Context: an optimization exercise on an open-source flow, tuned for small area. The choices shown serve that exercise and are no tape-out recipe.
Where RTL was checked, it was by simulation tests only, not by an equivalence proof against the original.
Not every run is shown, and edits may drop behaviour that the tests do not exercise.
Only the layout flow was run in runs 7 to 11; the RTL was not checked for function there.
The clock port is modelled as an ideal driver; clocking choices that lean on that would not hold on a real chip.
No activity file was given, so power comes from the tool's default toggle rates.

Fig. 1: run 1, cell outlines without signal wires
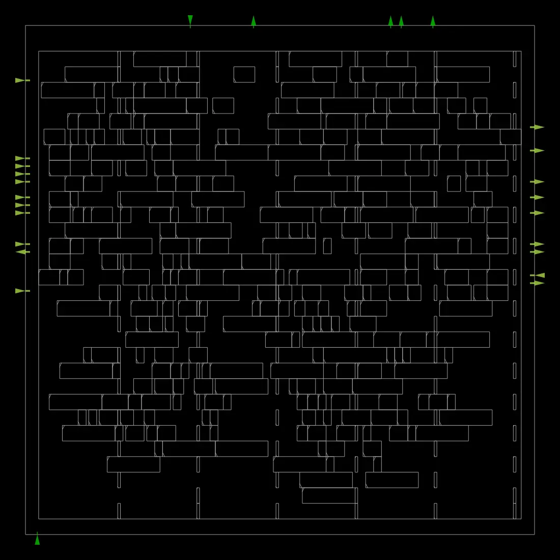
Fig. 2: run 1, signal wires on met1
(6 px per um)
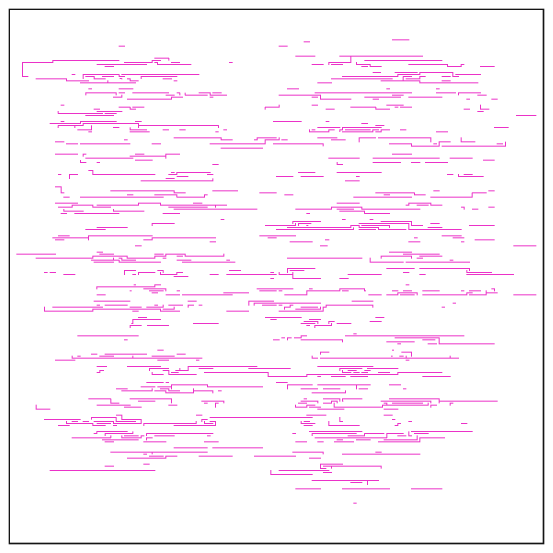
Fig. 3: run 1, clock nets
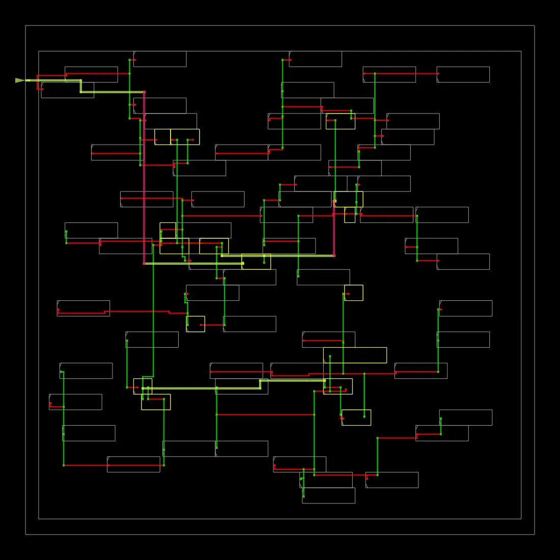
--- design/flow/run.sh ---
#!/bin/bash
# synth_recipe.tcl (not shown) runs the flow's synth.tcl, then flattens the netlist and writes it again
# the make line also repeats each setting of config.mk as NAME=value (left out here)
make -C /OpenROAD-flow-scripts/flow DESIGN_CONFIG=/design/flow/config.mk WORK_HOME=/design/flow/orfs CLKGATE_MAP_FILE= SYNTH_SCRIPT=/design/flow/synth_recipe.tcl finish
--- design/flow/config.mk ---
export PLATFORM = sky130hd
export DESIGN_NAME = uart
export DESIGN_NICKNAME = uart
export VERILOG_FILES = /design/flow/design.v
export SDC_FILE = /design/flow/constraint.sdc
export NUM_CORES = 4
export LEC_CHECK = 0
export CAP_MARGIN = 20
export CORE_MARGIN = 2
export CORE_UTILIZATION = 40
export SLEW_MARGIN = 20
--- design/flow/constraint.sdc ---
create_clock -name core_clock -period 20.0 [get_ports {clk}]
set_input_delay 4.0000 -clock core_clock [delete_from_list [all_inputs] [get_ports {clk}]]
set_output_delay 4.0000 -clock core_clock [all_outputs]
set_load 0.01 [all_outputs]
--- design/flow/design.v ---
module uart_rx #(
    parameter CLK_FREQ      = 50_000_000    ,
    parameter BAUD_RATE     = 9600          ,
    parameter DATA_WIDTH    = 8             ,
    parameter PARITY        = 0             ,    
    parameter STOP_BIT      = 1                  
)(
    input   logic                   clk             ,
    input   logic                   rst             ,
    output  logic [DATA_WIDTH-1:0]  m_axis_tdata    ,
    output  logic                   m_axis_tvalid   ,
    input   logic                   m_axis_tready   ,
    output  logic                   frame_error     ,        
    output  logic                   parity_error    ,        
    input   logic                   rx_wire         
);
    localparam BIT_PERIOD = CLK_FREQ / BAUD_RATE;
    logic   [$clog2(BIT_PERIOD)-1:0]                    baud_cnt        ;
    logic   [$clog2(DATA_WIDTH+STOP_BIT+2)-1:0]         bit_cnt         ;
    logic                                               rx_wire_d0      ;
    logic                                               rx_wire_d1      ;
    logic                                               rx_flag         ;         
    wire                                                rx_wire_negedge ;
    assign rx_wire_negedge = ~rx_wire_d0 & rx_wire_d1; 
    always_ff @(posedge clk or posedge rst) begin
        if (rst) begin
           rx_wire_d0   <=  '0;
           rx_wire_d1   <=  '0;
        end
        else begin
            rx_wire_d0  <=  rx_wire;
            rx_wire_d1  <=  rx_wire_d0;
        end
    end
    always_ff @( posedge clk or posedge rst ) begin
        if (rst) begin
            rx_flag <=  1'b0;
        end
        else begin
            rx_flag <=  rx_wire_negedge? 1'b1 :
                        m_axis_tvalid?   1'b0 : rx_flag;         
        end 
    end
    always_ff @( posedge clk or posedge rst ) begin : baud_cnt_logic 
        if (rst) begin
            baud_cnt <= '0;
        end
        else if (rx_flag) begin
            baud_cnt <= (baud_cnt == BIT_PERIOD-1) ? '0 : baud_cnt + 1;
        end
        else begin
            baud_cnt <= '0;
        end
    end
    always_ff @( posedge clk or posedge rst ) begin : bit_cnt_logic
        if (rst) begin
            bit_cnt <= '0;
        end
        else if (rx_flag) begin
            bit_cnt <= (baud_cnt == BIT_PERIOD-1) ? bit_cnt + 1 : bit_cnt;
        end
        else begin
            bit_cnt <= '0;
        end
    end
    logic   [DATA_WIDTH:0]  rx_data;
    always_ff @( posedge clk or posedge rst ) begin
        if (rst) begin
           rx_data  <= '0; 
        end
        else begin
            rx_data[DATA_WIDTH]     <= (baud_cnt == BIT_PERIOD/2 - 1)? rx_wire : rx_data[DATA_WIDTH];
            rx_data[DATA_WIDTH-1:0] <= (baud_cnt == BIT_PERIOD/2 - 1)? rx_data[DATA_WIDTH:1] : rx_data[DATA_WIDTH-1:0];
        end
    end
    logic [DATA_WIDTH-1:0] uart_rx_data;
    logic [STOP_BIT:0] bit_data;             
    always_ff @( posedge clk or posedge rst ) begin
        if (rst) begin
            uart_rx_data <= '0;
            bit_data <= '0;
        end  
        else begin
            uart_rx_data <= (bit_cnt == DATA_WIDTH )&&(baud_cnt == BIT_PERIOD/2)? rx_data[DATA_WIDTH:1] : uart_rx_data;
            for (int i=0; i < STOP_BIT + 1;i++) begin
                bit_data[i] <= (bit_cnt == DATA_WIDTH + 1 +i) && (baud_cnt == BIT_PERIOD/2 - 1)? rx_wire : bit_data[i];   
            end
        end
    end
    always_comb begin
        if ( ( bit_cnt == DATA_WIDTH + STOP_BIT + PARITY[0] + PARITY[1]) && ( baud_cnt == BIT_PERIOD/2 ) ) begin         
            if (PARITY == 1) begin
                parity_error = ^uart_rx_data == bit_data[0];
                frame_error  = bit_data[STOP_BIT:1] != {STOP_BIT{1'b1}} ? 1'b1 : 1'b0;
            end
            else if (PARITY == 2) begin
                parity_error = ~^uart_rx_data == bit_data[0];
                frame_error  = bit_data[STOP_BIT:1] != {STOP_BIT{1'b1}} ? 1'b1 : 1'b0;
            end
            else begin
                parity_error = 1'b0;
                frame_error  = bit_data[STOP_BIT-1:0] != {STOP_BIT{1'b1}} ? 1'b1 : 1'b0;
            end
            m_axis_tdata = uart_rx_data;
            m_axis_tvalid = 1'b1;
        end
        else begin
            frame_error   = 1'b0;
            parity_error  = 1'b0;
            m_axis_tvalid = 1'b0;
            m_axis_tdata  = '0;
        end
    end
endmodule
module uart_tx #(
    parameter CLK_FREQ      = 50_000_000    ,
    parameter BAUD_RATE     = 9600          ,
    parameter DATA_WIDTH    = 8             ,
    parameter PARITY        = 0             ,    
    parameter STOP_BIT      = 1                  
)(
    input   logic                   clk             ,
    input   logic                   rst             ,
    input   logic [DATA_WIDTH-1:0]  s_axis_tdata    ,
    input   logic                   s_axis_tvalid   ,
    output  logic                   s_axis_tready   ,
    output  logic                   tx_wire         
);
    localparam BIT_PERIOD = CLK_FREQ / BAUD_RATE;
    logic   [$clog2(BIT_PERIOD)-1:0]                                        baud_cnt    ;
    logic   [$clog2(DATA_WIDTH+STOP_BIT+2)-1:0]                             bit_cnt     ;             
    logic   [DATA_WIDTH+STOP_BIT+PARITY[0]+PARITY[1]:0]                     tx_data     ;             
    logic                                                                   tx_finish   ;
    wire                                                                    parity_bit_data = ^s_axis_tdata;
    wire    [STOP_BIT-1:0]                                                  stop_bit_data = '1;
    assign tx_finish = (bit_cnt == DATA_WIDTH + STOP_BIT + PARITY[0] + PARITY[1])&&(baud_cnt == BIT_PERIOD - 1) ? 1'b1 : 1'b0;   
    always_ff @( posedge clk or posedge rst ) begin
        if (rst) begin
           s_axis_tready    <=  1'b1; 
           tx_data          <=  '0;
        end
        else if (s_axis_tvalid&&s_axis_tready) begin        
            s_axis_tready   <=  1'b0;
            if (PARITY == 1) begin  
                tx_data <= {stop_bit_data,~parity_bit_data,s_axis_tdata,1'b0};               
            end
            else if (PARITY == 2) begin 
                tx_data <= {stop_bit_data,parity_bit_data,s_axis_tdata,1'b0};              
            end
            else begin 
                tx_data <= {stop_bit_data,s_axis_tdata,1'b0};              
            end
        end
        else begin
            s_axis_tready   <=  tx_finish?     1'b1 : s_axis_tready;    
            tx_data         <=  (baud_cnt == BIT_PERIOD - 1)?   tx_data >> 1 : tx_data;
        end
    end
    always_ff @( posedge clk or posedge rst ) begin : baud_cnt_logic 
        if (rst) begin
            baud_cnt <= '0;
        end
        else if (!s_axis_tready) begin
            baud_cnt <= (baud_cnt == BIT_PERIOD-1) ? '0 : baud_cnt + 1;
        end
        else begin
            baud_cnt <= '0;
        end
    end
    always_ff @( posedge clk or posedge rst ) begin : bit_cnt_logic
        if (rst) begin
            bit_cnt <= '0;
        end
        else if (!s_axis_tready) begin
            bit_cnt <= (baud_cnt == BIT_PERIOD-1) ? bit_cnt + 1 : bit_cnt;
        end
        else begin
            bit_cnt <= '0;
        end
    end
    always_comb begin : send_data
        tx_wire = s_axis_tready? 1'b1 : tx_data[0];
    end
endmodule
module uart #(
    parameter CLK_FREQ      = 50_000_000    ,
    parameter BAUD_RATE     = 115200        ,
    parameter DATA_WIDTH    = 8             ,
    parameter PARITY        = 2             ,    
    parameter STOP_BIT      = 1                  
)(
    input   logic                   clk             ,
    input   logic                   rst             ,
    input   logic [DATA_WIDTH-1:0]  s_axis_tdata    ,
    input   logic                   s_axis_tvalid   ,
    output  logic                   s_axis_tready   ,
    output  logic [DATA_WIDTH-1:0]  m_axis_tdata    ,
    output  logic                   m_axis_tvalid   ,
    input   logic                   m_axis_tready   ,
    output  logic                   frame_error     ,        
    output  logic                   parity_error    ,        
    input   logic                   rx_wire         ,
    output  logic                   tx_wire         
);
    uart_rx #(
        .CLK_FREQ      (CLK_FREQ  ),
        .BAUD_RATE     (BAUD_RATE ),
        .DATA_WIDTH    (DATA_WIDTH),
        .PARITY        (PARITY    ),
        .STOP_BIT      (STOP_BIT  )   
    )u_uart_rx(
        .clk             ,
        .rst             ,
        .m_axis_tdata    ,
        .m_axis_tvalid   ,
        .m_axis_tready   ,
        .frame_error     ,
        .parity_error    ,
        .rx_wire         
    );
    uart_tx #(
        .CLK_FREQ      (CLK_FREQ  ),
        .BAUD_RATE     (BAUD_RATE ),
        .DATA_WIDTH    (DATA_WIDTH),    
        .PARITY        (PARITY    ),
        .STOP_BIT      (STOP_BIT  )   
    )u_uart_tx(
        .clk             ,
        .rst             ,
        .s_axis_tdata    ,
        .s_axis_tvalid   ,
        .s_axis_tready   ,
        .tx_wire         
    );
endmodule
==> summary.txt, run 1 <==
* Status: timing/DRC/antenna clean
* Ports at 26
* Sequential fraction of the synthesis area at 51.4%
* Area of the multi-input gates at 1330 um^2
* Core ar. at 6870 um^2
* Max-slew violations at 0
* CTS sink count at 59
* Dpl hpwl at 3130 um
* Worst clock skew at 13.3 ps
* H-tree levels at 3
* MaxCap Viol Count at 0
* R2R setup slack at 17770 ps
* #FFs+latches synth at 59
* Post-cts repair resize count at 0
* Yosys cell types at 36
* Worst path max stage delay at 540 ps
* Layout cells sized above 1 at 14.1%
* Gr usage total at 13.8%
* RSZ-0062 raised after global routing: false
* DIE AREA at 7890 um^2
* Clock Path Buffers at 2
* Hold wc startpoint: u_uart_rx.rx_wire_d0
* Hold Path Cell Cnt at 0
* WP data arrival at 2690 ps
* Share of total power in combinational logic at 14.8%
* Drt first pass iters at 5
* Worst Hold End: u_uart_rx.rx_wire_d1
* Leak at 0.00157 uW
* Setup crit start: u_uart_rx.baud_cnt[5]
* Clock power share at 34.4%
* Post-synth EDFFs at 0
* Post-Syn Instances at 255
* Post-Layout Cell Count at 387
* CTS tree: built
* Yosys top cell area share at 50.5%
* Sw Pwr at 93.6 uW
* DR vias at 1797
* Critical path's top delay family: simple AND/OR/NAND/NOR gates
* DRT iter0 DRCs at 62
* WL/cell at 11.9 um
* Setup crit end kind: output port
* Synthesized area at 2880 um^2
* Gr ovfl total at 0
* Chip width at 88.8 um
* Worst hold slack at 386 ps
* Initial antenna violation count at 0
* Ys async rst share at 100%
* Crit Path Max Fanout at 12
* Synthesized area per cell at 11.3 um^2
* Final ANT Viol Nets at 0
* Nets@finish at 310
* Reg power frac at 50.8%
* IO buf count at 24
* Main synth FF type: dfrtp_1
* Post-CTS setup buffer count at 0
* Routability cong. at 0.734
* Die Ht at 88.8 um
* P_int at 222 uW
* Final setup TNS at 0 ps
* Clock root cell: clkbuf_8
* Slowest library cell on the worst path: clkdlybuf4s50_1
* Fillcell total at 647
* Core Rows at 30
* Warnings from Yosys at 2
* R2R Path End: u_uart_tx.baud_cnt[3]
* Initial core utilization at 41.9%
* Vias in the first global route at 1718
* Worst Setup Start Kind: flop
* P&R area growth vs syn at 18.9%
* Syn Nets at 279
* Cells after DPL at 371
* Worst-Margin Slew at 730 ps
* Minimum clock period after layout at 6690 ps
* Switch share at 29.7%
* Critical path type: reg -> out
* Final Cycle Share at 33.5%
* Final Hold Fails at 0
* Max Fclk at 149 MHz
* Critical path cell sequence: nand4b_1 > nor4b_4 > and4_1 > and2_1 > clkdlybuf4s50_1
* VDD IR-drop max at 0.0521 mV
* Synth top area cells: dfrtp_1 50%, xnor2_1 7.3%, mux2_2 7.0%
* First-pass GRT wire length at 8260 um
* Largest net degree at the start of global routing at 60
* WP data required at 16000 ps
* Hold Path Class: reg -> reg
* Final Core Density at 49.8%
* CTS Hold Bufs at 0
* Cells on worst reg2reg path at 4
* CTS clock-pin slew for the worst setup and hold paths at 80 ps
* Slew HR at 51.3%
* WP buf/inv at 1
* Post-DR vias/cell at 4.64
* Drc violations at 0
* PwrDens at 92.3 nW/um^2
* Final setup viols at 0
* CP Depth at 5
* Largest area contributor in the netlist: dfrtp_1
* R2R Path Start: u_uart_tx.baud_cnt[3]
* Antenna diode count at 0
* Storage cell area at 1480 um^2
-- Fig. 1 (at the start) --
Tapcells: 96
Seq area share: 43.2%

-- Fig. 2 (at the start) --
main direction = horizontal
share of all routed wire = 51%
longest straight run = 23.0 um
wire length on this layer = 2380 um
M1 GR Usage: 19.2%
final WL: 4620 um

-- Fig. 3 (at the start) --
CTS buffer count: 9
Layout clock buffers: 9
Clock group: 109 uW
latest clock arrival within the worst-skew pair: 340 ps

## run 1: sequential cells by signal (all words and copies together), names as in the netlist, 2 cells and up
name,flops
u_uart_rx.baud_cnt,9
u_uart_rx.uart_rx_data,8
u_uart_rx.bit_cnt,4
u_uart_tx.baud_cnt,9
u_uart_rx.rx_data,8
u_uart_rx.bit_data,2
u_uart_tx.bit_cnt,4
u_uart_tx.tx_data,11
## run 1: kinds of logic (layout without fill, tap and decap cells)
logic type,after synthesis,count (layout),share of synthesized area [%]
adders and majority gates,11,11,4.78
xor gates and xnor gates,33,33,10.5
AOI/OAI and AO/OA,17,17,3.18
buffers and inverters,17,53,2.44
DFF,59,59,51.4
and+or+nand+nor,89,89,16.8
muxes,29,29,10.9
## run 1: power by group through the flow
stage | combinational (uW) | sequential, uW | clock (uW)
2_1_floorplan | 38.2 | 156 | 0
3_3_place_gp | 46.5 | 161 | 0
3_5_place_dp | 47.6 | 162 | 0
4_1_cts | 47.6 | 160 | 113
5_1_grt | 53.9 | 164 | 119
6_report | 46.5 | 160 | 109
## run 1: cell type report
cell class / count / area share, %
flip-flops and latches: 59 / 43.2
clock buffers: 9 / 3.62
well taps: 96 / 3.51
clock inverters: 7 / 2.23
multi-input cells: 179 / 38.9
inverters: 12 / 1.32
repair buffers: 25 / 7.24
## run 1: layer usage
metal	global-route usage [%]	vias up	wire length, um
met5	0	-	0
met4	6.20	0	39
met3	4.76	4	188
met2	19.3	27	2010
met1	19.2	845	2380
li1	-	921	-
## run 1: placed cells by master (no fill, tap or decap), drive strengths merged, types with 2 or more instances in the layout
| cell | Yosys | routed |
|---|---|---|
| nor4b | 2 | 2 |
| dfrtp | 58 | 58 |
| xor2 | 8 | 8 |
| and3 | 2 | 2 |
| nor3 | 4 | 4 |
| and2 | 11 | 11 |
| mux2 | 18 | 18 |
| mux2i | 11 | 11 |
| o21ai | 11 | 11 |
| nand4 | 4 | 4 |
| nand3 | 8 | 8 |
| inv | 12 | 13 |
| clkbuf | 2 | 9 |
| and4 | 4 | 4 |
| nand2 | 16 | 16 |
| nor2b | 2 | 2 |
| clkdlybuf4s50 | 0 | 24 |
| ha | 11 | 11 |
| clkinvlp | 0 | 2 |
| nand4b | 2 | 2 |
| a21oi | 3 | 3 |
| xnor2 | 24 | 24 |
| clkinv | 0 | 3 |
| nor2 | 30 | 30 |
## run 1: how the worst max path moves through the flow
stage / slack [ps] / to
floorplan: 14390 / m_axis_tdata[0]
global placement: 13670 / m_axis_tdata[3]
detailed placement: 13650 / m_axis_tdata[2]
CTS: 13250 / m_axis_tdata[2]
global route: 13100 / frame_error
finish: 13310 / m_axis_tdata[2]
## run 1: cell usage after synthesis, types with 2 or more instances
master    number
nand2_1       15
nand4b_1       2
nor2_1        30
clkbuf_1       2
dfrtp_1       58
mux2i_1       11
and2_1        11
nor3_1         4
nand4_1        3
xor2_1         8
and4_1         4
and3_1         2
o21ai_0       10
a21oi_1        3
mux2_2        18
nand3_1        8
buf_2          2
xnor2_1       24
ha_1          11
nor2b_1        2
inv_1         12
## run 1: through the flow
step | instance area [um^2] | power [uW] | worst slack (ps)
after floorplan | 2880 | 195 | 14390
after global placement | 3220 | 208 | 13670
after detailed placement | 3220 | 210 | 13650
after CTS | 3420 | 321 | 13250
after global routing | 3420 | 337 | 13100
final | 3420 | 315 | 13310
Fig. 4: run 1, flops by top-level scope
(6 px per um) Other cells in gray.
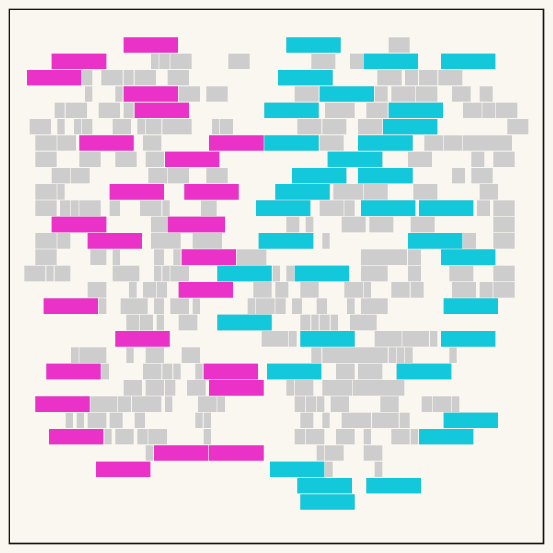

--- run 2 (changed files replaced; the others as in run 1) ---
==> design/flow/design.v <==
module uart_rx #(
    parameter CLK_FREQ      = 50_000_000    ,
    parameter BAUD_RATE     = 9600          ,
    parameter DATA_WIDTH    = 8             ,
    parameter PARITY        = 0             ,
    parameter STOP_BIT      = 1
)(
    input   logic                   clk             ,
    input   logic                   rst             ,
    output  logic [DATA_WIDTH-1:0]  m_axis_tdata    ,
    output  logic                   m_axis_tvalid   ,
    input   logic                   m_axis_tready   ,
    output  logic                   frame_error     ,
    output  logic                   parity_error    ,
    input   logic                   rx_wire
);
    localparam logic [8:0] POS_0   = 9'b011000111;   
    localparam logic [8:0] POS_217 = 9'b000010000;   
    logic       rx_d0, rx_d1, rx_flag;
    logic [8:0] lfsr;
    logic [3:0] tick_cnt;      
    logic [7:0] shreg;
    logic       par;
    wire tick  = lfsr[0] & ~lfsr[1] & ~lfsr[3] & ~lfsr[4] & ~lfsr[5] & ~lfsr[6] & lfsr[7];
    wire pos_v = ~(lfsr[0] | lfsr[1] | lfsr[3] | lfsr[5] | lfsr[6] | lfsr[7] | lfsr[8]);
    wire rx_negedge = rx_d1 & ~rx_d0;
    assign m_axis_tvalid = pos_v & (tick_cnt == 4'd0);    
    assign m_axis_tdata  = shreg;
    assign parity_error  = par;
    assign frame_error   = ~rx_d0;
    always_ff @(posedge clk or posedge rst) begin
        if (rst) begin
            rx_d0    <= 1'b0;
            rx_d1    <= 1'b0;
            rx_flag  <= 1'b0;
            tick_cnt <= 4'd5;
        end else begin
            rx_d0    <= rx_wire;
            rx_d1    <= rx_d0;
            rx_flag  <= rx_negedge | (rx_flag & ~m_axis_tvalid);
            tick_cnt <= rx_flag ? tick_cnt + {3'd0, tick} : 4'd5;
        end
    end
    always_ff @(posedge clk) begin
        lfsr <= !rx_flag ? POS_0 : tick ? POS_217 : {lfsr[7:0], lfsr[8] ^ lfsr[1]};
        if (tick && tick_cnt[3:1] != 3'b111)
            shreg <= {rx_wire, shreg[7:1]};
        if (tick)
            par <= (tick_cnt == 4'd5) ? 1'b0 : (tick_cnt == 4'd15) ? par : par ^ rx_wire;
    end
endmodule
module uart_tx #(
    parameter CLK_FREQ      = 50_000_000    ,
    parameter BAUD_RATE     = 9600          ,
    parameter DATA_WIDTH    = 8             ,
    parameter PARITY        = 0             ,
    parameter STOP_BIT      = 1
)(
    input   logic                   clk             ,
    input   logic                   rst             ,
    input   logic [DATA_WIDTH-1:0]  s_axis_tdata    ,
    input   logic                   s_axis_tvalid   ,
    output  logic                   s_axis_tready   ,
    output  logic                   tx_wire
);
    localparam logic [8:0] POS_0 = 9'b000010000;
    logic [8:0] lfsr;
    logic [3:0] slot;          
    logic [7:0] data;          
    logic       par;           
    wire last = lfsr[0] & ~lfsr[1] & ~lfsr[3] & ~lfsr[4] & ~lfsr[5] & ~lfsr[6] & lfsr[7];
    wire hs   = s_axis_tvalid & s_axis_tready;
    always_ff @(posedge clk or posedge rst) begin
        if (rst)
            s_axis_tready <= 1'b1;
        else if (hs)
            s_axis_tready <= 1'b0;
        else if (last && slot == 4'd10)
            s_axis_tready <= 1'b1;
    end
    always_ff @(posedge clk) begin
        lfsr <= (s_axis_tready | last) ? POS_0 : {lfsr[7:0], lfsr[8] ^ lfsr[1]};
        slot <= s_axis_tready ? 4'd0 : slot + {3'd0, last};
        if (hs)
            data <= {s_axis_tdata[6:0], s_axis_tdata[7]};
        par  <= s_axis_tready ? 1'b0 : par ^ (last & tx_wire);
    end
    always_comb begin
        if (s_axis_tready)
            tx_wire = 1'b1;
        else if (slot == 4'd0)
            tx_wire = 1'b0;
        else if (slot == 4'd9)
            tx_wire = par;
        else if (slot == 4'd10)
            tx_wire = 1'b1;
        else
            tx_wire = data[slot[2:0]];
    end
endmodule
module uart #(
    parameter CLK_FREQ      = 50_000_000    ,
    parameter BAUD_RATE     = 115200        ,
    parameter DATA_WIDTH    = 8             ,
    parameter PARITY        = 2             ,    
    parameter STOP_BIT      = 1                  
)(
    input   logic                   clk             ,
    input   logic                   rst             ,
    input   logic [DATA_WIDTH-1:0]  s_axis_tdata    ,
    input   logic                   s_axis_tvalid   ,
    output  logic                   s_axis_tready   ,
    output  logic [DATA_WIDTH-1:0]  m_axis_tdata    ,
    output  logic                   m_axis_tvalid   ,
    input   logic                   m_axis_tready   ,
    output  logic                   frame_error     ,        
    output  logic                   parity_error    ,        
    input   logic                   rx_wire         ,
    output  logic                   tx_wire         
);
    uart_rx #(
        .CLK_FREQ      (CLK_FREQ  ),
        .BAUD_RATE     (BAUD_RATE ),
        .DATA_WIDTH    (DATA_WIDTH),
        .PARITY        (PARITY    ),
        .STOP_BIT      (STOP_BIT  )   
    )u_uart_rx(
        .clk             ,
        .rst             ,
        .m_axis_tdata    ,
        .m_axis_tvalid   ,
        .m_axis_tready   ,
        .frame_error     ,
        .parity_error    ,
        .rx_wire         
    );
    uart_tx #(
        .CLK_FREQ      (CLK_FREQ  ),
        .BAUD_RATE     (BAUD_RATE ),
        .DATA_WIDTH    (DATA_WIDTH),    
        .PARITY        (PARITY    ),
        .STOP_BIT      (STOP_BIT  )   
    )u_uart_tx(
        .clk             ,
        .rst             ,
        .s_axis_tdata    ,
        .s_axis_tvalid   ,
        .s_axis_tready   ,
        .tx_wire         
    );
endmodule
==> design/flow/config.mk <==
export PLATFORM = sky130hd
export DESIGN_NAME = uart
export DESIGN_NICKNAME = uart
export VERILOG_FILES = /design/flow/design.v
export SDC_FILE = /design/flow/constraint.sdc
export NUM_CORES = 4
export LEC_CHECK = 0
export CAP_MARGIN = 20
export CORE_MARGIN = 2
export CORE_UTILIZATION = 40
export CTS_CLUSTER_DIAMETER = 200
export CTS_CLUSTER_SIZE = 50
export SLEW_MARGIN = 20
Fig. 5: run 2, flops by top-level scope
(8 px per um) Other cells in gray.
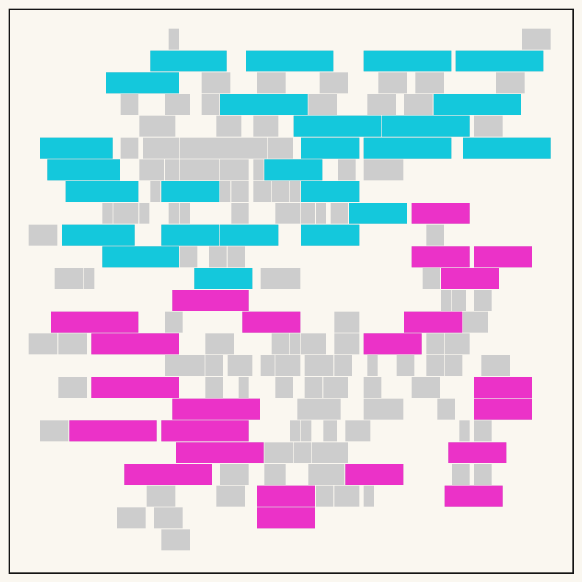
magenta -> `u_uart_tx`  # placed flops 23
cyan -> `u_uart_rx`  # placed flops 25
Post-Layout Cell Count: 215
DIE AREA: 4940 um^2
Final Core Density: 50.1%

Fig. 6: run 2, clock nets
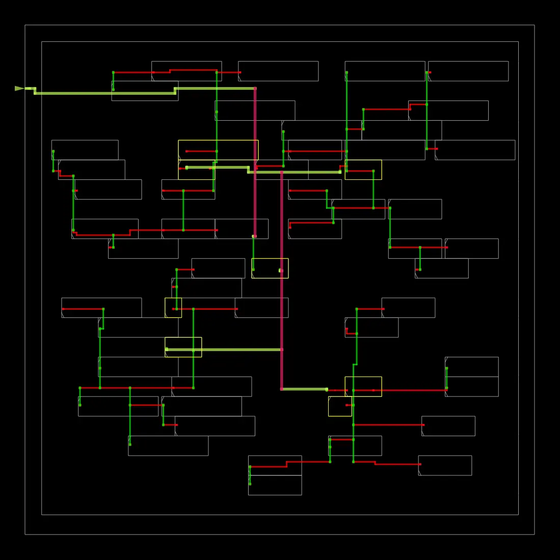
Layout clock buffers: 5
CTS sink count: 48

Fig. 7: run 2, sequential cells grouped by signal name
(6 px per um) Other sequential cells in the stronger gray, the rest of the logic in the fainter gray.
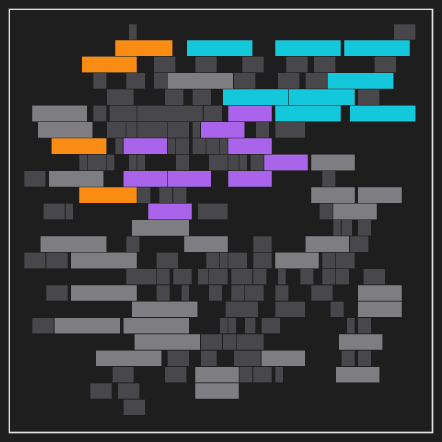
cyan -> `u_uart_rx.shreg`  # placed flops 8
purple -> `u_uart_rx.lfsr`  # placed flops 9
orange -> `u_uart_rx.tick_cnt`  # placed flops 4, where upper left
not colored = 27
sequential power: 145 uW
Storage cell area: 1170 um^2
Seq area share: 54.6%

Fig. 8: run 2, placed cells, one color a class
(6 px per um)
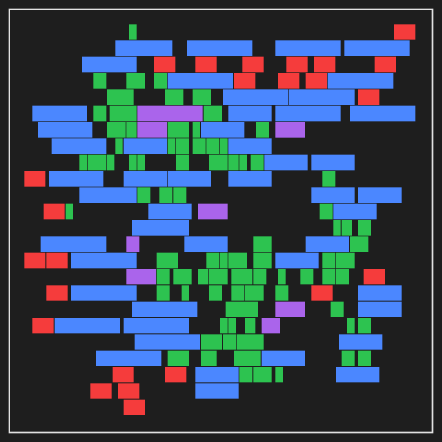
purple -> clock drivers and dummy loads  # cells 8
blue -> registers  # cells 48
red -> remaining buffers and delay cells  # cells 24
green -> remaining logic cells  # cells 83
Core Rows: 24
design area: 2150 um^2
Core ar.: 4290 um^2

==> summary.txt, run 2 <==
* Reg power frac at 57.3% (was 50.8%)
* H-tree levels at 2 (was 3)
* Commonest non-fill, non-tap cell in the layout: clkdlybuf4s50_1 (was dfrtp_1)
* WP data required at 16000 ps (about the same)
* CTS clock-pin slew for the worst setup and hold paths at 90 ps (was 80 ps)
* Synth top cells by count: 23 x dfxtp_1, 17 x edfxtp_1, 11 x nor2_1 (was 58 x dfrtp_1, 30 x nor2_1, 24 x xnor2_1, 18 x mux2_2, 15 x nand2_1)
* Post-synth EDFFs at 17 (was 0)
* Critical path type: reg -> out (unchanged)
* Final Power at 253 uW (was 315 uW)
* Slew HR at 40.7% (was 51.3%)
* Most frequent cells in the layout: 24 x clkdlybuf4s50_1, 23 x dfxtp_1, 17 x edfxtp_1 (was 58 x dfrtp_1, 30 x nor2_1, 24 x xnor2_1, 24 x clkdlybuf4s50_1, 18 x mux2_2)
* CTS buffer count at 5 (was 9)
* Largest area contributor in the netlist: edfxtp_1 (was dfrtp_1)
* Final setup viols at 0 (unchanged)
* Initial antenna violation count at 0 (unchanged)
* P_int at 189 uW (was 222 uW)
* Ports at 26 (unchanged)
* WL/cell at 13.0 um (was 11.9 um)
* Clock Path Buffers at 2 (unchanged)
* Status: timing/DRC/antenna clean (unchanged)
* Post-CTS setup buffer count at 0 (unchanged)
* IO buf count at 24 (unchanged)
* Crit Path Max Fanout at 8 (was 12)
* Worst clock skew at 6.55 ps (was 13.3 ps)
* P&R area growth vs syn at 22.5% (was 18.9%)
* Max-slew violations at 0 (unchanged)
* DP Worst Slack at 14020 ps (was 13650 ps)
* Leak at 0.000851 uW (was 0.00157 uW)
* Yosys top cell area share at 29.0% (was 50.5%)
* Layout cells sized above 1 at 7.98% (was 14.1%)
* Final ANT Viol Nets at 0 (unchanged)
* Vias in the first global route at 1066 (was 1718)
* Cells after DPL at 207 (was 371)
* Syn Nets at 152 (was 279)
* Drt first pass iters at 4 (was 5)
* First-pass GRT wire length at 5070 um (was 8260 um)
* Main synth FF type: dfxtp_1 (was dfrtp_1)
* Drc violations at 0 (unchanged)
* #FFs+latches synth at 48 (was 59)
* VDD IR-drop max at 0.0628 mV (was 0.0521 mV)
* Worst setup slack after layout at 13690 ps (was 13310 ps)
* Ys async rst share at 16.7% (was 100%)
* Post-DR vias/cell at 4.95 (was 4.64)
* Setup crit end kind: output port (unchanged)
* Sequential fraction of the synthesis area at 66.8% (was 51.4%)
* Biggest regs: u_uart_rx.lfsr: 9 flops, u_uart_tx.lfsr: 9 flops (was u_uart_tx.tx_data: 11 flops, u_uart_rx.baud_cnt: 9 flops, u_uart_tx.baud_cnt: 9 flops)
* Dpl hpwl at 2030 um (was 3130 um)
* Chip width at 70.3 um (was 88.8 um)
* Max Fclk at 158 MHz (was 149 MHz)
* Worst Setup Start Kind: flop (unchanged)
* Largest net degree at the start of global routing at 18 (was 60)
* DR vias at 1064 (was 1797)
* MaxCap Viol Count at 0 (unchanged)
* Warnings from Yosys at 2 (unchanged)
* Post-cts repair resize count at 0 (unchanged)
* Initial core utilization at 40.9% (was 41.9%)
* Final setup TNS at 0 ps (unchanged)
* Die Ht at 70.3 um (was 88.8 um)
* WP data arrival at 2310 ps (was 2690 ps)
* Post-Syn Instances at 135 (was 255)
* Most frequent cell after synthesis: dfxtp_1 (was dfrtp_1)
* Latest clock arrival within the worst-skew pair at 300 ps (was 340 ps)
* Yosys cell types at 36 (unchanged)
* Share of total power in combinational logic at 15.2% (was 14.8%)
* Synthesized area per cell at 13.0 um^2 (was 11.3 um^2)
* Clock power share at 27.5% (was 34.4%)
* Final Hold Fails at 0 (unchanged)
* Routability cong. at 0.844 (was 0.734)
* Synthesized area at 1760 um^2 (was 2880 um^2)
* DRT iter0 DRCs at 47 (was 62)
* Gr ovfl total at 0 (unchanged)
* Final WL at 2800 um (was 4620 um)
* CTS Hold Bufs at 0 (unchanged)
* RSZ-0062 raised after global routing: false (unchanged)
* Sw Pwr at 64.2 uW (was 93.6 uW)
* Nets@finish at 179 (was 310)
* Antenna diode count at 0 (unchanged)
* R2R setup slack at 17870 ps (was 17770 ps)
* Gr usage total at 13.1% (was 13.8%)
* Switch share at 25.4% (was 29.7%)
* Final Cycle Share at 31.6% (was 33.5%)
* Synth top area cells: edfxtp_1 29%, dfxtp_1 26%, dfrtp_1 7.1% (was dfrtp_1 50%, xnor2_1 7.3%, mux2_2 7.0%)
* PwrDens at 118 nW/um^2 (was 92.3 nW/um^2)
* Hold Path Class: reg -> reg (unchanged)
* CTS tree: built (unchanged)
* Clock root cell: clkbuf_8 (unchanged)
* Minimum clock period after layout at 6310 ps (was 6690 ps)
* Worst-Margin Slew at 885 ps (was 730 ps)
run 2: kinds of logic (layout without fill, tap and decap cells):
family,after synthesis,after routing,synth area share [%]
and+or+nand+nor,53,53,17.7
muxes,4,4,2.28
AOI/OAI and AO/OA,11,11,4.63
DFF,48,48,66.8
xor gates and xnor gates,7,7,3.49
buffers and inverters,8,36,2.21
adders and majority gates,4,4,2.85
run 2: metrics by stage:
stage                     utilization [%]  area (um^2)  hold WS, ps
after floorplan                         -         1760          354
final                                50.1         2150          387
after detailed placement             47.5         2040          376
after global placement               47.5         2040          372
after global routing                 50.1         2150          407
after CTS                            50.1         2150          395
run 2: final cells by class:
cell class / instances / area, um^2
sequential: 48 / 1170
fill: 382 / 2140
multi-input combinational: 79 / 544
tap: 52 / 65.1
clock inverter: 3 / 45.0
inverter: 4 / 15.0
timing repair buffer: 24 / 240
clock buffer: 5 / 68.8
run 2: path summary, 6_finish.rpt:
kind                                   start                 endpoint  cells after the start
max in group asynchronous                rst  u_uart_tx.s_axis_tready                      2
max reg2reg                u_uart_rx.lfsr[1]       u_uart_rx.shreg[7]                      3
min reg2reg                  u_uart_rx.rx_d0          u_uart_rx.rx_d1                      0
min                          u_uart_rx.rx_d0          u_uart_rx.rx_d1                      0
min in group asynchronous                rst        u_uart_rx.rx_flag                      2
max                        u_uart_tx.slot[0]                  tx_wire                      5
run 2: power by group through the flow:
stage	sequential (uW)	combinational (uW)	clock [uW]
2_1_floorplan	140	32.7	0
3_3_place_gp	146	37.2	0
3_5_place_dp	147	38.7	0
4_1_cts	145	39.1	72.3
5_1_grt	149	44.0	76.7
6_report	145	38.4	69.7
run 2: critical path: stages (launching register included):
cell and delay, ps:
dfxtp_1 500, mux2i_1 230, nor2_1 70, or3_1 370, or3_1 350, clkdlybuf4s50_1 500
run 2: metal layers:
metal / global-route usage, % / part of all wire (%) / wire length, um
met4: 5.13 / 1.8 / 50
met1: 16.4 / 47 / 1310
met2: 20.5 / 46 / 1290
met5: 0 / 0 / 0
met3: 4.76 / 5.3 / 147
==> run 2 -> run 3 <==
--- a/design/flow/config.mk
+++ b/design/flow/config.mk
@@ -8,6 +8,7 @@
 export CAP_MARGIN = 20
 export CORE_MARGIN = 2
 export CORE_UTILIZATION = 40
+export CTS_BUF_LIST = sky130_fd_sc_hd__clkbuf_8
 export CTS_CLUSTER_DIAMETER = 200
 export CTS_CLUSTER_SIZE = 50
 export SLEW_MARGIN = 20
Fig. 9: run 3, signal wires on met1
(8 px per um)
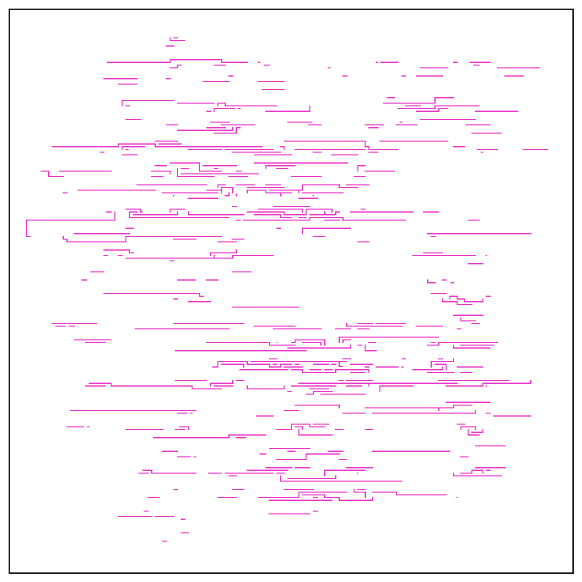
DR vias: 1064
M1 GR Usage: 16.4%
final WL: 2800 um

Fig. 10: run 3, cell outlines without signal wires
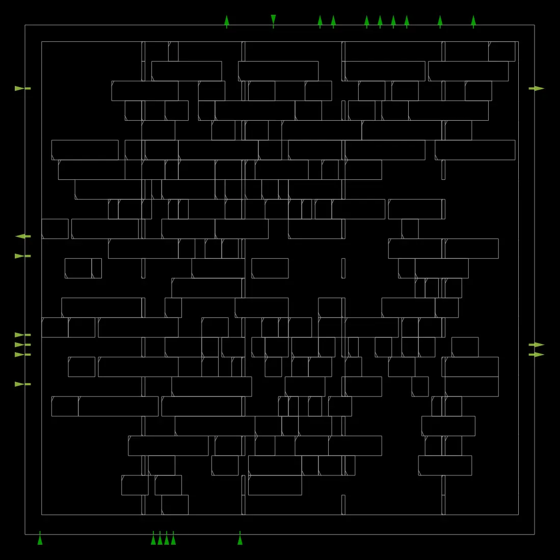
Tapcells: 52
fillcell total: 382
sequential cell count: 48

==> summary.txt, run 3 <==
* Routability cong. at 0.844 (unchanged)
* Synth top area cells: edfxtp_1 29%, dfxtp_1 26%, dfrtp_1 7.1% (unchanged)
* WL/cell at 13.0 um (unchanged)
* DP Worst Slack at 14020 ps (unchanged)
* Synthesized area per cell at 13.0 um^2 (unchanged)
* Commonest non-fill, non-tap cell in the layout: clkdlybuf4s50_1 (unchanged)
* CTS Hold Bufs at 0 (unchanged)
* Main synth FF type: dfxtp_1 (unchanged)
* Crit Path Max Fanout at 8 (unchanged)
* Ports at 26 (unchanged)
* Initial core utilization at 40.9% (unchanged)
* Initial antenna violation count at 0 (unchanged)
* DRT iter0 DRCs at 47 (unchanged)
* Latest clock arrival within the worst-skew pair at 300 ps (about the same)
* WP data arrival at 2310 ps (about the same)
* Final setup TNS at 0 ps (unchanged)
* Worst setup slack after layout at 13690 ps (unchanged)
* RSZ-0062 raised after global routing: false (unchanged)
* CTS clock-pin slew for the worst setup and hold paths at 90 ps (about the same)
* Vias in the first global route at 1066 (unchanged)
* Final Hold Fails at 0 (unchanged)
* #FFs+latches synth at 48 (unchanged)
* Most frequent cells in the layout: 24 x clkdlybuf4s50_1, 23 x dfxtp_1, 17 x edfxtp_1 (unchanged)
* Final setup viols at 0 (unchanged)
* Sequential fraction of the synthesis area at 66.8% (unchanged)
* H-tree levels at 2 (unchanged)
* Largest area contributor in the netlist: edfxtp_1 (unchanged)
* Syn Nets at 152 (unchanged)
* WP data required at 16000 ps (about the same)
* Chip width at 70.3 um (unchanged)
* Yosys top cell area share at 29.0% (unchanged)
* Largest net degree at the start of global routing at 18 (unchanged)
* Status: timing/DRC/antenna clean (unchanged)
* Gr usage total at 13.1% (unchanged)
* Most frequent cell after synthesis: dfxtp_1 (unchanged)
* Clock Path Buffers at 2 (unchanged)
* Post-Syn Instances at 135 (unchanged)
* CTS buffer count at 5 (unchanged)
* Die Ht at 70.3 um (unchanged)
* Worst hold slack at 387 ps (unchanged)
* Gr ovfl total at 0 (unchanged)
* CTS sink count at 48 (unchanged)
* Drc violations at 0 (unchanged)
* Post-synth EDFFs at 17 (unchanged)
* Synth top cells by count: 23 x dfxtp_1, 17 x edfxtp_1, 11 x nor2_1 (unchanged)
* Minimum clock period after layout at 6310 ps (unchanged)
* Warnings from Yosys at 2 (unchanged)
* Max Fclk at 158 MHz (unchanged)
* Core Rows at 24 (unchanged)
* IO buf count at 24 (unchanged)
* Final ANT Viol Nets at 0 (unchanged)
* Hold Path Class: reg -> reg (unchanged)
* Post-cts repair resize count at 0 (unchanged)
* Core ar. at 4290 um^2 (unchanged)
* Antenna diode count at 0 (unchanged)
* Setup crit end kind: output port (unchanged)
* Nets@finish at 179 (unchanged)
* Layout cells sized above 1 at 7.98% (unchanged)
* CTS tree: built (unchanged)
* Post-DR vias/cell at 4.95 (unchanged)
* Ys async rst share at 16.7% (unchanged)
* R2R setup slack at 17870 ps (about the same)
* First-pass GRT wire length at 5070 um (unchanged)
* Biggest regs: u_uart_rx.lfsr: 9 flops, u_uart_tx.lfsr: 9 flops (unchanged)
* Clock root cell: clkbuf_8 (unchanged)
* PwrDens at 118 nW/um^2 (unchanged)
* Slew HR at 40.7% (unchanged)
* Leak at 0.000851 uW (unchanged)
* VDD IR-drop max at 0.0628 mV (unchanged)
* Worst Setup Start Kind: flop (unchanged)
* Dpl hpwl at 2030 um (unchanged)
* MaxCap Viol Count at 0 (unchanged)
* Final Cycle Share at 31.6% (unchanged)
* DIE AREA at 4940 um^2 (unchanged)
* Drt first pass iters at 4 (unchanged)
* Worst clock skew at 6.55 ps (unchanged)
* Worst-Margin Slew at 885 ps (unchanged)
* Post-CTS setup buffer count at 0 (unchanged)
* Max-slew violations at 0 (unchanged)
* Yosys cell types at 36 (unchanged)
* Critical path type: reg -> out (unchanged)
* Synthesized area at 1760 um^2 (unchanged)
* P&R area growth vs syn at 22.5% (unchanged)
-- run 3: area by class of cell --
cell class / instances / area [um^2] / area share [%]
clock buffers: 5 / 68.8 / 3.20
clock inverters: 3 / 45.0 / 2.09
inverters: 4 / 15.0 / 0.697
multi-input cells: 79 / 544 / 25.3
flip-flops and latches: 48 / 1170 / 54.6
well taps: 52 / 65.1 / 3.02
repair buffers: 24 / 240 / 11.2
-- run 3: through the flow --
step | instance area (um^2) | power [uW] | instances | util, %
floorplan | 1760 | 173 | 135 | -
global placement | 2040 | 183 | 207 | 47.5
detailed placement | 2040 | 186 | 207 | 47.5
CTS | 2150 | 257 | 215 | 50.1
global route | 2150 | 269 | 215 | 50.1
finish | 2150 | 253 | 215 | 50.1
-- run 3: cell families after synthesis --
logic type,after synthesis,share of synthesized area (%)
adder cells (fa/ha/maj),4,2.85
AO/OA/AOI/OAI,11,4.63
buffers and inverters,8,2.21
XOR/XNOR,7,3.49
flip-flops,48,66.8
multiplexers,4,2.28
AND/OR/NAND/NOR,53,17.7
-- run 3: worst max-delay path, cell delays in order, from the launching register on --
cell and delay, ps:
dfxtp_1 500, mux2i_1 230, nor2_1 70, or3_1 370, or3_1 350, clkdlybuf4s50_1 500
-- run 3: report_power, final --
group          internal (uW)  switching (uW)  total, uW  leakage (uW)
registers                127            18.1        145      0.000436
logic                   24.2            14.2       38.4      0.000356
clock network           37.7            31.9       69.7     0.0000591
-- run 3: routing by layer --
layer	GRT usage, %	vias up	wire, um
li1	-	528	-
met5	0	-	0
met1	16.4	505	1310
met2	20.5	25	1290
met4	5.13	0	50
met3	4.76	6	147
-- run 3: worst paths after layout --
kind | cells after the start | from | to
min in group asynchronous | 2 | rst | u_uart_rx.rx_flag
min | 0 | u_uart_rx.rx_d0 | u_uart_rx.rx_d1
min reg2reg | 0 | u_uart_rx.rx_d0 | u_uart_rx.rx_d1
max in group asynchronous | 2 | rst | u_uart_tx.s_axis_tready
max | 5 | u_uart_tx.slot[0] | tx_wire
max reg2reg | 3 | u_uart_rx.lfsr[1] | u_uart_rx.shreg[7]
==> run 3 -> run 4 <==
--- a/design/flow/config.mk
+++ b/design/flow/config.mk
@@ -8,7 +8,4 @@
 export CAP_MARGIN = 20
 export CORE_MARGIN = 2
 export CORE_UTILIZATION = 40
-export CTS_BUF_LIST = sky130_fd_sc_hd__clkbuf_8
-export CTS_CLUSTER_DIAMETER = 200
-export CTS_CLUSTER_SIZE = 50
 export SLEW_MARGIN = 20
==> summary.txt, run 4 <==
* Status: timing/DRC/antenna clean (unchanged)
* P&R area growth vs syn at 22.5% (unchanged)
* MaxCap Viol Count at 0 (unchanged)
* Routability cong. at 0.844 (unchanged)
* Final Cycle Share at 31.6% (unchanged)
* Clock root cell: clkbuf_8 (unchanged)
* Core ar. at 4290 um^2 (unchanged)
* DIE AREA at 4940 um^2 (unchanged)
* Final ANT Viol Nets at 0 (unchanged)
* Vias in the first global route at 1066 (unchanged)
* Ports at 26 (unchanged)
* Final setup TNS at 0 ps (unchanged)
* Syn Nets at 152 (unchanged)
* Worst Setup Start Kind: flop (unchanged)
* Critical path type: reg -> out (unchanged)
* R2R setup slack at 17870 ps (about the same)
* Antenna diode count at 0 (unchanged)
* WP data required at 16000 ps (about the same)
* Most frequent cell after synthesis: dfxtp_1 (unchanged)
* Slew HR at 40.7% (unchanged)
* Synth top area cells: edfxtp_1 29%, dfxtp_1 26%, dfrtp_1 7.1% (unchanged)
* Slowest library cell on the worst path: dfxtp_1 (unchanged)
* Largest area contributor in the netlist: edfxtp_1 (unchanged)
* Post-Syn Instances at 135 (unchanged)
* Leak at 0.000851 uW (unchanged)
* IO buf count at 24 (unchanged)
* Yosys cell types at 36 (unchanged)
* Yosys top cell area share at 29.0% (unchanged)
* WP data arrival at 2310 ps (about the same)
* Final Hold Fails at 0 (unchanged)
* RSZ-0062 raised after global routing: false (unchanged)
* CTS clock-pin slew for the worst setup and hold paths at 90 ps (about the same)
* Drc violations at 0 (unchanged)
* Synthesized area per cell at 13.0 um^2 (unchanged)
* Gr ovfl total at 0 (unchanged)
* WL/cell at 13.0 um (unchanged)
* H-tree levels at 2 (unchanged)
* Chip width at 70.3 um (unchanged)
* Most frequent cells in the layout: 24 x clkdlybuf4s50_1, 23 x dfxtp_1, 17 x edfxtp_1 (unchanged)
* CTS Hold Bufs at 0 (unchanged)
* DRT iter0 DRCs at 47 (unchanged)
* Initial antenna violation count at 0 (unchanged)
* Crit Path Max Fanout at 8 (unchanged)
* Commonest non-fill, non-tap cell in the layout: clkdlybuf4s50_1 (unchanged)
* VDD IR-drop max at 0.0628 mV (unchanged)
* Worst clock skew at 6.55 ps (unchanged)
* Synthesized area at 1760 um^2 (unchanged)
* Final Core Density at 50.1% (unchanged)
* Minimum clock period after layout at 6310 ps (unchanged)
* Layout cells sized above 1 at 7.98% (unchanged)
* Synth top cells by count: 23 x dfxtp_1, 17 x edfxtp_1, 11 x nor2_1 (unchanged)
* CTS tree: built (unchanged)
* Largest net degree at the start of global routing at 18 (unchanged)
* Post-CTS setup buffer count at 0 (unchanged)
* Dpl hpwl at 2030 um (unchanged)
* PwrDens at 118 nW/um^2 (unchanged)
* Biggest regs: u_uart_rx.lfsr: 9 flops, u_uart_tx.lfsr: 9 flops (unchanged)
* Max-slew violations at 0 (unchanged)
* Max Fclk at 158 MHz (unchanged)
* Final setup viols at 0 (unchanged)
* Post-DR vias/cell at 4.95 (unchanged)
* Post-synth EDFFs at 17 (unchanged)
* #FFs+latches synth at 48 (unchanged)
* Worst path max stage delay at 500 ps (about the same)
* Worst-Margin Slew at 885 ps (unchanged)
* CTS sink count at 48 (unchanged)
* Drt first pass iters at 4 (unchanged)
* Clock Path Buffers at 2 (unchanged)
* Hold Path Class: reg -> reg (unchanged)
* Sequential fraction of the synthesis area at 66.8% (unchanged)
* Latest clock arrival within the worst-skew pair at 300 ps (about the same)
* Ys async rst share at 16.7% (unchanged)
* Warnings from Yosys at 2 (unchanged)
* Die Ht at 70.3 um (unchanged)
* CTS buffer count at 5 (unchanged)
* Main synth FF type: dfxtp_1 (unchanged)
* Initial core utilization at 40.9% (unchanged)
* Core Rows at 24 (unchanged)
* Post-cts repair resize count at 0 (unchanged)
* Setup crit end kind: output port (unchanged)
* Critical path cell sequence: mux2i_1 > nor2_1 > or3_1 > or3_1 > clkdlybuf4s50_1 (unchanged)
* First-pass GRT wire length at 5070 um (unchanged)
* Gr usage total at 13.1% (unchanged)
* Nets@finish at 179 (unchanged)
* Final WL at 2800 um (unchanged)
* Cell mode on critical path: or3_1 (unchanged)
* DR vias at 1064 (unchanged)
run 4: cell counts in the layout (fill, tap and decap cells not counted):
Identical to the previous run, type by type.
run 4: worst max-delay path, delay by kind of cell, from the launching register on:
| kind | cells | cell delay (ps) |
|---|---|---|
| DFF | 1 | 500 |
| muxes | 1 | 230 |
| buffers and inverters | 1 | 500 |
| and+or+nand+nor | 3 | 790 |
run 4: final timing paths:
kind / from / to / cells past startpoint
max: u_uart_tx.slot[0] / tx_wire / 5
max reg2reg: u_uart_rx.lfsr[1] / u_uart_rx.shreg[7] / 3
min reg2reg: u_uart_rx.rx_d0 / u_uart_rx.rx_d1 / 0
min: u_uart_rx.rx_d0 / u_uart_rx.rx_d1 / 0
min in group asynchronous: rst / u_uart_rx.rx_flag / 2
max in group asynchronous: rst / u_uart_tx.s_axis_tready / 2
run 4: layout make-up:
type	count	area, um^2
flip-flops and latches	48	1170
multi-input cells	79	544
clock buffers	5	68.8
well taps	52	65.1
clock inverters	3	45.0
repair buffers	24	240
fillers	382	2140
inverters	4	15.0
run 4: layer usage:
layer  global-route usage (%)  share of wire [%]
met5                        0                  0
met4                     5.13                1.8
met3                     4.76                5.3
met2                     20.5                 46
met1                     16.4                 47
run 4: power breakdown:
group	internal [uW]	switching (uW)	total (uW)
Combinational	24.2	14.2	38.4
Sequential	127	18.1	145
Clock	37.7	31.9	69.7
Total	189	64.2	253
run 4: logic make-up after synthesis:
family	share of synthesized area [%]
and+or+nand+nor	17.7
DFF	66.8
AOI/OAI and AO/OA	4.63
buffers and inverters	2.21
xor gates and xnor gates	3.49
muxes	2.28
adders and majority gates	2.85
run 4: through the flow:
step	hold slack, ps	instance area [um^2]	total power [uW]	setup slack, ps	instances
after floorplan	354	1760	173	14590	135
after global placement	372	2040	183	14010	207
after detailed placement	376	2040	186	14020	207
after CTS	395	2150	257	13680	215
after global routing	407	2150	269	13590	215
final	387	2150	253	13690	215
==> run 4 -> run 5 <==
==> design/flow/flow/run.sh (new file) <==
#!/bin/bash
bash standard.sh BUFFER_PORTS_ARGS="-buffer_cell sky130_fd_sc_hd__buf_1" CTS_ARGS="-repair_clock_nets -buf_list sky130_fd_sc_hd__clkbuf_8 -dont_use_dummy_load" finish > standard.log 2>&1
==> design/flow/standard.sh (new file) <==
#!/bin/bash
# synth_recipe.tcl (not shown) runs the flow's synth.tcl, then flattens the netlist and writes it again
# the make line also repeats each setting of config.mk as NAME=value (left out here)
make -C /OpenROAD-flow-scripts/flow DESIGN_CONFIG=/design/flow/config.mk WORK_HOME=/design/flow/orfs CLKGATE_MAP_FILE= SYNTH_SCRIPT=/design/flow/synth_recipe.tcl "${@:-finish}"
removed: design/flow/run.sh
Fig. 11: run 5, sequential cells grouped by signal name
(6 px per um) Other sequential cells in the stronger gray, the rest of the logic in the fainter gray.
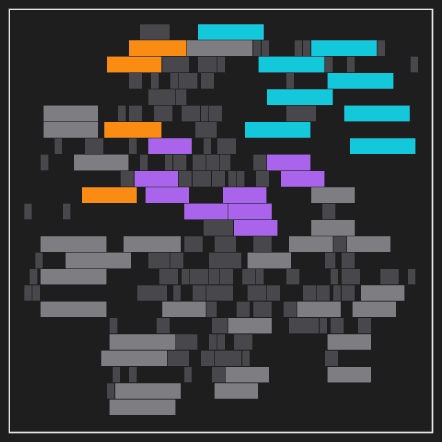
cyan -> `u_uart_rx.shreg`  # placed flops 8, where upper right
orange -> `u_uart_rx.tick_cnt`  # placed flops 4
purple -> `u_uart_rx.lfsr`  # placed flops 9, where center
not colored = 27
Seq area share: 60.0%
Final Core Density: 45.6%

Fig. 12: run 5, clock nets
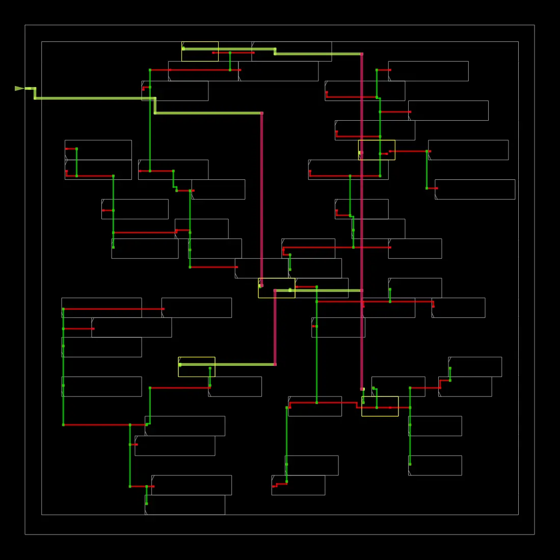
CTS buffer count: 5
Clock group: 50.2 uW
latest clock arrival within the worst-skew pair: 300 ps
worst clock skew: 12.8 ps

Fig. 13: run 5, signal wires on met1
(8 px per um)
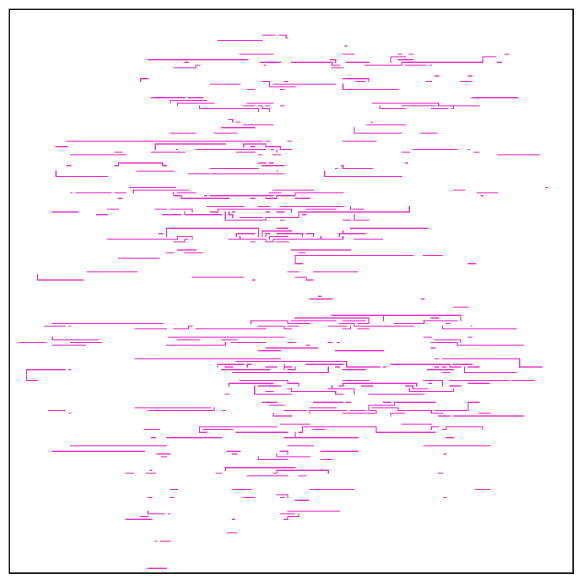
nets with wire on the layer = 163
longest straight run = 24.4 um
wire length on this layer = 1320 um
main direction = horizontal
share of all routed wire = 48%

Fig. 14: run 5, cell outlines without signal wires
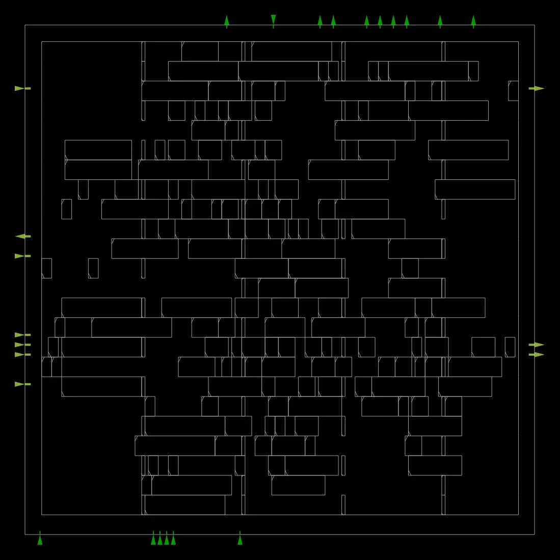
fillcell total: 419
Post-Layout Cell Count: 212

==> summary.txt, run 5 <==
* Biggest regs: u_uart_rx.lfsr: 9 flops, u_uart_tx.lfsr: 9 flops (unchanged)
* Max-slew violations at 0 (unchanged)
* Storage cell area at 1170 um^2 (unchanged)
* Largest area contributor in the netlist: edfxtp_1 (unchanged)
* CTS tree: built (unchanged)
* Warnings from Yosys at 2 (unchanged)
* CTS sink count at 48 (unchanged)
* DIE AREA at 4940 um^2 (unchanged)
* Final WL at 2760 um (was 2800 um)
* Area of the multi-input gates at 544 um^2 (unchanged)
* R2R Path End: u_uart_rx.shreg[0] (was u_uart_rx.shreg[7])
* Final ANT Viol Nets at 0 (unchanged)
* Worst setup slack after layout at 14010 ps (was 13690 ps)
* Synth top area cells: edfxtp_1 29%, dfxtp_1 26%, dfrtp_1 7.1% (unchanged)
* MaxCap Viol Count at 0 (unchanged)
* Die Ht at 70.3 um (unchanged)
* Commonest non-fill, non-tap cell in the layout: buf_1 (was clkdlybuf4s50_1)
* H-tree levels at 2 (unchanged)
* Crit Path Max Fanout at 8 (unchanged)
* Final setup TNS at 0 ps (unchanged)
* Core Rows at 24 (unchanged)
* WL/cell at 13.0 um (about the same)
* Most frequent cell after synthesis: dfxtp_1 (unchanged)
* Ys async rst share at 16.7% (unchanged)
* Layout cells sized above 1 at 6.25% (was 7.98%)
* Max Fclk at 167 MHz (was 158 MHz)
* DR vias at 1068 (was 1064)
* Worst hold slack at 388 ps (was 387 ps)
* Syn Nets at 152 (unchanged)
* CTS Hold Bufs at 0 (unchanged)
* Yosys cell types at 36 (unchanged)
* Worst-Margin Slew at 857 ps (was 885 ps)
* Slew HR at 42.6% (was 40.7%)
* Final Power at 231 uW (was 253 uW)
* Ports at 26 (unchanged)
* R2R setup slack at 17910 ps (was 17870 ps)
* Hold Path Class: reg -> reg (unchanged)
* R2R Path Start: u_uart_rx.lfsr[1] (unchanged)
* Worst Setup Start Kind: flop (unchanged)
* Dpl hpwl at 2010 um (was 2030 um)
* Drt first pass iters at 4 (unchanged)
* Most frequent cells in the layout: 24 x buf_1, 23 x dfxtp_1, 17 x edfxtp_1 (was 24 x clkdlybuf4s50_1, 23 x dfxtp_1, 17 x edfxtp_1)
* Setup crit end kind: output port (unchanged)
* Synthesized area at 1760 um^2 (unchanged)
* Critical path cell sequence: mux2i_1 > nor2_1 > or3_1 > or3_1 > buf_1 (was mux2i_1 > nor2_1 > or3_1 > or3_1 > clkdlybuf4s50_1)
* Main synth FF type: dfxtp_1 (unchanged)
* CTS clock-pin slew for the worst setup and hold paths at 80 ps (was 90 ps)
* Yosys top cell area share at 29.0% (unchanged)
* Status: timing/DRC/antenna clean (unchanged)
* Cells on worst reg2reg path at 3 (unchanged)
* VDD IR-drop max at 0.0349 mV (was 0.0628 mV)
* Critical path type: reg -> out (unchanged)
* Antenna diode count at 0 (unchanged)
* WP data required at 16000 ps (about the same)
* Largest net degree at the start of global routing at 18 (unchanged)
* Clock Path Buffers at 2 (unchanged)
* PwrDens at 118 nW/um^2 (about the same)
* First-pass GRT wire length at 4940 um (was 5070 um)
* Clock root cell: clkbuf_8 (unchanged)
* Post-synth EDFFs at 17 (unchanged)
* Core ar. at 4290 um^2 (unchanged)
* Sequential fraction of the synthesis area at 66.8% (unchanged)
* Chip width at 70.3 um (unchanged)
* Nets@finish at 179 (unchanged)
* Cells after DPL at 207 (unchanged)
* Synthesized area per cell at 13.0 um^2 (unchanged)
* WP data arrival at 1990 ps (was 2310 ps)
* Setup crit start: u_uart_tx.slot[0] (unchanged)
* Initial core utilization at 40.9% (unchanged)
* RSZ-0062 raised after global routing: false (unchanged)
* Final Hold Fails at 0 (unchanged)
* IO buf count at 24 (unchanged)
* Leak at 0.000764 uW (was 0.000851 uW)
* #FFs+latches synth at 48 (unchanged)
run 5: cell types whose count changed in the layout (fill, tap and decap cells not counted):
cell | before | now
bufinv_16 | 1 | 0
inv_6 | 1 | 0
buf_1 | 0 | 24
clkdlybuf4s50_1 | 24 | 0
inv_4 | 1 | 0
run 5: kinds of logic (layout without fill, tap and decap cells):
family / count (synthesis) / after routing / share of synthesized area, %
muxes: 4 / 4 / 2.28
and+or+nand+nor: 53 / 53 / 17.7
xor gates and xnor gates: 7 / 7 / 3.49
adders and majority gates: 4 / 4 / 2.85
DFF: 48 / 48 / 66.8
buffers and inverters: 8 / 33 / 2.21
AOI/OAI and AO/OA: 11 / 11 / 4.63
run 5: where the power goes:
part	switching (uW)	internal, uW	leakage (uW)	total [uW]
sequential	17.4	127	0.000436	145
combinational	14.5	21.4	0.000292	35.9
clock	27.7	22.5	0.0000359	50.2
total	59.6	171	0.000764	231
run 5: worst max-delay path by stage:
stage	to
4_1_cts	tx_wire
6_report	tx_wire
5_1_grt	tx_wire
3_5_place_dp	tx_wire
3_3_place_gp	tx_wire
2_1_floorplan	tx_wire
run 5: critical path: cells and delay by family (launching register included):
family | cells | cell delay, ps
buf+inv | 1 | 140
simple gates | 3 | 800
flops | 1 | 500
mux | 1 | 250
run 5: area by class of cell:
type,count,share of cell area (%)
Clock buffer,5,3.51
Inverter,4,0.767
Multi-Input combinational cell,79,27.8
Sequential cell,48,60.0
Tap cell,52,3.32
Timing Repair Buffer,24,4.60
run 5: through the flow:
step           utilization [%]  area (um^2)
2_1_floorplan                -         1760
3_3_place_gp              44.0         1890
3_5_place_dp              44.0         1890
4_1_cts                   45.6         1960
5_1_grt                   45.6         1960
6_report                  45.6         1960
run 5: routing by layer:
layer | vias to the layer above | track usage [%] | share of wire [%]
li1 | 523 | - | -
met1 | 516 | 17.2 | 48
met2 | 21 | 18.3 | 45
met3 | 8 | 4.76 | 4.5
met4 | 0 | 7.05 | 2.9
met5 | - | 0 | 0
Fig. 15: run 5, flops by top-level scope
(8 px per um) Other cells in gray.
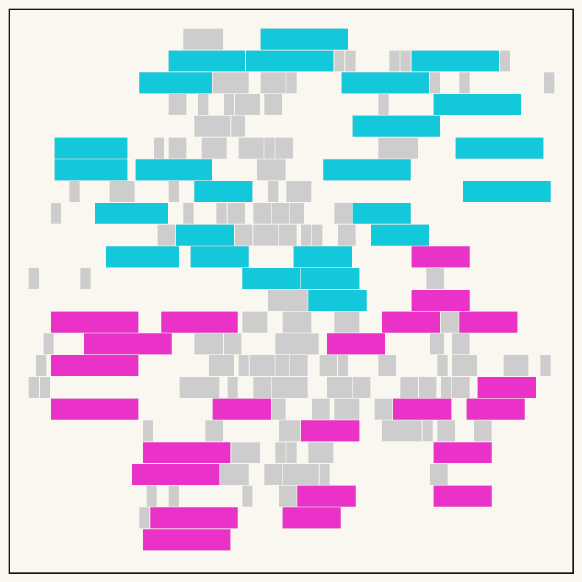

==> run 5 -> run 6 <==
==> design/flow/flow/run.sh (replaced) <==
#!/bin/bash
bash standard.sh BUFFER_PORTS_ARGS="-buffer_cell sky130_fd_sc_hd__buf_1" CTS_ARGS="-sink_clustering_enable -repair_clock_nets -sink_clustering_size 64 -sink_clustering_max_diameter 500 -buf_list sky130_fd_sc_hd__clkbuf_16 -dont_use_dummy_load" finish > standard.log 2>&1
Fig. 16: run 6, flops by top-level scope
(8 px per um) Other cells in gray.
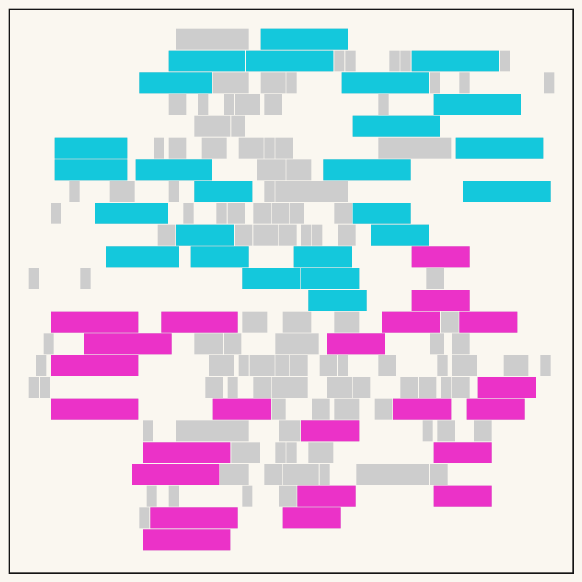
Final Core Density: 46.9%

Fig. 17: run 6, placed cells, one color a class
(6 px per um)
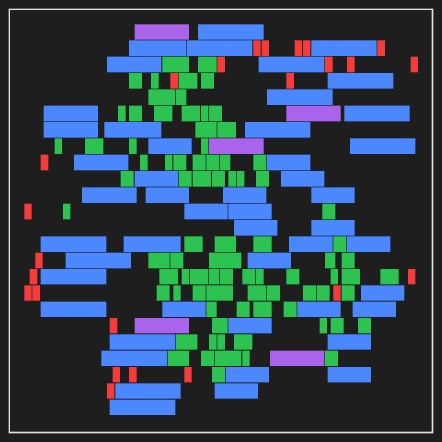
red -> remaining buffers and delay cells  # cells 24
purple -> clock-net drivers  # cells 5
green -> remaining logic cells  # cells 83
blue -> registers  # cells 48

Fig. 18: run 6, sequential cells grouped by signal name
(6 px per um) Other sequential cells in the stronger gray, the rest of the logic in the fainter gray.
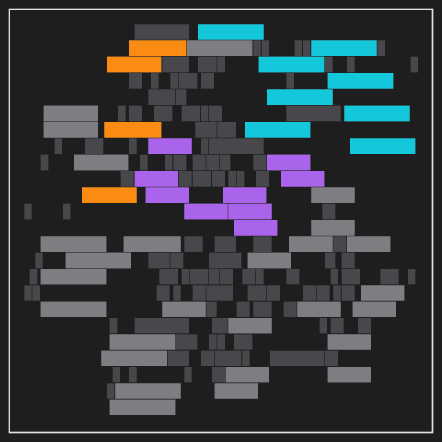
purple -> `u_uart_rx.lfsr`  # placed flops 9, where center
orange -> `u_uart_rx.tick_cnt`  # placed flops 4
cyan -> `u_uart_rx.shreg`  # placed flops 8, where upper right
not colored = 27
Seq area share: 58.3%

Fig. 19: run 6, clock nets
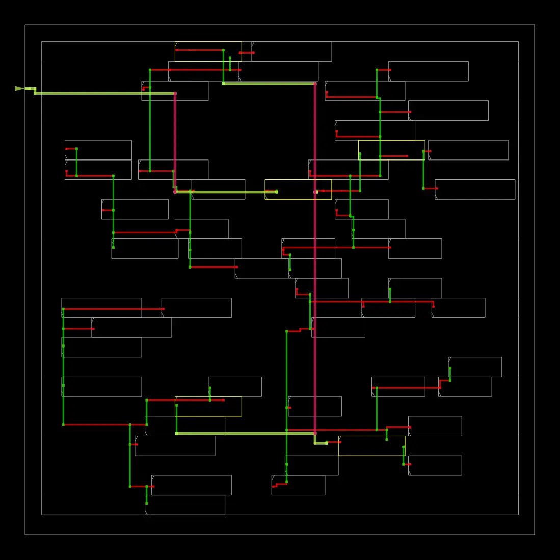
latest clock arrival within the worst-skew pair: 280 ps
worst clock skew: 9.31 ps

==> summary.txt, run 6 <==
* Status: timing/DRC/antenna clean (unchanged)
* H-tree levels at 2 (unchanged)
* Cell mode on critical path: or3_1 (unchanged)
* Reg power frac at 56.8% (was 62.7%)
* Critical path's top delay family: simple AND/OR/NAND/NOR gates (unchanged)
* VDD IR-drop max at 0.0380 mV (was 0.0349 mV)
* IO buf count at 24 (unchanged)
* Compound-cell area share of the yosys netlist at 4.63% (unchanged)
* #FFs+latches synth at 48 (unchanged)
* Drt first pass iters at 4 (unchanged)
* Final setup viols at 0 (unchanged)
* Post-Synth Simple-Gate Area at 17.7% (unchanged)
* Switch share at 24.3% (was 25.8%)
* Sw Pwr at 62.0 uW (was 59.6 uW)
* Post-DR vias/cell at 5.04 (unchanged)
* Critical path cell sequence: mux2i_1 > nor2_1 > or3_1 > or3_1 > buf_1 (unchanged)
* Final setup TNS at 0 ps (unchanged)
* First-pass GRT wire length at 4960 um (was 4940 um)
* Synth top cells by count: 23 x dfxtp_1, 17 x edfxtp_1, 11 x nor2_1 (unchanged)
* Synthesized area per cell at 13.0 um^2 (unchanged)
* Leak at 0.000789 uW (was 0.000764 uW)
* Initial core utilization at 40.9% (unchanged)
* Layout cells sized above 1 at 6.25% (unchanged)
* Met3 usage at 4.33% (was 4.76%)
* Final Hold Fails at 0 (unchanged)
* CTS Hold Bufs at 0 (unchanged)
* PwrDens at 126 nW/um^2 (was 118 nW/um^2)
* Core Rows at 24 (unchanged)
* WP buf/inv at 1 (unchanged)
* Critical path type: reg -> out (unchanged)
* WL/cell at 13.0 um (about the same)
* Hold Path Class: reg -> reg (unchanged)
* CTS tree: built (unchanged)
* Dpl hpwl at 2010 um (unchanged)
* MaxCap Viol Count at 0 (unchanged)
* Drc violations at 0 (unchanged)
* Yosys cell types at 36 (unchanged)
* GRT met2 Usage at 18.4% (was 18.3%)
* Worst-Margin Slew at 858 ps (was 857 ps)
* CTS buffer count at 5 (unchanged)
* Warnings from Yosys at 2 (unchanged)
* Chip width at 70.3 um (unchanged)
* Gr ovfl total at 0 (unchanged)
* Synthesized area at 1760 um^2 (unchanged)
* Crit Path Max Fanout at 8 (unchanged)
* Ys async rst share at 16.7% (unchanged)
* Die Ht at 70.3 um (unchanged)
* M1 GR Usage at 17.4% (was 17.2%)
* P&R area growth vs syn at 14.6% (was 11.4%)
* Worst hold slack at 383 ps (was 388 ps)
* Final Cycle Share at 29.8% (was 30.0%)
* Fraction of synthesized cell area in xor and xnor cells at 3.49% (unchanged)
* Minimum clock period after layout at 5970 ps (was 5990 ps)
* Main combinational cell family by area after synthesis: simple AND/OR/NAND/NOR gates (unchanged)
* Core ar. at 4290 um^2 (unchanged)
* Max Fclk at 168 MHz (was 167 MHz)
* Worst path max stage delay at 500 ps (about the same)
* Biggest regs: u_uart_rx.lfsr: 9 flops, u_uart_tx.lfsr: 9 flops (unchanged)
* Sequential fraction of the synthesis area at 66.8% (unchanged)
* Final ANT Viol Nets at 0 (unchanged)
* Setup crit end kind: output port (unchanged)
* P_int at 193 uW (was 171 uW)
* Most frequent cell after synthesis: dfxtp_1 (unchanged)
* GRT busiest layer: met2 (unchanged)
* Main synth FF type: dfxtp_1 (unchanged)
* RSZ-0062 raised after global routing: false (unchanged)
* Antenna diode count at 0 (unchanged)
* Most frequent cells in the layout: 24 x buf_1, 23 x dfxtp_1, 17 x edfxtp_1 (unchanged)
* DR vias at 1068 (unchanged)
* Clock power share at 29.1% (was 21.8%)
* Share of total power in combinational logic at 14.1% (was 15.6%)
* CTS sink count at 48 (unchanged)
* Largest area contributor in the netlist: edfxtp_1 (unchanged)
-- run 6: changes by cell type in the layout (fill, tap and decap cells not counted) --
cell,delta
clkbuf_16,+5
clkbuf_8,-5
-- run 6: cell type report --
type                       count  area (um^2)
tap                           52         65.1
sequential                    48         1170
inverter                       4         15.0
multi-input combinational     79          544
timing repair buffer          24         90.1
clock buffer                   5          125
fill                         411         2280
-- run 6: routing by layer --
| metal | up-vias | part of all wire [%] |
|---|---|---|
| met3 | 5 | 5.2 |
| li1 | 525 | - |
| met2 | 29 | 45 |
| met1 | 509 | 47 |
| met4 | 0 | 2.2 |
| met5 | - | 0 |
-- run 6: path summary, 6_finish.rpt --
| path | slack (ps) | end | cells after the start | from |
|---|---|---|---|---|
| max | 14030 | tx_wire | 5 | u_uart_tx.slot[0] |
| min | 380 | u_uart_rx.rx_d1 | 0 | u_uart_rx.rx_d0 |
| max reg2reg | 17920 | u_uart_rx.shreg[0] | 3 | u_uart_rx.lfsr[1] |
| min reg2reg | 380 | u_uart_rx.rx_d1 | 0 | u_uart_rx.rx_d0 |
| max in group asynchronous | 16080 | u_uart_tx.s_axis_tready | 2 | rst |
| min in group asynchronous | 3630 | u_uart_rx.tick_cnt[3] | 2 | rst |
-- run 6: power by group through the flow --
stage	Sequential, uW	Combinational, uW	Clock, uW
finish	145	36.0	74.0
global route	148	41.2	80.3
CTS	145	36.8	77.0
detailed placement	146	36.8	0
global placement	145	34.4	0
floorplan	140	32.7	0
-- run 6: cells by family (layout without fill, tap and decap cells) --
kind of cell    after synthesis  in the layout
simple gates                 53             53
flops                        48             48
compound gates               11             11
buf+inv                       8             33
xor+xnor                      7              7
fa+ha+maj                     4              4
mux                           4              4
-- run 6: worst reg2reg max path: stages, from the launching register on --
cell and delay [ps]:
dfxtp_1 330, nor4_1 350, nand4b_1 300, a31oi_1 720
-- run 6: through the flow --
step           setup slack, ps  total power (uW)  std cells  cell area, um^2
2_1_floorplan            14590               173        135             1760
3_3_place_gp             14360               180        207             1890
3_5_place_dp             14360               183        207             1890
4_1_cts                  14030               259        212             2010
5_1_grt                  13880               270        212             2010
6_report                 14030               255        212             2010
Fig. 20: run 6, signal wires on met1
(8 px per um)
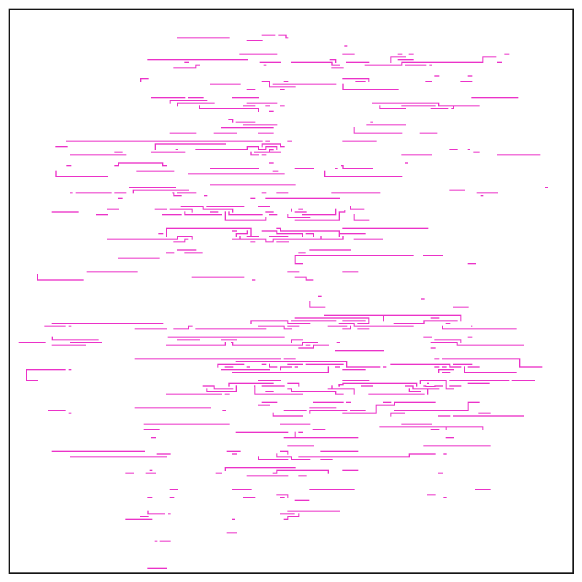

## Run 7: files that changed since run 6, shown whole
==> design/flow/design.v <==
module uart_rx #(
    parameter CLK_FREQ      = 50_000_000    ,
    parameter BAUD_RATE     = 9600          ,
    parameter DATA_WIDTH    = 8             ,
    parameter PARITY        = 0             ,
    parameter STOP_BIT      = 1
)(
    input   logic                   clk             ,
    input   logic                   rst             ,
    output  logic [DATA_WIDTH-1:0]  m_axis_tdata    ,
    output  logic                   m_axis_tvalid   ,
    input   logic                   m_axis_tready   ,
    output  logic                   frame_error     ,
    output  logic                   parity_error    ,
    input   logic                   rx_wire
);
    localparam logic [8:0] POS_0   = 9'b011000111;   
    localparam logic [8:0] POS_217 = 9'b000010000;   
    logic       rx_d0, rx_d1, rx_flag;
    logic [8:0] lfsr;
    logic [3:0] tick_cnt;      
    logic [7:0] shreg;
    logic       par;
    wire tick  = lfsr[0] & ~lfsr[1] & ~lfsr[3] & ~lfsr[4] & ~lfsr[5] & ~lfsr[6] & lfsr[7];
    wire pos_v = ~(lfsr[0] | lfsr[1] | lfsr[3] | lfsr[5] | lfsr[6] | lfsr[7] | lfsr[8]);
    wire rx_negedge = rx_d1 & ~rx_d0;
    assign m_axis_tvalid = rx_flag & pos_v & (tick_cnt == 4'd0);    
    assign m_axis_tdata  = shreg;
    assign parity_error  = par;
    assign frame_error   = ~rx_d0;
    always_ff @(posedge clk or posedge rst) begin
        if (rst) begin
            rx_d0    <= 1'b0;
            rx_d1    <= 1'b0;
            rx_flag  <= 1'b0;
        end else begin
            rx_d0    <= rx_wire;
            rx_d1    <= rx_d0;
            rx_flag  <= rx_negedge | (rx_flag & ~m_axis_tvalid);
        end
    end
    always_ff @(posedge clk) begin
        tick_cnt <= rx_flag ? tick_cnt + {3'd0, tick} : 4'd5;
        lfsr <= !rx_flag ? POS_0 : tick ? POS_217 : {lfsr[7:0], lfsr[8] ^ lfsr[1]};
        if (tick && tick_cnt[3:1] != 3'b111)
            shreg <= {rx_wire, shreg[7:1]};
        if (tick)
            par <= (tick_cnt == 4'd5) ? 1'b0 : (tick_cnt == 4'd15) ? par : par ^ rx_wire;
    end
endmodule
module uart_tx #(
    parameter CLK_FREQ      = 50_000_000    ,
    parameter BAUD_RATE     = 9600          ,
    parameter DATA_WIDTH    = 8             ,
    parameter PARITY        = 0             ,
    parameter STOP_BIT      = 1
)(
    input   logic                   clk             ,
    input   logic                   rst             ,
    input   logic [DATA_WIDTH-1:0]  s_axis_tdata    ,
    input   logic                   s_axis_tvalid   ,
    output  logic                   s_axis_tready   ,
    output  logic                   tx_wire
);
    localparam logic [8:0] POS_0 = 9'b000010000;
    logic [8:0] lfsr;
    logic [9:0] shreg;
    logic       par;           
    wire last = lfsr[0] & ~lfsr[1] & ~lfsr[3] & ~lfsr[4] & ~lfsr[5] & ~lfsr[6] & lfsr[7];
    wire hs   = s_axis_tvalid & s_axis_tready;
    wire tail = (shreg[9:1] == 9'd0);      
    always_ff @(posedge clk or posedge rst) begin
        if (rst)
            s_axis_tready <= 1'b1;
        else if (hs)
            s_axis_tready <= 1'b0;
        else if (last && tail && !shreg[0])
            s_axis_tready <= 1'b1;
    end
    always_ff @(posedge clk) begin
        lfsr <= (s_axis_tready | last) ? POS_0 : {lfsr[7:0], lfsr[8] ^ lfsr[1]};
        if (hs)
            shreg <= {1'b1, s_axis_tdata, 1'b0};
        else if (last)
            shreg <= {1'b0, shreg[9:1]};
        par  <= s_axis_tready ? 1'b0 : par ^ (last & shreg[0] & ~tail);
    end
    assign tx_wire = s_axis_tready | (tail ? (~shreg[0] | par) : shreg[0]);
endmodule
module uart #(
    parameter CLK_FREQ      = 50_000_000    ,
    parameter BAUD_RATE     = 115200        ,
    parameter DATA_WIDTH    = 8             ,
    parameter PARITY        = 2             ,    
    parameter STOP_BIT      = 1                  
)(
    input   logic                   clk             ,
    input   logic                   rst             ,
    input   logic [DATA_WIDTH-1:0]  s_axis_tdata    ,
    input   logic                   s_axis_tvalid   ,
    output  logic                   s_axis_tready   ,
    output  logic [DATA_WIDTH-1:0]  m_axis_tdata    ,
    output  logic                   m_axis_tvalid   ,
    input   logic                   m_axis_tready   ,
    output  logic                   frame_error     ,        
    output  logic                   parity_error    ,        
    input   logic                   rx_wire         ,
    output  logic                   tx_wire         
);
    uart_rx #(
        .CLK_FREQ      (CLK_FREQ  ),
        .BAUD_RATE     (BAUD_RATE ),
        .DATA_WIDTH    (DATA_WIDTH),
        .PARITY        (PARITY    ),
        .STOP_BIT      (STOP_BIT  )   
    )u_uart_rx(
        .clk             ,
        .rst             ,
        .m_axis_tdata    ,
        .m_axis_tvalid   ,
        .m_axis_tready   ,
        .frame_error     ,
        .parity_error    ,
        .rx_wire         
    );
    uart_tx #(
        .CLK_FREQ      (CLK_FREQ  ),
        .BAUD_RATE     (BAUD_RATE ),
        .DATA_WIDTH    (DATA_WIDTH),    
        .PARITY        (PARITY    ),
        .STOP_BIT      (STOP_BIT  )   
    )u_uart_tx(
        .clk             ,
        .rst             ,
        .s_axis_tdata    ,
        .s_axis_tvalid   ,
        .s_axis_tready   ,
        .tx_wire         
    );
endmodule
==> design/flow/flow/run.sh <==
#!/bin/bash
# Standard layout, with two changes: the port buffers are buf_1 cells, and the
# clock is distributed by a few buffers placed by flow/cts_pre.tcl instead of
# TritonCTS's tree (TritonCTS then finds no net to build). Each ORFS step logs
# to orfs/logs/; make's output goes to standard.log.
set -o pipefail
source flow/params.sh
bash standard.sh \
  BUFFER_PORTS_ARGS="-buffer_cell sky130_fd_sc_hd__buf_1" \
  PRE_CTS_TCL="$PWD/flow/cts_pre.tcl" \
  CTS_GROUPS="$CTS_GROUPS" CTS_CELL="$CTS_CELL" \
  CTS_ARGS="-clk_nets clk -dont_use_dummy_load -buf_list $CTS_CELL" \
  finish > standard.log 2>&1
==> design/flow/flow/cts_pre.tcl <==
# Clock distribution for this small design: the clock pins are split into
# CTS_GROUPS groups by x position, and one buffer of type CTS_CELL, placed at
# the centroid of its group, drives each group. This replaces TritonCTS's
# H-tree, which splits the sinks into groups of at most 15.
set groups $::env(CTS_GROUPS)
set block [ord::get_db_block]
set clk_net [$block findNet clk]
set master [[ord::get_db] findMaster $::env(CTS_CELL)]
set sinks {}
foreach it [$clk_net getITerms] {
  set loc [[$it getInst] getLocation]
  lappend sinks [list [lindex $loc 0] [lindex $loc 1] $it]
}
set sinks [lsort -integer -index 0 $sinks]
set n [llength $sinks]
for {set g 0} {$g < $groups} {incr g} {
  set lo [expr {($g * $n) / $groups}]
  set hi [expr {(($g + 1) * $n) / $groups - 1}]
  set buf [odb::dbInst_create $block $master clkbuf_root_$g]
  set net [odb::dbNet_create $block clk_root_$g]
  $net setSigType CLOCK
  set sx 0
  set sy 0
  foreach s [lrange $sinks $lo $hi] {
    set sx [expr {$sx + [lindex $s 0]}]
    set sy [expr {$sy + [lindex $s 1]}]
    set it [lindex $s 2]
    $it disconnect
    $it connect $net
  }
  set cnt [expr {$hi - $lo + 1}]
  [$buf findITerm A] connect $clk_net
  [$buf findITerm X] connect $net
  $buf setLocation [expr {$sx / $cnt}] [expr {$sy / $cnt}]
  $buf setPlacementStatus PLACED
  puts "cts_pre: clkbuf_root_$g drives $cnt clock pins"
}
==> design/flow/flow/params.sh <==
CTS_GROUPS=2
CTS_CELL=sky130_fd_sc_hd__clkbuf_8
Fig. 21: run 7, signal wires on met1
(8 px per um)
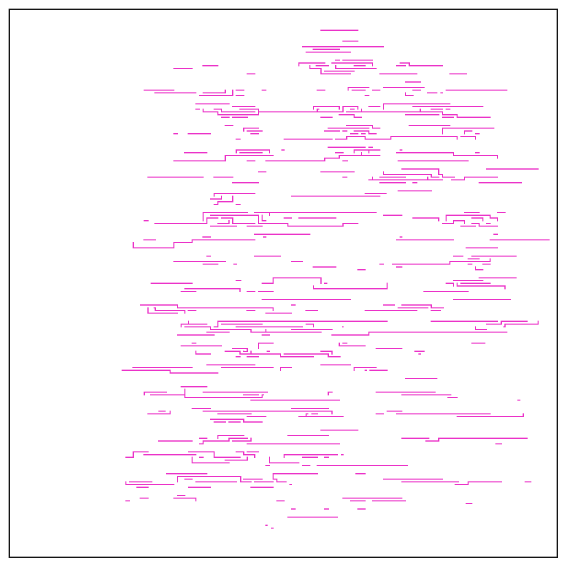
main direction = horizontal
share of all routed wire = 48%
longest straight run = 21.2 um
nets with wire on the layer = 151

Fig. 22: run 7, flops by top-level scope
(8 px per um) Other cells in gray.
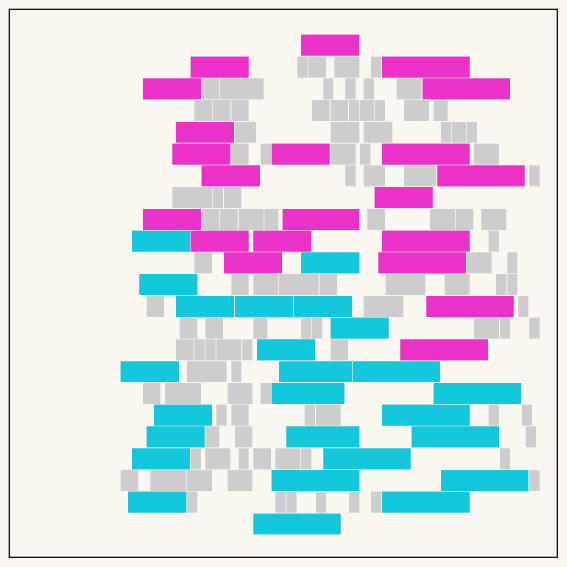
cyan -> `u_uart_rx`  # placed flops 25
magenta -> `u_uart_tx`  # placed flops 21

==> summary.txt, run 7 <==
* Leak at 0.000708 uW (was 0.000789 uW)
* Clock power share at 21.1% (was 29.1%)
* Post-Syn Instances at 129 (was 135)
* Initial core utilization at 41.4% (was 40.9%)
* Status: timing/DRC/antenna clean (unchanged)
* Post-cts repair resize count at 0 (unchanged)
* Final Cycle Share at 29.1% (was 29.8%)
* Yosys cell types at 38 (was 36)
* Minimum clock period after layout at 5810 ps (was 5970 ps)
* Syn Nets at 144 (was 152)
* Final setup TNS at 0 ps (unchanged)
* Synthesized area per cell at 12.8 um^2 (was 13.0 um^2)
* Latest clock arrival within the worst-skew pair at 410 ps (was 280 ps)
* Post-Layout Cell Count at 204 (was 212)
* Initial antenna violation count at 0 (unchanged)
* Crit Path Max Fanout at 4 (was 8)
* Cells after DPL at 199 (was 207)
* Yosys top cell area share at 30.8% (was 29.0%)
* Post-DR vias/cell at 4.96 (was 5.04)
* First-pass GRT wire length at 4190 um (was 4960 um)
* Die Ht at 68.3 um (was 70.3 um)
* CTS buffer count at 3 (was 5)
* Post-CTS setup buffer count at 0 (unchanged)
* Final Hold Fails at 0 (unchanged)
* Fillcell total at 364 (was 411)
* Area of the multi-input gates at 502 um^2 (was 544 um^2)
* Drt first pass iters at 4 (unchanged)
* Worst clock skew at 9.33 ps (was 9.31 ps)
* Worst-Margin Slew at 868 ps (was 858 ps)
* PwrDens at 122 nW/um^2 (was 126 nW/um^2)
* Ys async rst share at 8.70% (was 16.7%)
* Max-slew violations at 0 (unchanged)
* Max Fclk at 172 MHz (was 168 MHz)
* Share of total power in combinational logic at 16.0% (was 14.1%)
* WL/cell at 13.5 um (was 13.0 um)
* DIE AREA at 4670 um^2 (was 4940 um^2)
* VDD IR-drop max at 0.0500 mV (was 0.0380 mV)
* Largest Register: u_uart_tx.shreg
* Largest net degree at the start of global routing at 24 (was 18)
* WP data required at 16000 ps (about the same)
* Max reg flops at 10
* Nets@finish at 171 (was 179)
* Final ANT Viol Nets at 0 (unchanged)
* CTS tree: built (unchanged)
* Setup crit end kind: output port (unchanged)
* Antenna diode count at 0 (unchanged)
* Critical path type: reg -> out (unchanged)
* Final WL at 2750 um (was 2760 um)
* Synth top area cells: edfxtp_1 31%, dfxtp_1 30%, dfrtp_1 4.5% (was edfxtp_1 29%, dfxtp_1 26%, dfrtp_1 7.1%)
* Worst path max stage delay at 430 ps (was 500 ps)
* IO buf count at 24 (unchanged)
* Gr ovfl total at 0 (unchanged)
* WP data arrival at 1810 ps (was 1970 ps)
* Sequential fraction of the synthesis area at 67.2% (was 66.8%)
* Most frequent cells in the layout: 25 x dfxtp_1, 24 x buf_1, 17 x edfxtp_1 (was 24 x buf_1, 23 x dfxtp_1, 17 x edfxtp_1)
* Storage cell area at 1110 um^2 (was 1170 um^2)
* Largest area contributor in the netlist: edfxtp_1 (unchanged)
* Main synth FF type: dfxtp_1 (unchanged)
* Switch share at 26.0% (was 24.3%)
* P_int at 167 uW (was 193 uW)
* Most frequent cell after synthesis: dfxtp_1 (unchanged)
* P&R area growth vs syn at 12.0% (was 14.6%)
* Dpl hpwl at 1990 um (was 2010 um)
* Reg power frac at 62.8% (was 56.8%)
* Biggest regs: u_uart_tx.shreg: 10 flops, u_uart_rx.lfsr: 9 flops, u_uart_tx.lfsr: 9 flops (was u_uart_rx.lfsr: 9 flops, u_uart_tx.lfsr: 9 flops)
* DRT iter0 DRCs at 66 (was 79)
* Gr usage total at 12.2% (was 12.9%)
* Ports at 26 (unchanged)
* Slew HR at 41.9% (was 42.6%)
* CTS Hold Bufs at 0 (unchanged)
* Sw Pwr at 58.9 uW (was 62.0 uW)
* Hold Path Class: reg -> reg (unchanged)
* Vias in the first global route at 970 (was 1065)
* MaxCap Viol Count at 0 (unchanged)
* Warnings from Yosys at 2 (unchanged)
* Commonest non-fill, non-tap cell in the layout: dfxtp_1 (was buf_1)
* Synth top cells by count: 25 x dfxtp_1, 17 x edfxtp_1, 8 x a22o_1, 8 x nor2_1 (was 23 x dfxtp_1, 17 x edfxtp_1, 11 x nor2_1)
* Chip width at 68.3 um (was 70.3 um)
* DR vias at 1011 (was 1068)
* RSZ-0062 raised after global routing: false (unchanged)
* Layout cells sized above 1 at 6.49% (was 6.25%)
* Worst Setup Start Kind: flop (unchanged)
* Slowest library cell on the worst path: edfxtp_1 (was dfxtp_1)
* Final setup viols at 0 (unchanged)
* Synthesized area at 1660 um^2 (was 1760 um^2)
* Drc violations at 0 (unchanged)
* Post-synth EDFFs at 17 (unchanged)
* Critical path cell sequence: nor4_1 > nand3_1 > mux2i_1 > nand2b_1 > buf_1 (was mux2i_1 > nor2_1 > or3_1 > or3_1 > buf_1)
* Routability cong. at 0.739 (was 0.791)
* CTS clock-pin slew for the worst setup and hold paths at 120 ps (was 60 ps)
* #FFs+latches synth at 46 (was 48)
Fig. 23: run 7, cell outlines without signal wires
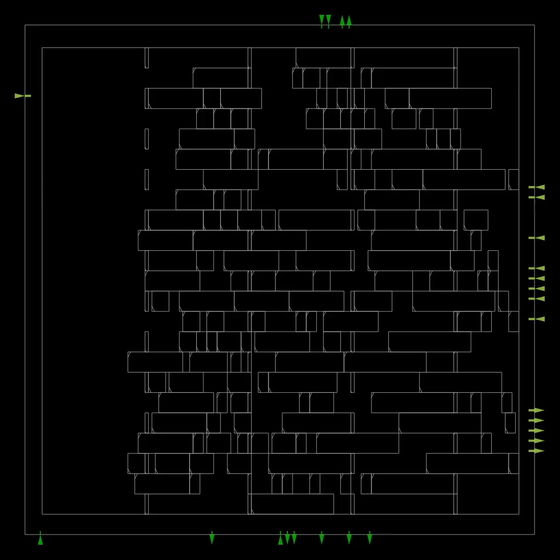
Tapcells: 50
Core ar.: 4000 um^2
Seq area share: 60.0%
Core Rows: 23

Fig. 24: run 7, sequential cells grouped by signal name
(6 px per um) Other sequential cells in the stronger gray, the rest of the logic in the fainter gray.
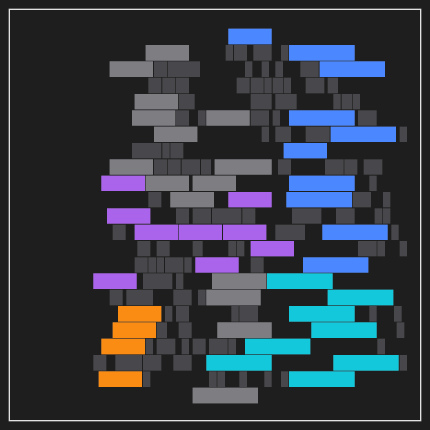
orange -> `u_uart_rx.tick_cnt`  # placed flops 4
cyan -> `u_uart_rx.shreg`  # placed flops 8, where lower right
purple -> `u_uart_rx.lfsr`  # placed flops 9, where center
blue -> `u_uart_tx.shreg`  # placed flops 10
not colored = 15

run 7: cell count changes after synthesis, sizes merged, moves of 3 or more:
cell,change
a22o,+7
mux2i,-3
nand2,+3
nor2b,-3
run 7: critical path: cells and delay by family (launching register included):
kind                   cells  cell delay (ps)
AND/OR/NAND/NOR            3              630
flip-flops                 1              430
buffers and inverters      1              130
multiplexers               1              220
run 7: final timing paths:
check | slack, ps | to | start | cells after the start
max reg2reg | 17880 | u_uart_rx.shreg[5] | u_uart_rx.lfsr[1] | 3
max in group asynchronous | 16330 | u_uart_tx.s_axis_tready | rst | 2
min in group asynchronous | 3430 | u_uart_rx.rx_d0 | rst | 2
max | 14190 | tx_wire | u_uart_tx.shreg[7] | 5
min reg2reg | 400 | u_uart_rx.rx_d1 | u_uart_rx.rx_d0 | 0
min | 400 | u_uart_rx.rx_d1 | u_uart_rx.rx_d0 | 0
run 7: per-stage QoR:
stage	total power, uW	setup slack (ps)	instance area (um^2)	hold slack (ps)	utilization [%]
6_report	226	14190	1850	398	46.4
5_1_grt	239	14060	1850	411	46.4
4_1_cts	229	14200	1850	402	46.4
3_5_place_dp	180	14660	1790	369	44.6
3_3_place_gp	177	14670	1790	364	44.6
2_1_floorplan	169	14940	1660	354	-
run 7: layout make-up, clock buffers not listed:
type | count | share of cell area [%]
Sequential cell | 46 | 60.0
Buffer | 2 | 1.48
Inverter | 5 | 1.01
Tap cell | 50 | 3.37
Multi-Input combinational cell | 74 | 27.1
Timing Repair Buffer | 24 | 4.86
run 7: power by group through the flow:
stage / Combinational [uW] / Sequential [uW] / Clock (uW)
3_3_place_gp: 34.4 / 142 / 0
2_1_floorplan: 29.8 / 139 / 0
5_1_grt: 40.6 / 145 / 53.5
6_report: 36.2 / 142 / 47.8
3_5_place_dp: 36.5 / 144 / 0
4_1_cts: 36.8 / 142 / 50.2
run 7: metal layers:
metal  track usage, %  up-vias  wire length [um]
met1             14.3      477              1320
li1                 -      510                 -
met5                0        -                 0
met3             4.11        6               104
met4             5.50        0                52
met2             20.3       18              1270
run 7: logic make-up after synthesis:
kind of cell               Yosys count  share of synthesized area [%]
xor gates and xnor gates             5                           2.65
DFF                                 46                           67.2
adders and majority gates            2                           1.51
and+or+nand+nor                     48                           16.8
muxes                                1                          0.605
AOI/OAI and AO/OA                   18                           8.77
buffers and inverters                9                           2.49
==> run 7 -> run 8 <==
--- a/design/flow/flow/run.sh
+++ b/design/flow/flow/run.sh
@@ -8,6 +8,6 @@
 bash standard.sh \
   BUFFER_PORTS_ARGS="-buffer_cell sky130_fd_sc_hd__buf_1" \
   PRE_CTS_TCL="$PWD/flow/cts_pre.tcl" \
-  CTS_GROUPS="$CTS_GROUPS" CTS_CELL="$CTS_CELL" \
+  CTS_GROUPS="$CTS_GROUPS" CTS_CELL="$CTS_CELL" CTS_ROOT="$CTS_ROOT" \
   CTS_ARGS="-clk_nets clk -dont_use_dummy_load -buf_list $CTS_CELL" \
   finish > standard.log 2>&1
==> design/flow/flow/cts_pre.tcl (replaced) <==
# Clock distribution for this small design, in place of TritonCTS's H-tree
# (which splits the sinks into groups of at most 15 with a buffer each).
# The clock pins are split into CTS_GROUPS groups by x position; one cell of
# type CTS_CELL, placed at the centroid of its group, drives each group. If
# CTS_ROOT is set, the clock port drives one CTS_ROOT cell, placed at the
# centroid of all sinks, and that cell drives the group cells (use a pair of
# inverters to keep the clock's polarity).
set groups $::env(CTS_GROUPS)
set block [ord::get_db_block]
set db [ord::get_db]
set clk_net [$block findNet clk]
set sinks {}
set ax 0
set ay 0
foreach it [$clk_net getITerms] {
  set loc [[$it getInst] getLocation]
  lappend sinks [list [lindex $loc 0] [lindex $loc 1] $it]
  set ax [expr {$ax + [lindex $loc 0]}]
  set ay [expr {$ay + [lindex $loc 1]}]
}
set n [llength $sinks]
set src_net $clk_net
if {[info exists ::env(CTS_ROOT)] && $::env(CTS_ROOT) ne ""} {
  set root [odb::dbInst_create $block [$db findMaster $::env(CTS_ROOT)] clkbuf_root]
  set src_net [odb::dbNet_create $block clk_root]
  $src_net setSigType CLOCK
  [$root findITerm A] connect $clk_net
  [$root findITerm Y] connect $src_net
  $root setLocation [expr {$ax / $n}] [expr {$ay / $n}]
  $root setPlacementStatus PLACED
}
set master [$db findMaster $::env(CTS_CELL)]
set out_pin [expr {[string match *inv* $::env(CTS_CELL)] ? "Y" : "X"}]
set sinks [lsort -integer -index 0 $sinks]
for {set g 0} {$g < $groups} {incr g} {
  set lo [expr {($g * $n) / $groups}]
  set hi [expr {(($g + 1) * $n) / $groups - 1}]
  set buf [odb::dbInst_create $block $master clkbuf_leaf_$g]
  set net [odb::dbNet_create $block clk_leaf_$g]
  $net setSigType CLOCK
  set sx 0
  set sy 0
  foreach s [lrange $sinks $lo $hi] {
    set sx [expr {$sx + [lindex $s 0]}]
    set sy [expr {$sy + [lindex $s 1]}]
    set it [lindex $s 2]
    $it disconnect
    $it connect $net
  }
  set cnt [expr {$hi - $lo + 1}]
  [$buf findITerm A] connect $src_net
  [$buf findITerm $out_pin] connect $net
  $buf setLocation [expr {$sx / $cnt}] [expr {$sy / $cnt}]
  $buf setPlacementStatus PLACED
  puts "cts_pre: clkbuf_leaf_$g drives $cnt clock pins"
}
==> design/flow/flow/params.sh (replaced) <==
CTS_GROUPS=1
CTS_CELL=sky130_fd_sc_hd__clkinv_16
CTS_ROOT=sky130_fd_sc_hd__clkinv_1
--- a/design/flow/config.mk
+++ b/design/flow/config.mk
@@ -7,5 +7,6 @@
 export LEC_CHECK = 0
 export CAP_MARGIN = 20
 export CORE_MARGIN = 2
-export CORE_UTILIZATION = 40
+export CORE_UTILIZATION = 70
+export PLACE_DENSITY = 0.85
 export SLEW_MARGIN = 20
==> summary.txt, run 8 <==
* #FFs+latches synth at 46 (unchanged)
* Die Ht at 52.6 um (was 68.3 um)
* Warnings from Yosys at 2 (unchanged)
* Post-Syn Instances at 129 (unchanged)
* Cells after DPL at 177 (was 199)
* Largest area contributor in the netlist: edfxtp_1 (unchanged)
* Most frequent cell after synthesis: dfxtp_1 (unchanged)
* Routability cong. at 0.769 (was 0.739)
* Chip width at 52.6 um (was 68.3 um)
* Syn Nets at 144 (unchanged)
* Cell Area, Placed at 1760 um^2 (was 1790 um^2)
* Status: stopped before the end (was timing/DRC/antenna clean)
* Sequential fraction of the synthesis area at 67.2% (unchanged)
* First Error: [ERROR DPL-0038] Utilization greater than 100%, impossible to legalize
* Synth top area cells: edfxtp_1 31%, dfxtp_1 30%, dfrtp_1 4.5% (unchanged)
* Core Rows at 17 (was 23)
* Yosys top cell area share at 30.8% (unchanged)
* Dpl hpwl at 1910 um (was 1990 um)
* Synth top cells by count: 25 x dfxtp_1, 17 x edfxtp_1, 8 x a22o_1, 8 x nor2_1 (unchanged)
* Post-synth EDFFs at 17 (unchanged)
* IO buf count at 24 (unchanged)
* Last step reached: 4_1_cts
* Synthesized area at 1660 um^2 (unchanged)
* Main synth FF type: dfxtp_1 (unchanged)
* Initial core utilization at 74.1% (was 41.4%)
* Synthesized area per cell at 12.8 um^2 (unchanged)
* Yosys cell types at 38 (unchanged)
* Ys async rst share at 8.70% (unchanged)
* Ports at 26 (unchanged)
==> run 8: cell counts after synthesis <==
No cell type changed its count.
==> run 8: logic make-up after synthesis <==
group | after synthesis | share of synthesized area, %
compound gates | 18 | 8.77
simple gates | 48 | 16.8
mux | 1 | 0.605
xor+xnor | 5 | 2.65
buf+inv | 9 | 2.49
fa+ha+maj | 2 | 1.51
flops | 46 | 67.2
==> run 8: stage by stage <==
stage | setup WS (ps) | hold slack, ps | util, % | power (uW)
floorplan | 14940 | 354 | - | 169
global placement | 14680 | 362 | 78.7 | 176
detailed placement | 14690 | 377 | 78.7 | 180
==> run 8: how the worst min path moves through the flow <==
stage,from,endpoint,cells after the start
3_5_place_dp,u_uart_rx.rx_d0,u_uart_rx.rx_d1,0
3_3_place_gp,u_uart_rx.rx_d0,u_uart_rx.rx_d1,0
2_1_floorplan,u_uart_rx.rx_d0,u_uart_rx.rx_d1,0
==> run 8: power by group through the flow <==
stage	sequential, uW	combinational, uW	clock [uW]
3_5_place_dp	144	36.5	0
3_3_place_gp	142	34.2	0
2_1_floorplan	139	29.8	0
==> run 8 -> run 9 <==
--- a/design/flow/config.mk
+++ b/design/flow/config.mk
@@ -7,6 +7,5 @@
 export LEC_CHECK = 0
 export CAP_MARGIN = 20
 export CORE_MARGIN = 2
-export CORE_UTILIZATION = 70
-export PLACE_DENSITY = 0.85
+export CORE_UTILIZATION = 40
 export SLEW_MARGIN = 20
==> summary.txt, run 9 <==
* Synth top cells by count: 25 x dfxtp_1, 17 x edfxtp_1, 8 x a22o_1, 8 x nor2_1 (unchanged)
* Yosys cell types at 38 (unchanged)
* Synthesized area at 1660 um^2 (unchanged)
* Largest area contributor in the netlist: edfxtp_1 (unchanged)
* Synth top area cells: edfxtp_1 31%, dfxtp_1 30%, dfrtp_1 4.5% (unchanged)
* Post-synth EDFFs at 17 (unchanged)
* Ys async rst share at 8.70% (unchanged)
* Post-Syn Instances at 129 (unchanged)
* DP Worst Slack at 14660 ps (was 14690 ps)
* Ports at 26 (unchanged)
* Synthesized area per cell at 12.8 um^2 (unchanged)
* Core Rows at 23 (was 17)
* Initial core utilization at 41.4% (was 74.1%)
* Most frequent cell after synthesis: dfxtp_1 (unchanged)
* Main synth FF type: dfxtp_1 (unchanged)
* Dpl hpwl at 1990 um (was 1910 um)
* Status: stopped before the end (unchanged)
* Syn Nets at 144 (unchanged)
* Post-CTS setup buffer count at 0
* Chip width at 68.3 um (was 52.6 um)
* IO buf count at 24 (unchanged)
* First Error: [ERROR RSZ-0060] Max buffer count reached. (was [ERROR DPL-0038] Utilization greater than 100%, impossible to legalize)
* Die Ht at 68.3 um (was 52.6 um)
* CTS Hold Bufs at 0
* Post-cts repair resize count at 0
* Routability cong. at 0.739 (was 0.769)
* Largest net degree at the start of global routing at 47
* #FFs+latches synth at 46 (unchanged)
* Warnings from Yosys at 2 (unchanged)
* Yosys top cell area share at 30.8% (unchanged)
* Sequential fraction of the synthesis area at 67.2% (unchanged)
* Last step reached: 5_1_grt (was 4_1_cts)
## run 9: cell counts after synthesis
Identical to the previous run, type by type.
## run 9: per-stage QoR
| stage | cells | power [uW] | area [um^2] |
|---|---|---|---|
| CTS | 246 | 692 | 3170 |
| global placement | 199 | 177 | 1790 |
| detailed placement | 199 | 180 | 1790 |
| floorplan | 129 | 169 | 1660 |
## run 9: kinds of logic after synthesis
logic type | after synthesis | share of synthesized area (%)
XOR/XNOR | 5 | 2.65
flip-flops | 46 | 67.2
AND/OR/NAND/NOR | 48 | 16.8
buffers and inverters | 9 | 2.49
multiplexers | 1 | 0.605
AO/OA/AOI/OAI | 18 | 8.77
adder cells (fa/ha/maj) | 2 | 1.51
## run 9: worst max-delay path by stage
| stage | cells past startpoint | slack [ps] | end |
|---|---|---|---|
| 2_1_floorplan | 4 | 14940 | tx_wire |
| 3_3_place_gp | 5 | 14670 | tx_wire |
| 3_5_place_dp | 5 | 14660 | tx_wire |
| 4_1_cts | 5 | 14600 | tx_wire |
## run 9: power by group through the flow
| stage | registers, uW | clock network, uW | logic, uW |
|---|---|---|---|
| CTS | 147 | 503 | 41.5 |
| detailed placement | 144 | 0 | 36.5 |
| global placement | 142 | 0 | 34.4 |
| floorplan | 139 | 0 | 29.8 |
==> run 9 -> run 10 <==
==> design/flow/flow/params.sh (replaced) <==
CTS_GROUPS=2
CTS_CELL=sky130_fd_sc_hd__clkbuf_8
CTS_ROOT=
--- a/design/flow/config.mk
+++ b/design/flow/config.mk
@@ -7,5 +7,5 @@
 export LEC_CHECK = 0
 export CAP_MARGIN = 20
 export CORE_MARGIN = 2
-export CORE_UTILIZATION = 40
+export CORE_UTILIZATION = 70
 export SLEW_MARGIN = 20
Fig. 25: run 10, signal wires on met1
(12 px per um)
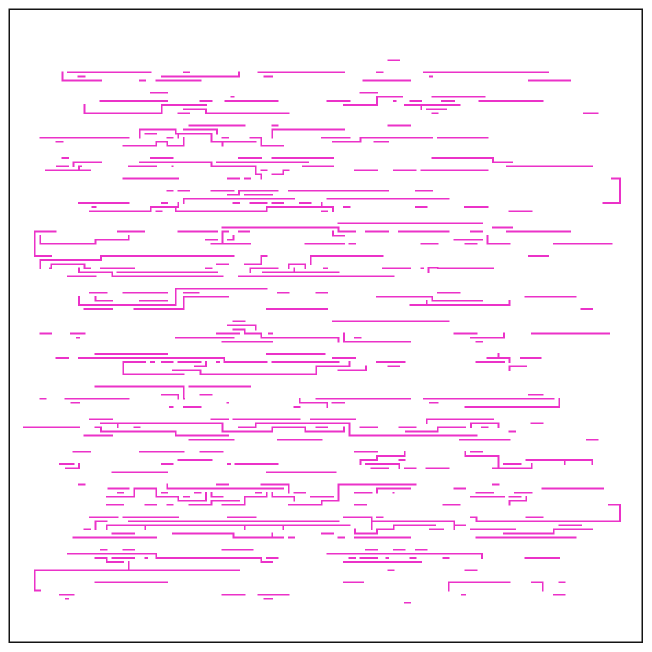
M1 GR Usage: 28.4%
DR vias: 1036
final WL: 2890 um

Fig. 26: run 10, sequential cells grouped by signal name
(8 px per um) Other sequential cells in the stronger gray, the rest of the logic in the fainter gray.
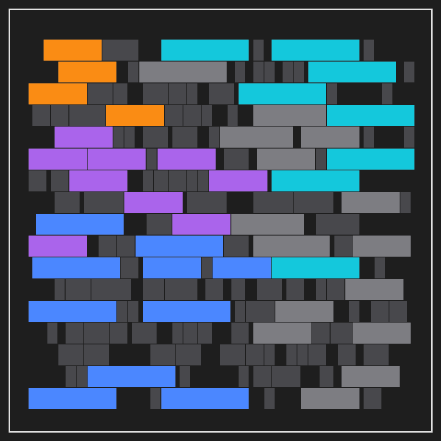
Storage cell area: 1110 um^2
Seq area share: 60.9%

==> summary.txt, run 10 <==
* Worst Setup Start Kind: flop
* Hold wc startpoint: u_uart_rx.rx_d0
* Setup crit start: u_uart_tx.shreg[7]
* Biggest regs: u_uart_tx.shreg: 10 flops, u_uart_rx.lfsr: 9 flops, u_uart_tx.lfsr: 9 flops
* Most frequent cells in the layout: 25 x dfxtp_1, 24 x buf_1, 17 x edfxtp_1
* Largest area contributor in the netlist: edfxtp_1 (unchanged)
* Max Fclk at 173 MHz
* Final Hold Fails at 0
* GRT met2 Usage at 44.0%
* IO buf count at 24 (unchanged)
* Gr ovfl total at 0
* Most frequent cell after synthesis: dfxtp_1 (unchanged)
* Final setup TNS at 0 ps
* Share of total power in combinational logic at 16.4%
* CTS Hold Bufs at 0 (unchanged)
* Clock power share at 20.8%
* Commonest non-fill, non-tap cell in the layout: dfxtp_1
* Synthesized area at 1660 um^2 (unchanged)
* R2R setup slack at 17670 ps
* VDD IR-drop max at 0.0984 mV
* CTS clock-pin slew for the worst setup and hold paths at 120 ps
* Worst-Margin Slew at 874 ps
* Synthesized area per cell at 12.8 um^2 (unchanged)
* Main synth FF type: dfxtp_1 (unchanged)
* Warnings from Yosys at 2 (unchanged)
* Largest Register: u_uart_tx.shreg
* Post-CTS setup buffer count at 0 (unchanged)
* Post-cts repair resize count at 0 (unchanged)
* Worst hold slack at 394 ps
* RSZ-0062 raised after global routing: false
* Synth top area cells: edfxtp_1 31%, dfxtp_1 30%, dfrtp_1 4.5% (unchanged)
* CTS tree: built
* Crit Path Max Fanout at 4
* Reg power frac at 62.8%
* R2R Path Start: u_uart_rx.lfsr[1]
* Fraction of synthesized cell area in xor and xnor cells at 2.65% (unchanged)
* Dpl hpwl at 1990 um (about the same)
* Largest net degree at the start of global routing at 24
* Nets@finish at 171
* Switch share at 26.7%
* Multiplexer area fraction after synthesis at 0.605% (unchanged)
* Post-synth EDFFs at 17 (unchanged)
* Critical path type: reg -> out
* Status: timing/DRC/antenna clean (was stopped before the end)
* Fillcell total at 132
* Initial core utilization at 74.1% (was 41.4%)
* Yosys top cell area share at 30.8% (unchanged)
* Leak at 0.000708 uW
* Yosys cell types at 38 (unchanged)
* DRT iter0 DRCs at 10
* Minimum clock period after layout at 5780 ps
* Drc violations at 0
* Die Ht at 52.6 um (was 68.3 um)
* Post-Synth Simple-Gate Area at 16.8% (unchanged)
* P&R area growth vs syn at 10.4%
* Max reg flops at 10
* P_int at 167 uW
* DIE AREA at 2770 um^2
* Hold Path Class: reg -> reg
* Antenna diode count at 0
* Ports at 26 (unchanged)
* Gr usage total at 24.0%
* Drt first pass iters at 4
* Post-DR vias/cell at 5.69
* Chip width at 52.6 um (was 68.3 um)
* Final ANT Viol Nets at 0
* Post-Syn Instances at 129 (unchanged)
* Sw Pwr at 60.9 uW
* #FFs+latches synth at 46 (unchanged)
* Synth Area in Adders at 1.51% (unchanged)
* Layout cells sized above 1 at 6.49%
* Synth top cells by count: 25 x dfxtp_1, 17 x edfxtp_1, 8 x a22o_1, 8 x nor2_1 (unchanged)
* Core ar. at 2230 um^2
* Core Rows at 17 (was 23)
* Met3 usage at 6.57%
* GRT busiest layer: met2
* Main combinational cell family by area after synthesis: simple AND/OR/NAND/NOR gates (unchanged)
* Initial antenna violation count at 0
* Max-slew violations at 0
* Sequential fraction of the synthesis area at 67.2% (unchanged)
* Vias in the first global route at 1041
* First-pass GRT wire length at 4660 um
* MaxCap Viol Count at 0
* Slew HR at 41.5%
* Compound-cell area share of the yosys netlist at 8.77% (unchanged)
* WP data arrival at 1780 ps
* Final setup viols at 0
* Routability cong. at 0.757 (was 0.739)
* Ys async rst share at 8.70% (unchanged)
* Syn Nets at 144 (unchanged)
* WL/cell at 15.9 um
* Setup crit end kind: output port
* Final Cycle Share at 28.9%
* WP data required at 16000 ps
* PwrDens at 125 nW/um^2
Fig. 27: run 10, flops by top-level scope
(12 px per um) Other cells in gray.
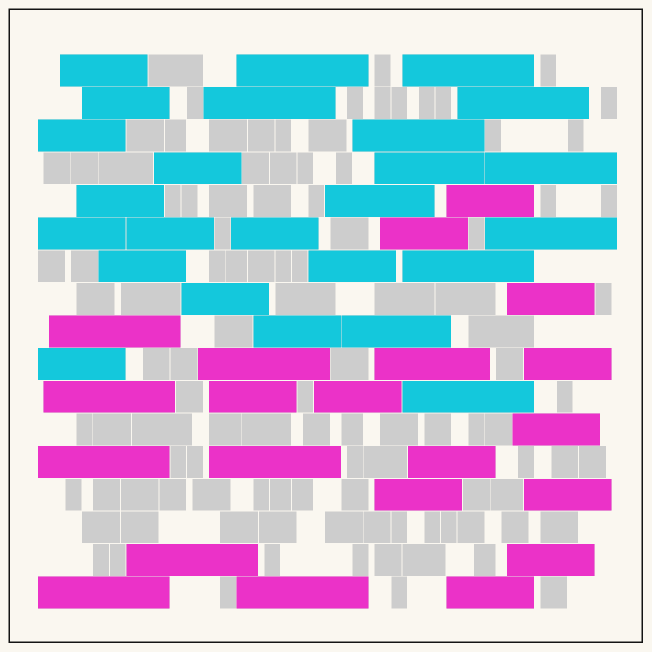
cyan -> `u_uart_rx`  # placed flops 25
magenta -> `u_uart_tx`  # placed flops 21

Fig. 28: run 10, clock nets
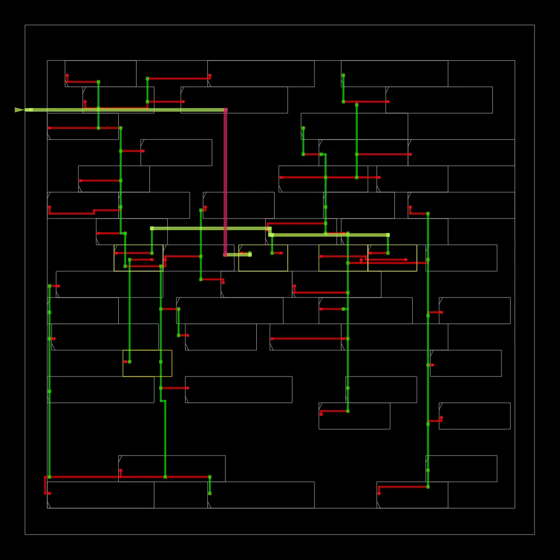
worst clock skew: 7.20 ps
sequential cell count: 46
latest clock arrival within the worst-skew pair: 400 ps
CTS buffer count: 3

run 10: cell counts after synthesis:
No cell type changed its count.
run 10: cell type report, clock buffers not listed:
class | instances | area [um^2] | share of cell area [%]
Tap cell | 28 | 35.0 | 1.92
Inverter | 5 | 18.8 | 1.03
Sequential cell | 46 | 1110 | 60.9
Multi-Input combinational cell | 74 | 502 | 27.5
Buffer | 2 | 27.5 | 1.51
Timing Repair Buffer | 24 | 90.1 | 4.93
run 10: final timing paths:
path,to,cells after the start
hold / removal,u_uart_rx.rx_d1,0
hold reg to reg,u_uart_rx.rx_d1,0
setup reg to reg,u_uart_rx.shreg[2],3
max in group asynchronous,u_uart_tx.s_axis_tready,2
min in group asynchronous,u_uart_rx.rx_d1,2
setup / recovery,tx_wire,5
run 10: through the flow:
step | setup slack (ps) | area [um^2] | std cells | utilization, % | power (uW)
floorplan | 14940 | 1660 | 129 | - | 169
global placement | 14710 | 1760 | 177 | 78.7 | 176
detailed placement | 14700 | 1760 | 177 | 78.7 | 181
CTS | 14230 | 1830 | 182 | 81.8 | 229
global route | 14070 | 1830 | 182 | 81.8 | 240
finish | 14220 | 1830 | 182 | 81.8 | 228
run 10: critical path, cell delays in order (launching register included):
cell and delay, ps:
edfxtp_1 440, nor4_1 320, nand3_1 220, mux2i_1 210, nand2b_1 70, buf_1 120
run 10: cells by family after synthesis:
| family | count (synthesis) |
|---|---|
| AO/OA/AOI/OAI | 18 |
| XOR/XNOR | 5 |
| flip-flops | 46 |
| multiplexers | 1 |
| adder cells (fa/ha/maj) | 2 |
| buffers and inverters | 9 |
| AND/OR/NAND/NOR | 48 |
run 10: power groups by stage:
stage | sequential, uW | combinational [uW] | clock [uW]
after global routing | 146 | 42.0 | 51.7
after floorplan | 139 | 29.8 | 0
after CTS | 143 | 38.1 | 48.4
final | 143 | 37.5 | 47.5
after global placement | 142 | 34.0 | 0
after detailed placement | 144 | 37.0 | 0
run 10: metal layers:
| layer | share of wire, % | vias up |
|---|---|---|
| li1 | - | 507 |
| met1 | 43 | 510 |
| met2 | 53 | 17 |
| met3 | 3.4 | 2 |
| met4 | 0.48 | 0 |
| met5 | 0 | - |
Fig. 29: run 10, cell outlines without signal wires
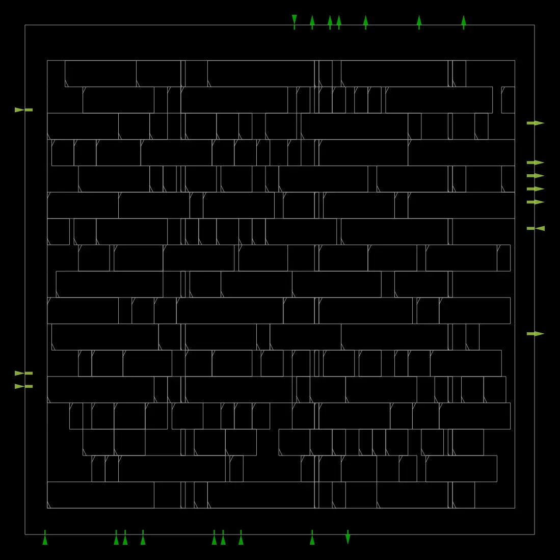

==> run 10 -> run 11 <==
==> design/flow/flow/run.sh (replaced) <==
#!/bin/bash
# Standard layout, with two changes: the port buffers are buf_1 cells, and the
# clock is distributed by the small tree of flow/cts_tree.tcl instead of
# TritonCTS's H-tree (flow/cts_pre.tcl and flow/cts_post.tcl, hooked around
# the CTS step). Each ORFS step logs to orfs/logs/; make's output goes to
# standard.log.
set -o pipefail
source flow/params.sh
bash standard.sh \
  BUFFER_PORTS_ARGS="-buffer_cell sky130_fd_sc_hd__buf_1" \
  PRE_CTS_TCL="$PWD/flow/cts_pre.tcl" \
  POST_CTS_TCL="$PWD/flow/cts_post.tcl" \
  CTS_GROUPS="$CTS_GROUPS" CTS_CELL="$CTS_CELL" CTS_ROOT="$CTS_ROOT" \
  CTS_ARGS="-clk_nets clk -dont_use_dummy_load -buf_list sky130_fd_sc_hd__clkbuf_1" \
  finish > standard.log 2>&1
==> design/flow/flow/cts_post.tcl (new file) <==
# After CTS: put the clock pins back on net clk, remove the temporary buffer,
# build the clock tree of flow/cts_tree.tcl and legalize its cells.
set block [ord::get_db_block]
set clk_net [$block findNet clk]
set tmp_net [$block findNet clk_tmp]
set tmp [$block findInst clk_tmp_buf]
foreach it [$tmp_net getITerms] {
  if {[$it getInst] ne $tmp} {
    $it disconnect
    $it connect $clk_net
  }
}
odb::dbInst_destroy $tmp
odb::dbNet_destroy $tmp_net
source [file join [file dirname [info script]] cts_tree.tcl]
detailed_placement
check_placement -verbose
estimate_parasitics -placement
report_clock_skew
==> design/flow/flow/cts_pre.tcl (replaced) <==
# Before CTS: hide the clock pins behind one temporary buffer, so that
# TritonCTS (run on net clk only) finds a single sink and builds nothing, and
# repair_clock_inverters finds no inverter to clone.
set block [ord::get_db_block]
set clk_net [$block findNet clk]
set tmp [odb::dbInst_create $block [[ord::get_db] findMaster sky130_fd_sc_hd__clkbuf_1] clk_tmp_buf]
set tmp_net [odb::dbNet_create $block clk_tmp]
$tmp_net setSigType CLOCK
foreach it [$clk_net getITerms] {
  $it disconnect
  $it connect $tmp_net
}
[$tmp findITerm A] connect $clk_net
[$tmp findITerm X] connect $tmp_net
set core [$block getCoreArea]
$tmp setLocation [$core xMin] [$core yMin]
$tmp setPlacementStatus PLACED
==> design/flow/flow/cts_tree.tcl (new file) <==
# Clock distribution for this small design, in place of TritonCTS's H-tree
# (which splits the sinks into groups of at most 15 with a buffer each).
# The clock pins are split into CTS_GROUPS groups by x position; one cell of
# type CTS_CELL, placed at the centroid of its group, drives each group. If
# CTS_ROOT is set, the clock port drives one CTS_ROOT cell, placed at the
# centroid of all sinks, and that cell drives the group cells (use a pair of
# inverters to keep the clock's polarity).
set groups $::env(CTS_GROUPS)
set block [ord::get_db_block]
set db [ord::get_db]
set clk_net [$block findNet clk]
set sinks {}
set ax 0
set ay 0
foreach it [$clk_net getITerms] {
  set loc [[$it getInst] getLocation]
  lappend sinks [list [lindex $loc 0] [lindex $loc 1] $it]
  set ax [expr {$ax + [lindex $loc 0]}]
  set ay [expr {$ay + [lindex $loc 1]}]
}
set n [llength $sinks]
set src_net $clk_net
if {[info exists ::env(CTS_ROOT)] && $::env(CTS_ROOT) ne ""} {
  set root [odb::dbInst_create $block [$db findMaster $::env(CTS_ROOT)] clkbuf_root]
  set src_net [odb::dbNet_create $block clk_root]
  $src_net setSigType CLOCK
  [$root findITerm A] connect $clk_net
  [$root findITerm Y] connect $src_net
  $root setLocation [expr {$ax / $n}] [expr {$ay / $n}]
  $root setPlacementStatus PLACED
}
set master [$db findMaster $::env(CTS_CELL)]
set out_pin [expr {[string match *inv* $::env(CTS_CELL)] ? "Y" : "X"}]
set sinks [lsort -integer -index 0 $sinks]
for {set g 0} {$g < $groups} {incr g} {
  set lo [expr {($g * $n) / $groups}]
  set hi [expr {(($g + 1) * $n) / $groups - 1}]
  set buf [odb::dbInst_create $block $master clkbuf_leaf_$g]
  set net [odb::dbNet_create $block clk_leaf_$g]
  $net setSigType CLOCK
  set sx 0
  set sy 0
  foreach s [lrange $sinks $lo $hi] {
    set sx [expr {$sx + [lindex $s 0]}]
    set sy [expr {$sy + [lindex $s 1]}]
    set it [lindex $s 2]
    $it disconnect
    $it connect $net
  }
  set cnt [expr {$hi - $lo + 1}]
  [$buf findITerm A] connect $src_net
  [$buf findITerm $out_pin] connect $net
  $buf setLocation [expr {$sx / $cnt}] [expr {$sy / $cnt}]
  $buf setPlacementStatus PLACED
  puts "cts_pre: clkbuf_leaf_$g drives $cnt clock pins"
}
==> design/flow/flow/params.sh (replaced) <==
CTS_GROUPS=1
CTS_CELL=sky130_fd_sc_hd__clkinv_16
CTS_ROOT=sky130_fd_sc_hd__inv_4
--- a/design/flow/config.mk
+++ b/design/flow/config.mk
@@ -7,5 +7,5 @@
 export LEC_CHECK = 0
 export CAP_MARGIN = 20
 export CORE_MARGIN = 2
-export CORE_UTILIZATION = 70
+export CORE_UTILIZATION = 40
 export SLEW_MARGIN = 20
Fig. 30: run 11, cell outlines without signal wires
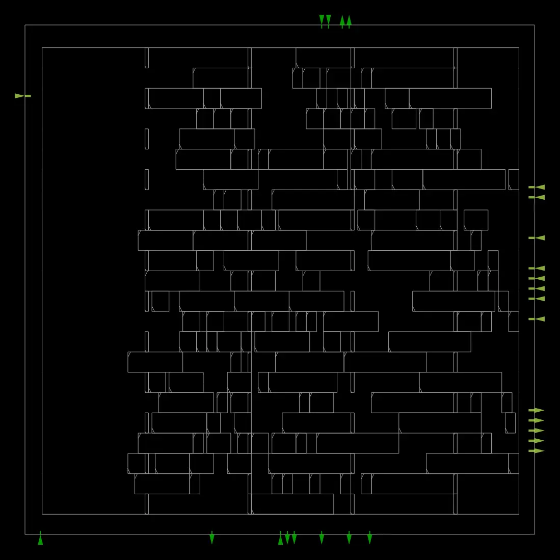
Post-Layout Cell Count: 201
fillcell total: 365

Fig. 31: run 11, signal wires on met1
(8 px per um)
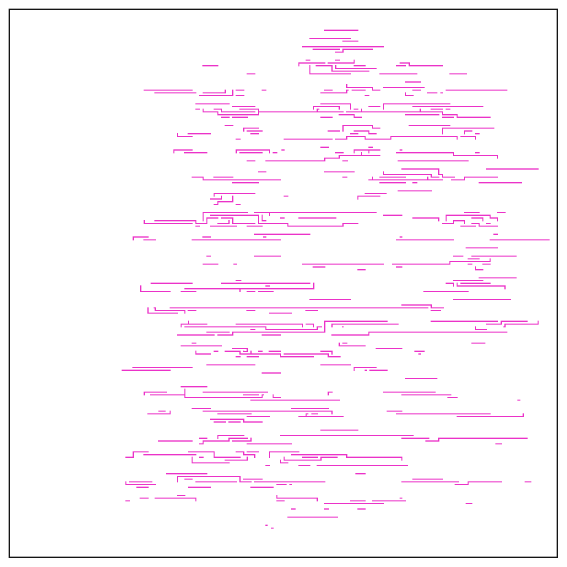
wire length on this layer = 1320 um
longest straight run = 32.2 um

Fig. 32: run 11, clock nets
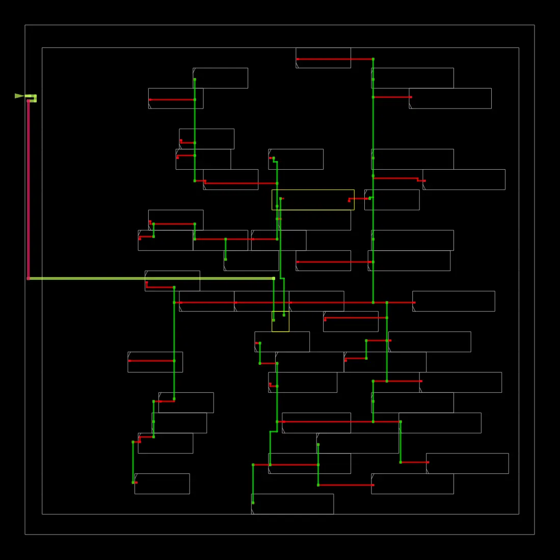
worst clock skew: 4.83 ps
Clock group: 33.2 uW
latest clock arrival within the worst-skew pair: 140 ps

Fig. 33: run 11, sequential cells grouped by signal name
(6 px per um) Other sequential cells in the stronger gray, the rest of the logic in the fainter gray.
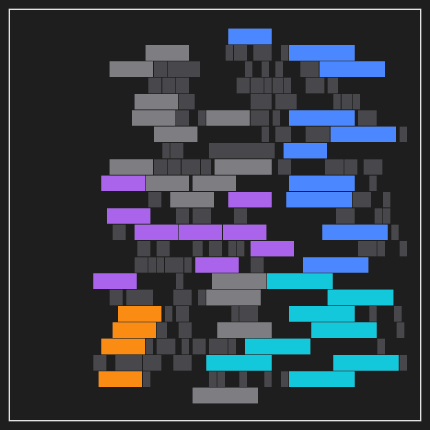
orange -> `u_uart_rx.tick_cnt`  # placed flops 4
cyan -> `u_uart_rx.shreg`  # placed flops 8, where lower right
blue -> `u_uart_tx.shreg`  # placed flops 10
purple -> `u_uart_rx.lfsr`  # placed flops 9, where center
Final Core Density: 45.5%
sequential power: 142 uW
Seq area share: 61.1%

==> summary.txt, run 11 <==
* CP Depth at 5 (unchanged)
* RSZ-0062 raised after global routing: false (unchanged)
* Worst path max stage delay at 420 ps (was 440 ps)
* Minimum clock period after layout at 5540 ps (was 5780 ps)
* Most frequent cell after synthesis: dfxtp_1 (unchanged)
* Setup crit start: u_uart_tx.shreg[7] (unchanged)
* Critical path cell sequence: nor4_1 > nand3_1 > mux2i_1 > nand2b_1 > buf_1 (unchanged)
* P&R area growth vs syn at 10.1% (was 10.4%)
* Slew HR at 43.3% (was 41.5%)
* VDD IR-drop max at 0.0520 mV (was 0.0984 mV)
* P_int at 150 uW (was 167 uW)
* Final setup TNS at 0 ps (unchanged)
* IO buf count at 24 (unchanged)
* Storage cell area at 1110 um^2 (unchanged)
* R2R Path End: u_uart_rx.shreg[5] (was u_uart_rx.shreg[2])
* Status: timing/DRC/antenna clean (unchanged)
* WL/cell at 13.3 um (was 15.9 um)
[run 11: cell count changes in the layout (fill, tap and decap cells not counted)]
cell,change
clkbuf_8,-5
inv_4,+1
clkinv_16,+1
[run 11: cells by family (layout without fill, tap and decap cells)]
family	after synthesis	after routing	share of synthesized area, %
xor gates and xnor gates	5	5	2.65
muxes	1	1	0.605
and+or+nand+nor	48	48	16.8
buffers and inverters	9	31	2.49
DFF	46	46	67.2
AOI/OAI and AO/OA	18	18	8.77
adders and majority gates	2	2	1.51
[run 11: layer usage]
layer	wire length, um	vias to the layer above	GRT usage (%)
met5	0	-	0
met4	23	0	1.50
met1	1320	471	14.0
met2	1240	14	20.5
li1	-	501	-
met3	87	2	0.822

## Gallery

Placed cells, one color a class.
(a)
(6 px per um)
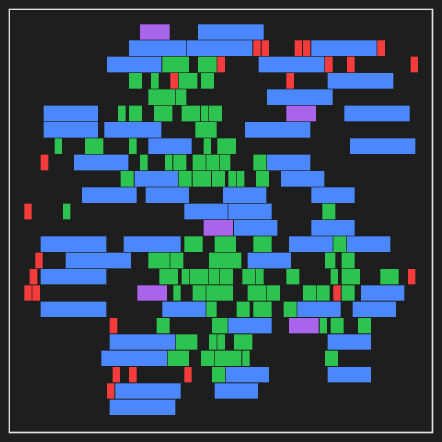
(b)
(6 px per um)
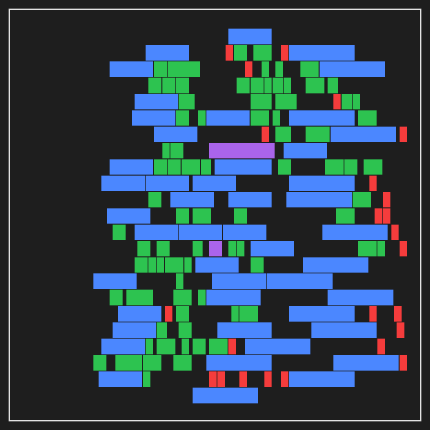
(c)
(6 px per um)
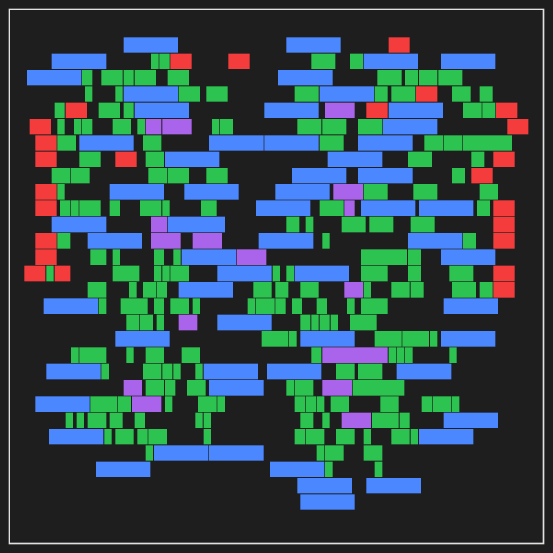
(d)
(10 px per um)
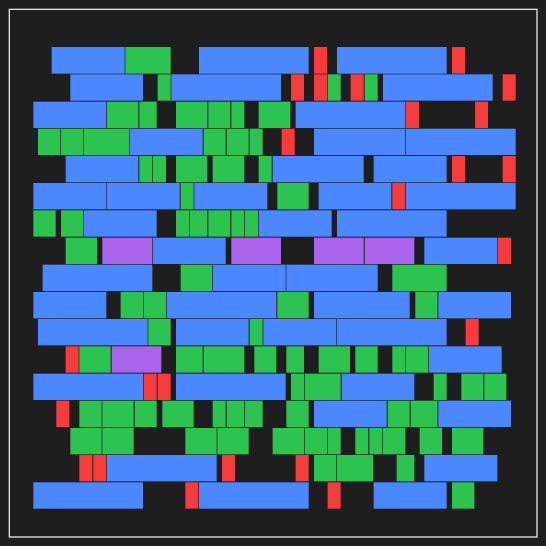
Run 10 is (d).
Run 11 is (b).
Run 5 is (a).
Run 1 is (c).

[separate check: timing with driven ports]
The flow's constraints put no driver on any port. The routed layouts listed below were extracted and timed again, unchanged, in two steps. Step 1: set_driving_cell puts a clkbuf_16 on clk and a buf_2 on each other input, an assumption about the parent block. Step 2, shift: input delay + t, output delay - t, t = (earliest + latest rising clock arrival at the registers) / 2. This alone moves slack from input paths to output paths. Slacks: ideal / step 1 / step 2; pairs: ideal / step 1.
run | t (ns) | setup slack, ns | latest minus earliest clock arrival (ns)
run 1 | 0.358 | 13.306 / 13.276 / 13.634 | 0.013 / 0.014
run 2 | 0.322 | 13.688 / 13.662 / 13.983 | 0.007 / 0.007
run 3 | 0.322 | 13.688 / 13.662 / 13.983 | 0.007 / 0.007
run 4 | 0.322 | 13.688 / 13.662 / 13.983 | 0.007 / 0.007
run 5 | 0.318 | 14.009 / 13.981 / 14.299 | 0.013 / 0.013
run 6 | 0.307 | 14.032 / 14.003 / 14.310 | 0.009 / 0.010
run 7 | 0.426 | 14.187 / 14.163 / 14.589 | 0.009 / 0.009
run 10 | 0.426 | 14.220 / 14.195 / 14.621 | 0.008 / 0.008
run 11 | 0.171 | 14.459 / 14.427 / 14.599 | 0.005 / 0.005
After both steps every run listed still meets setup and hold.
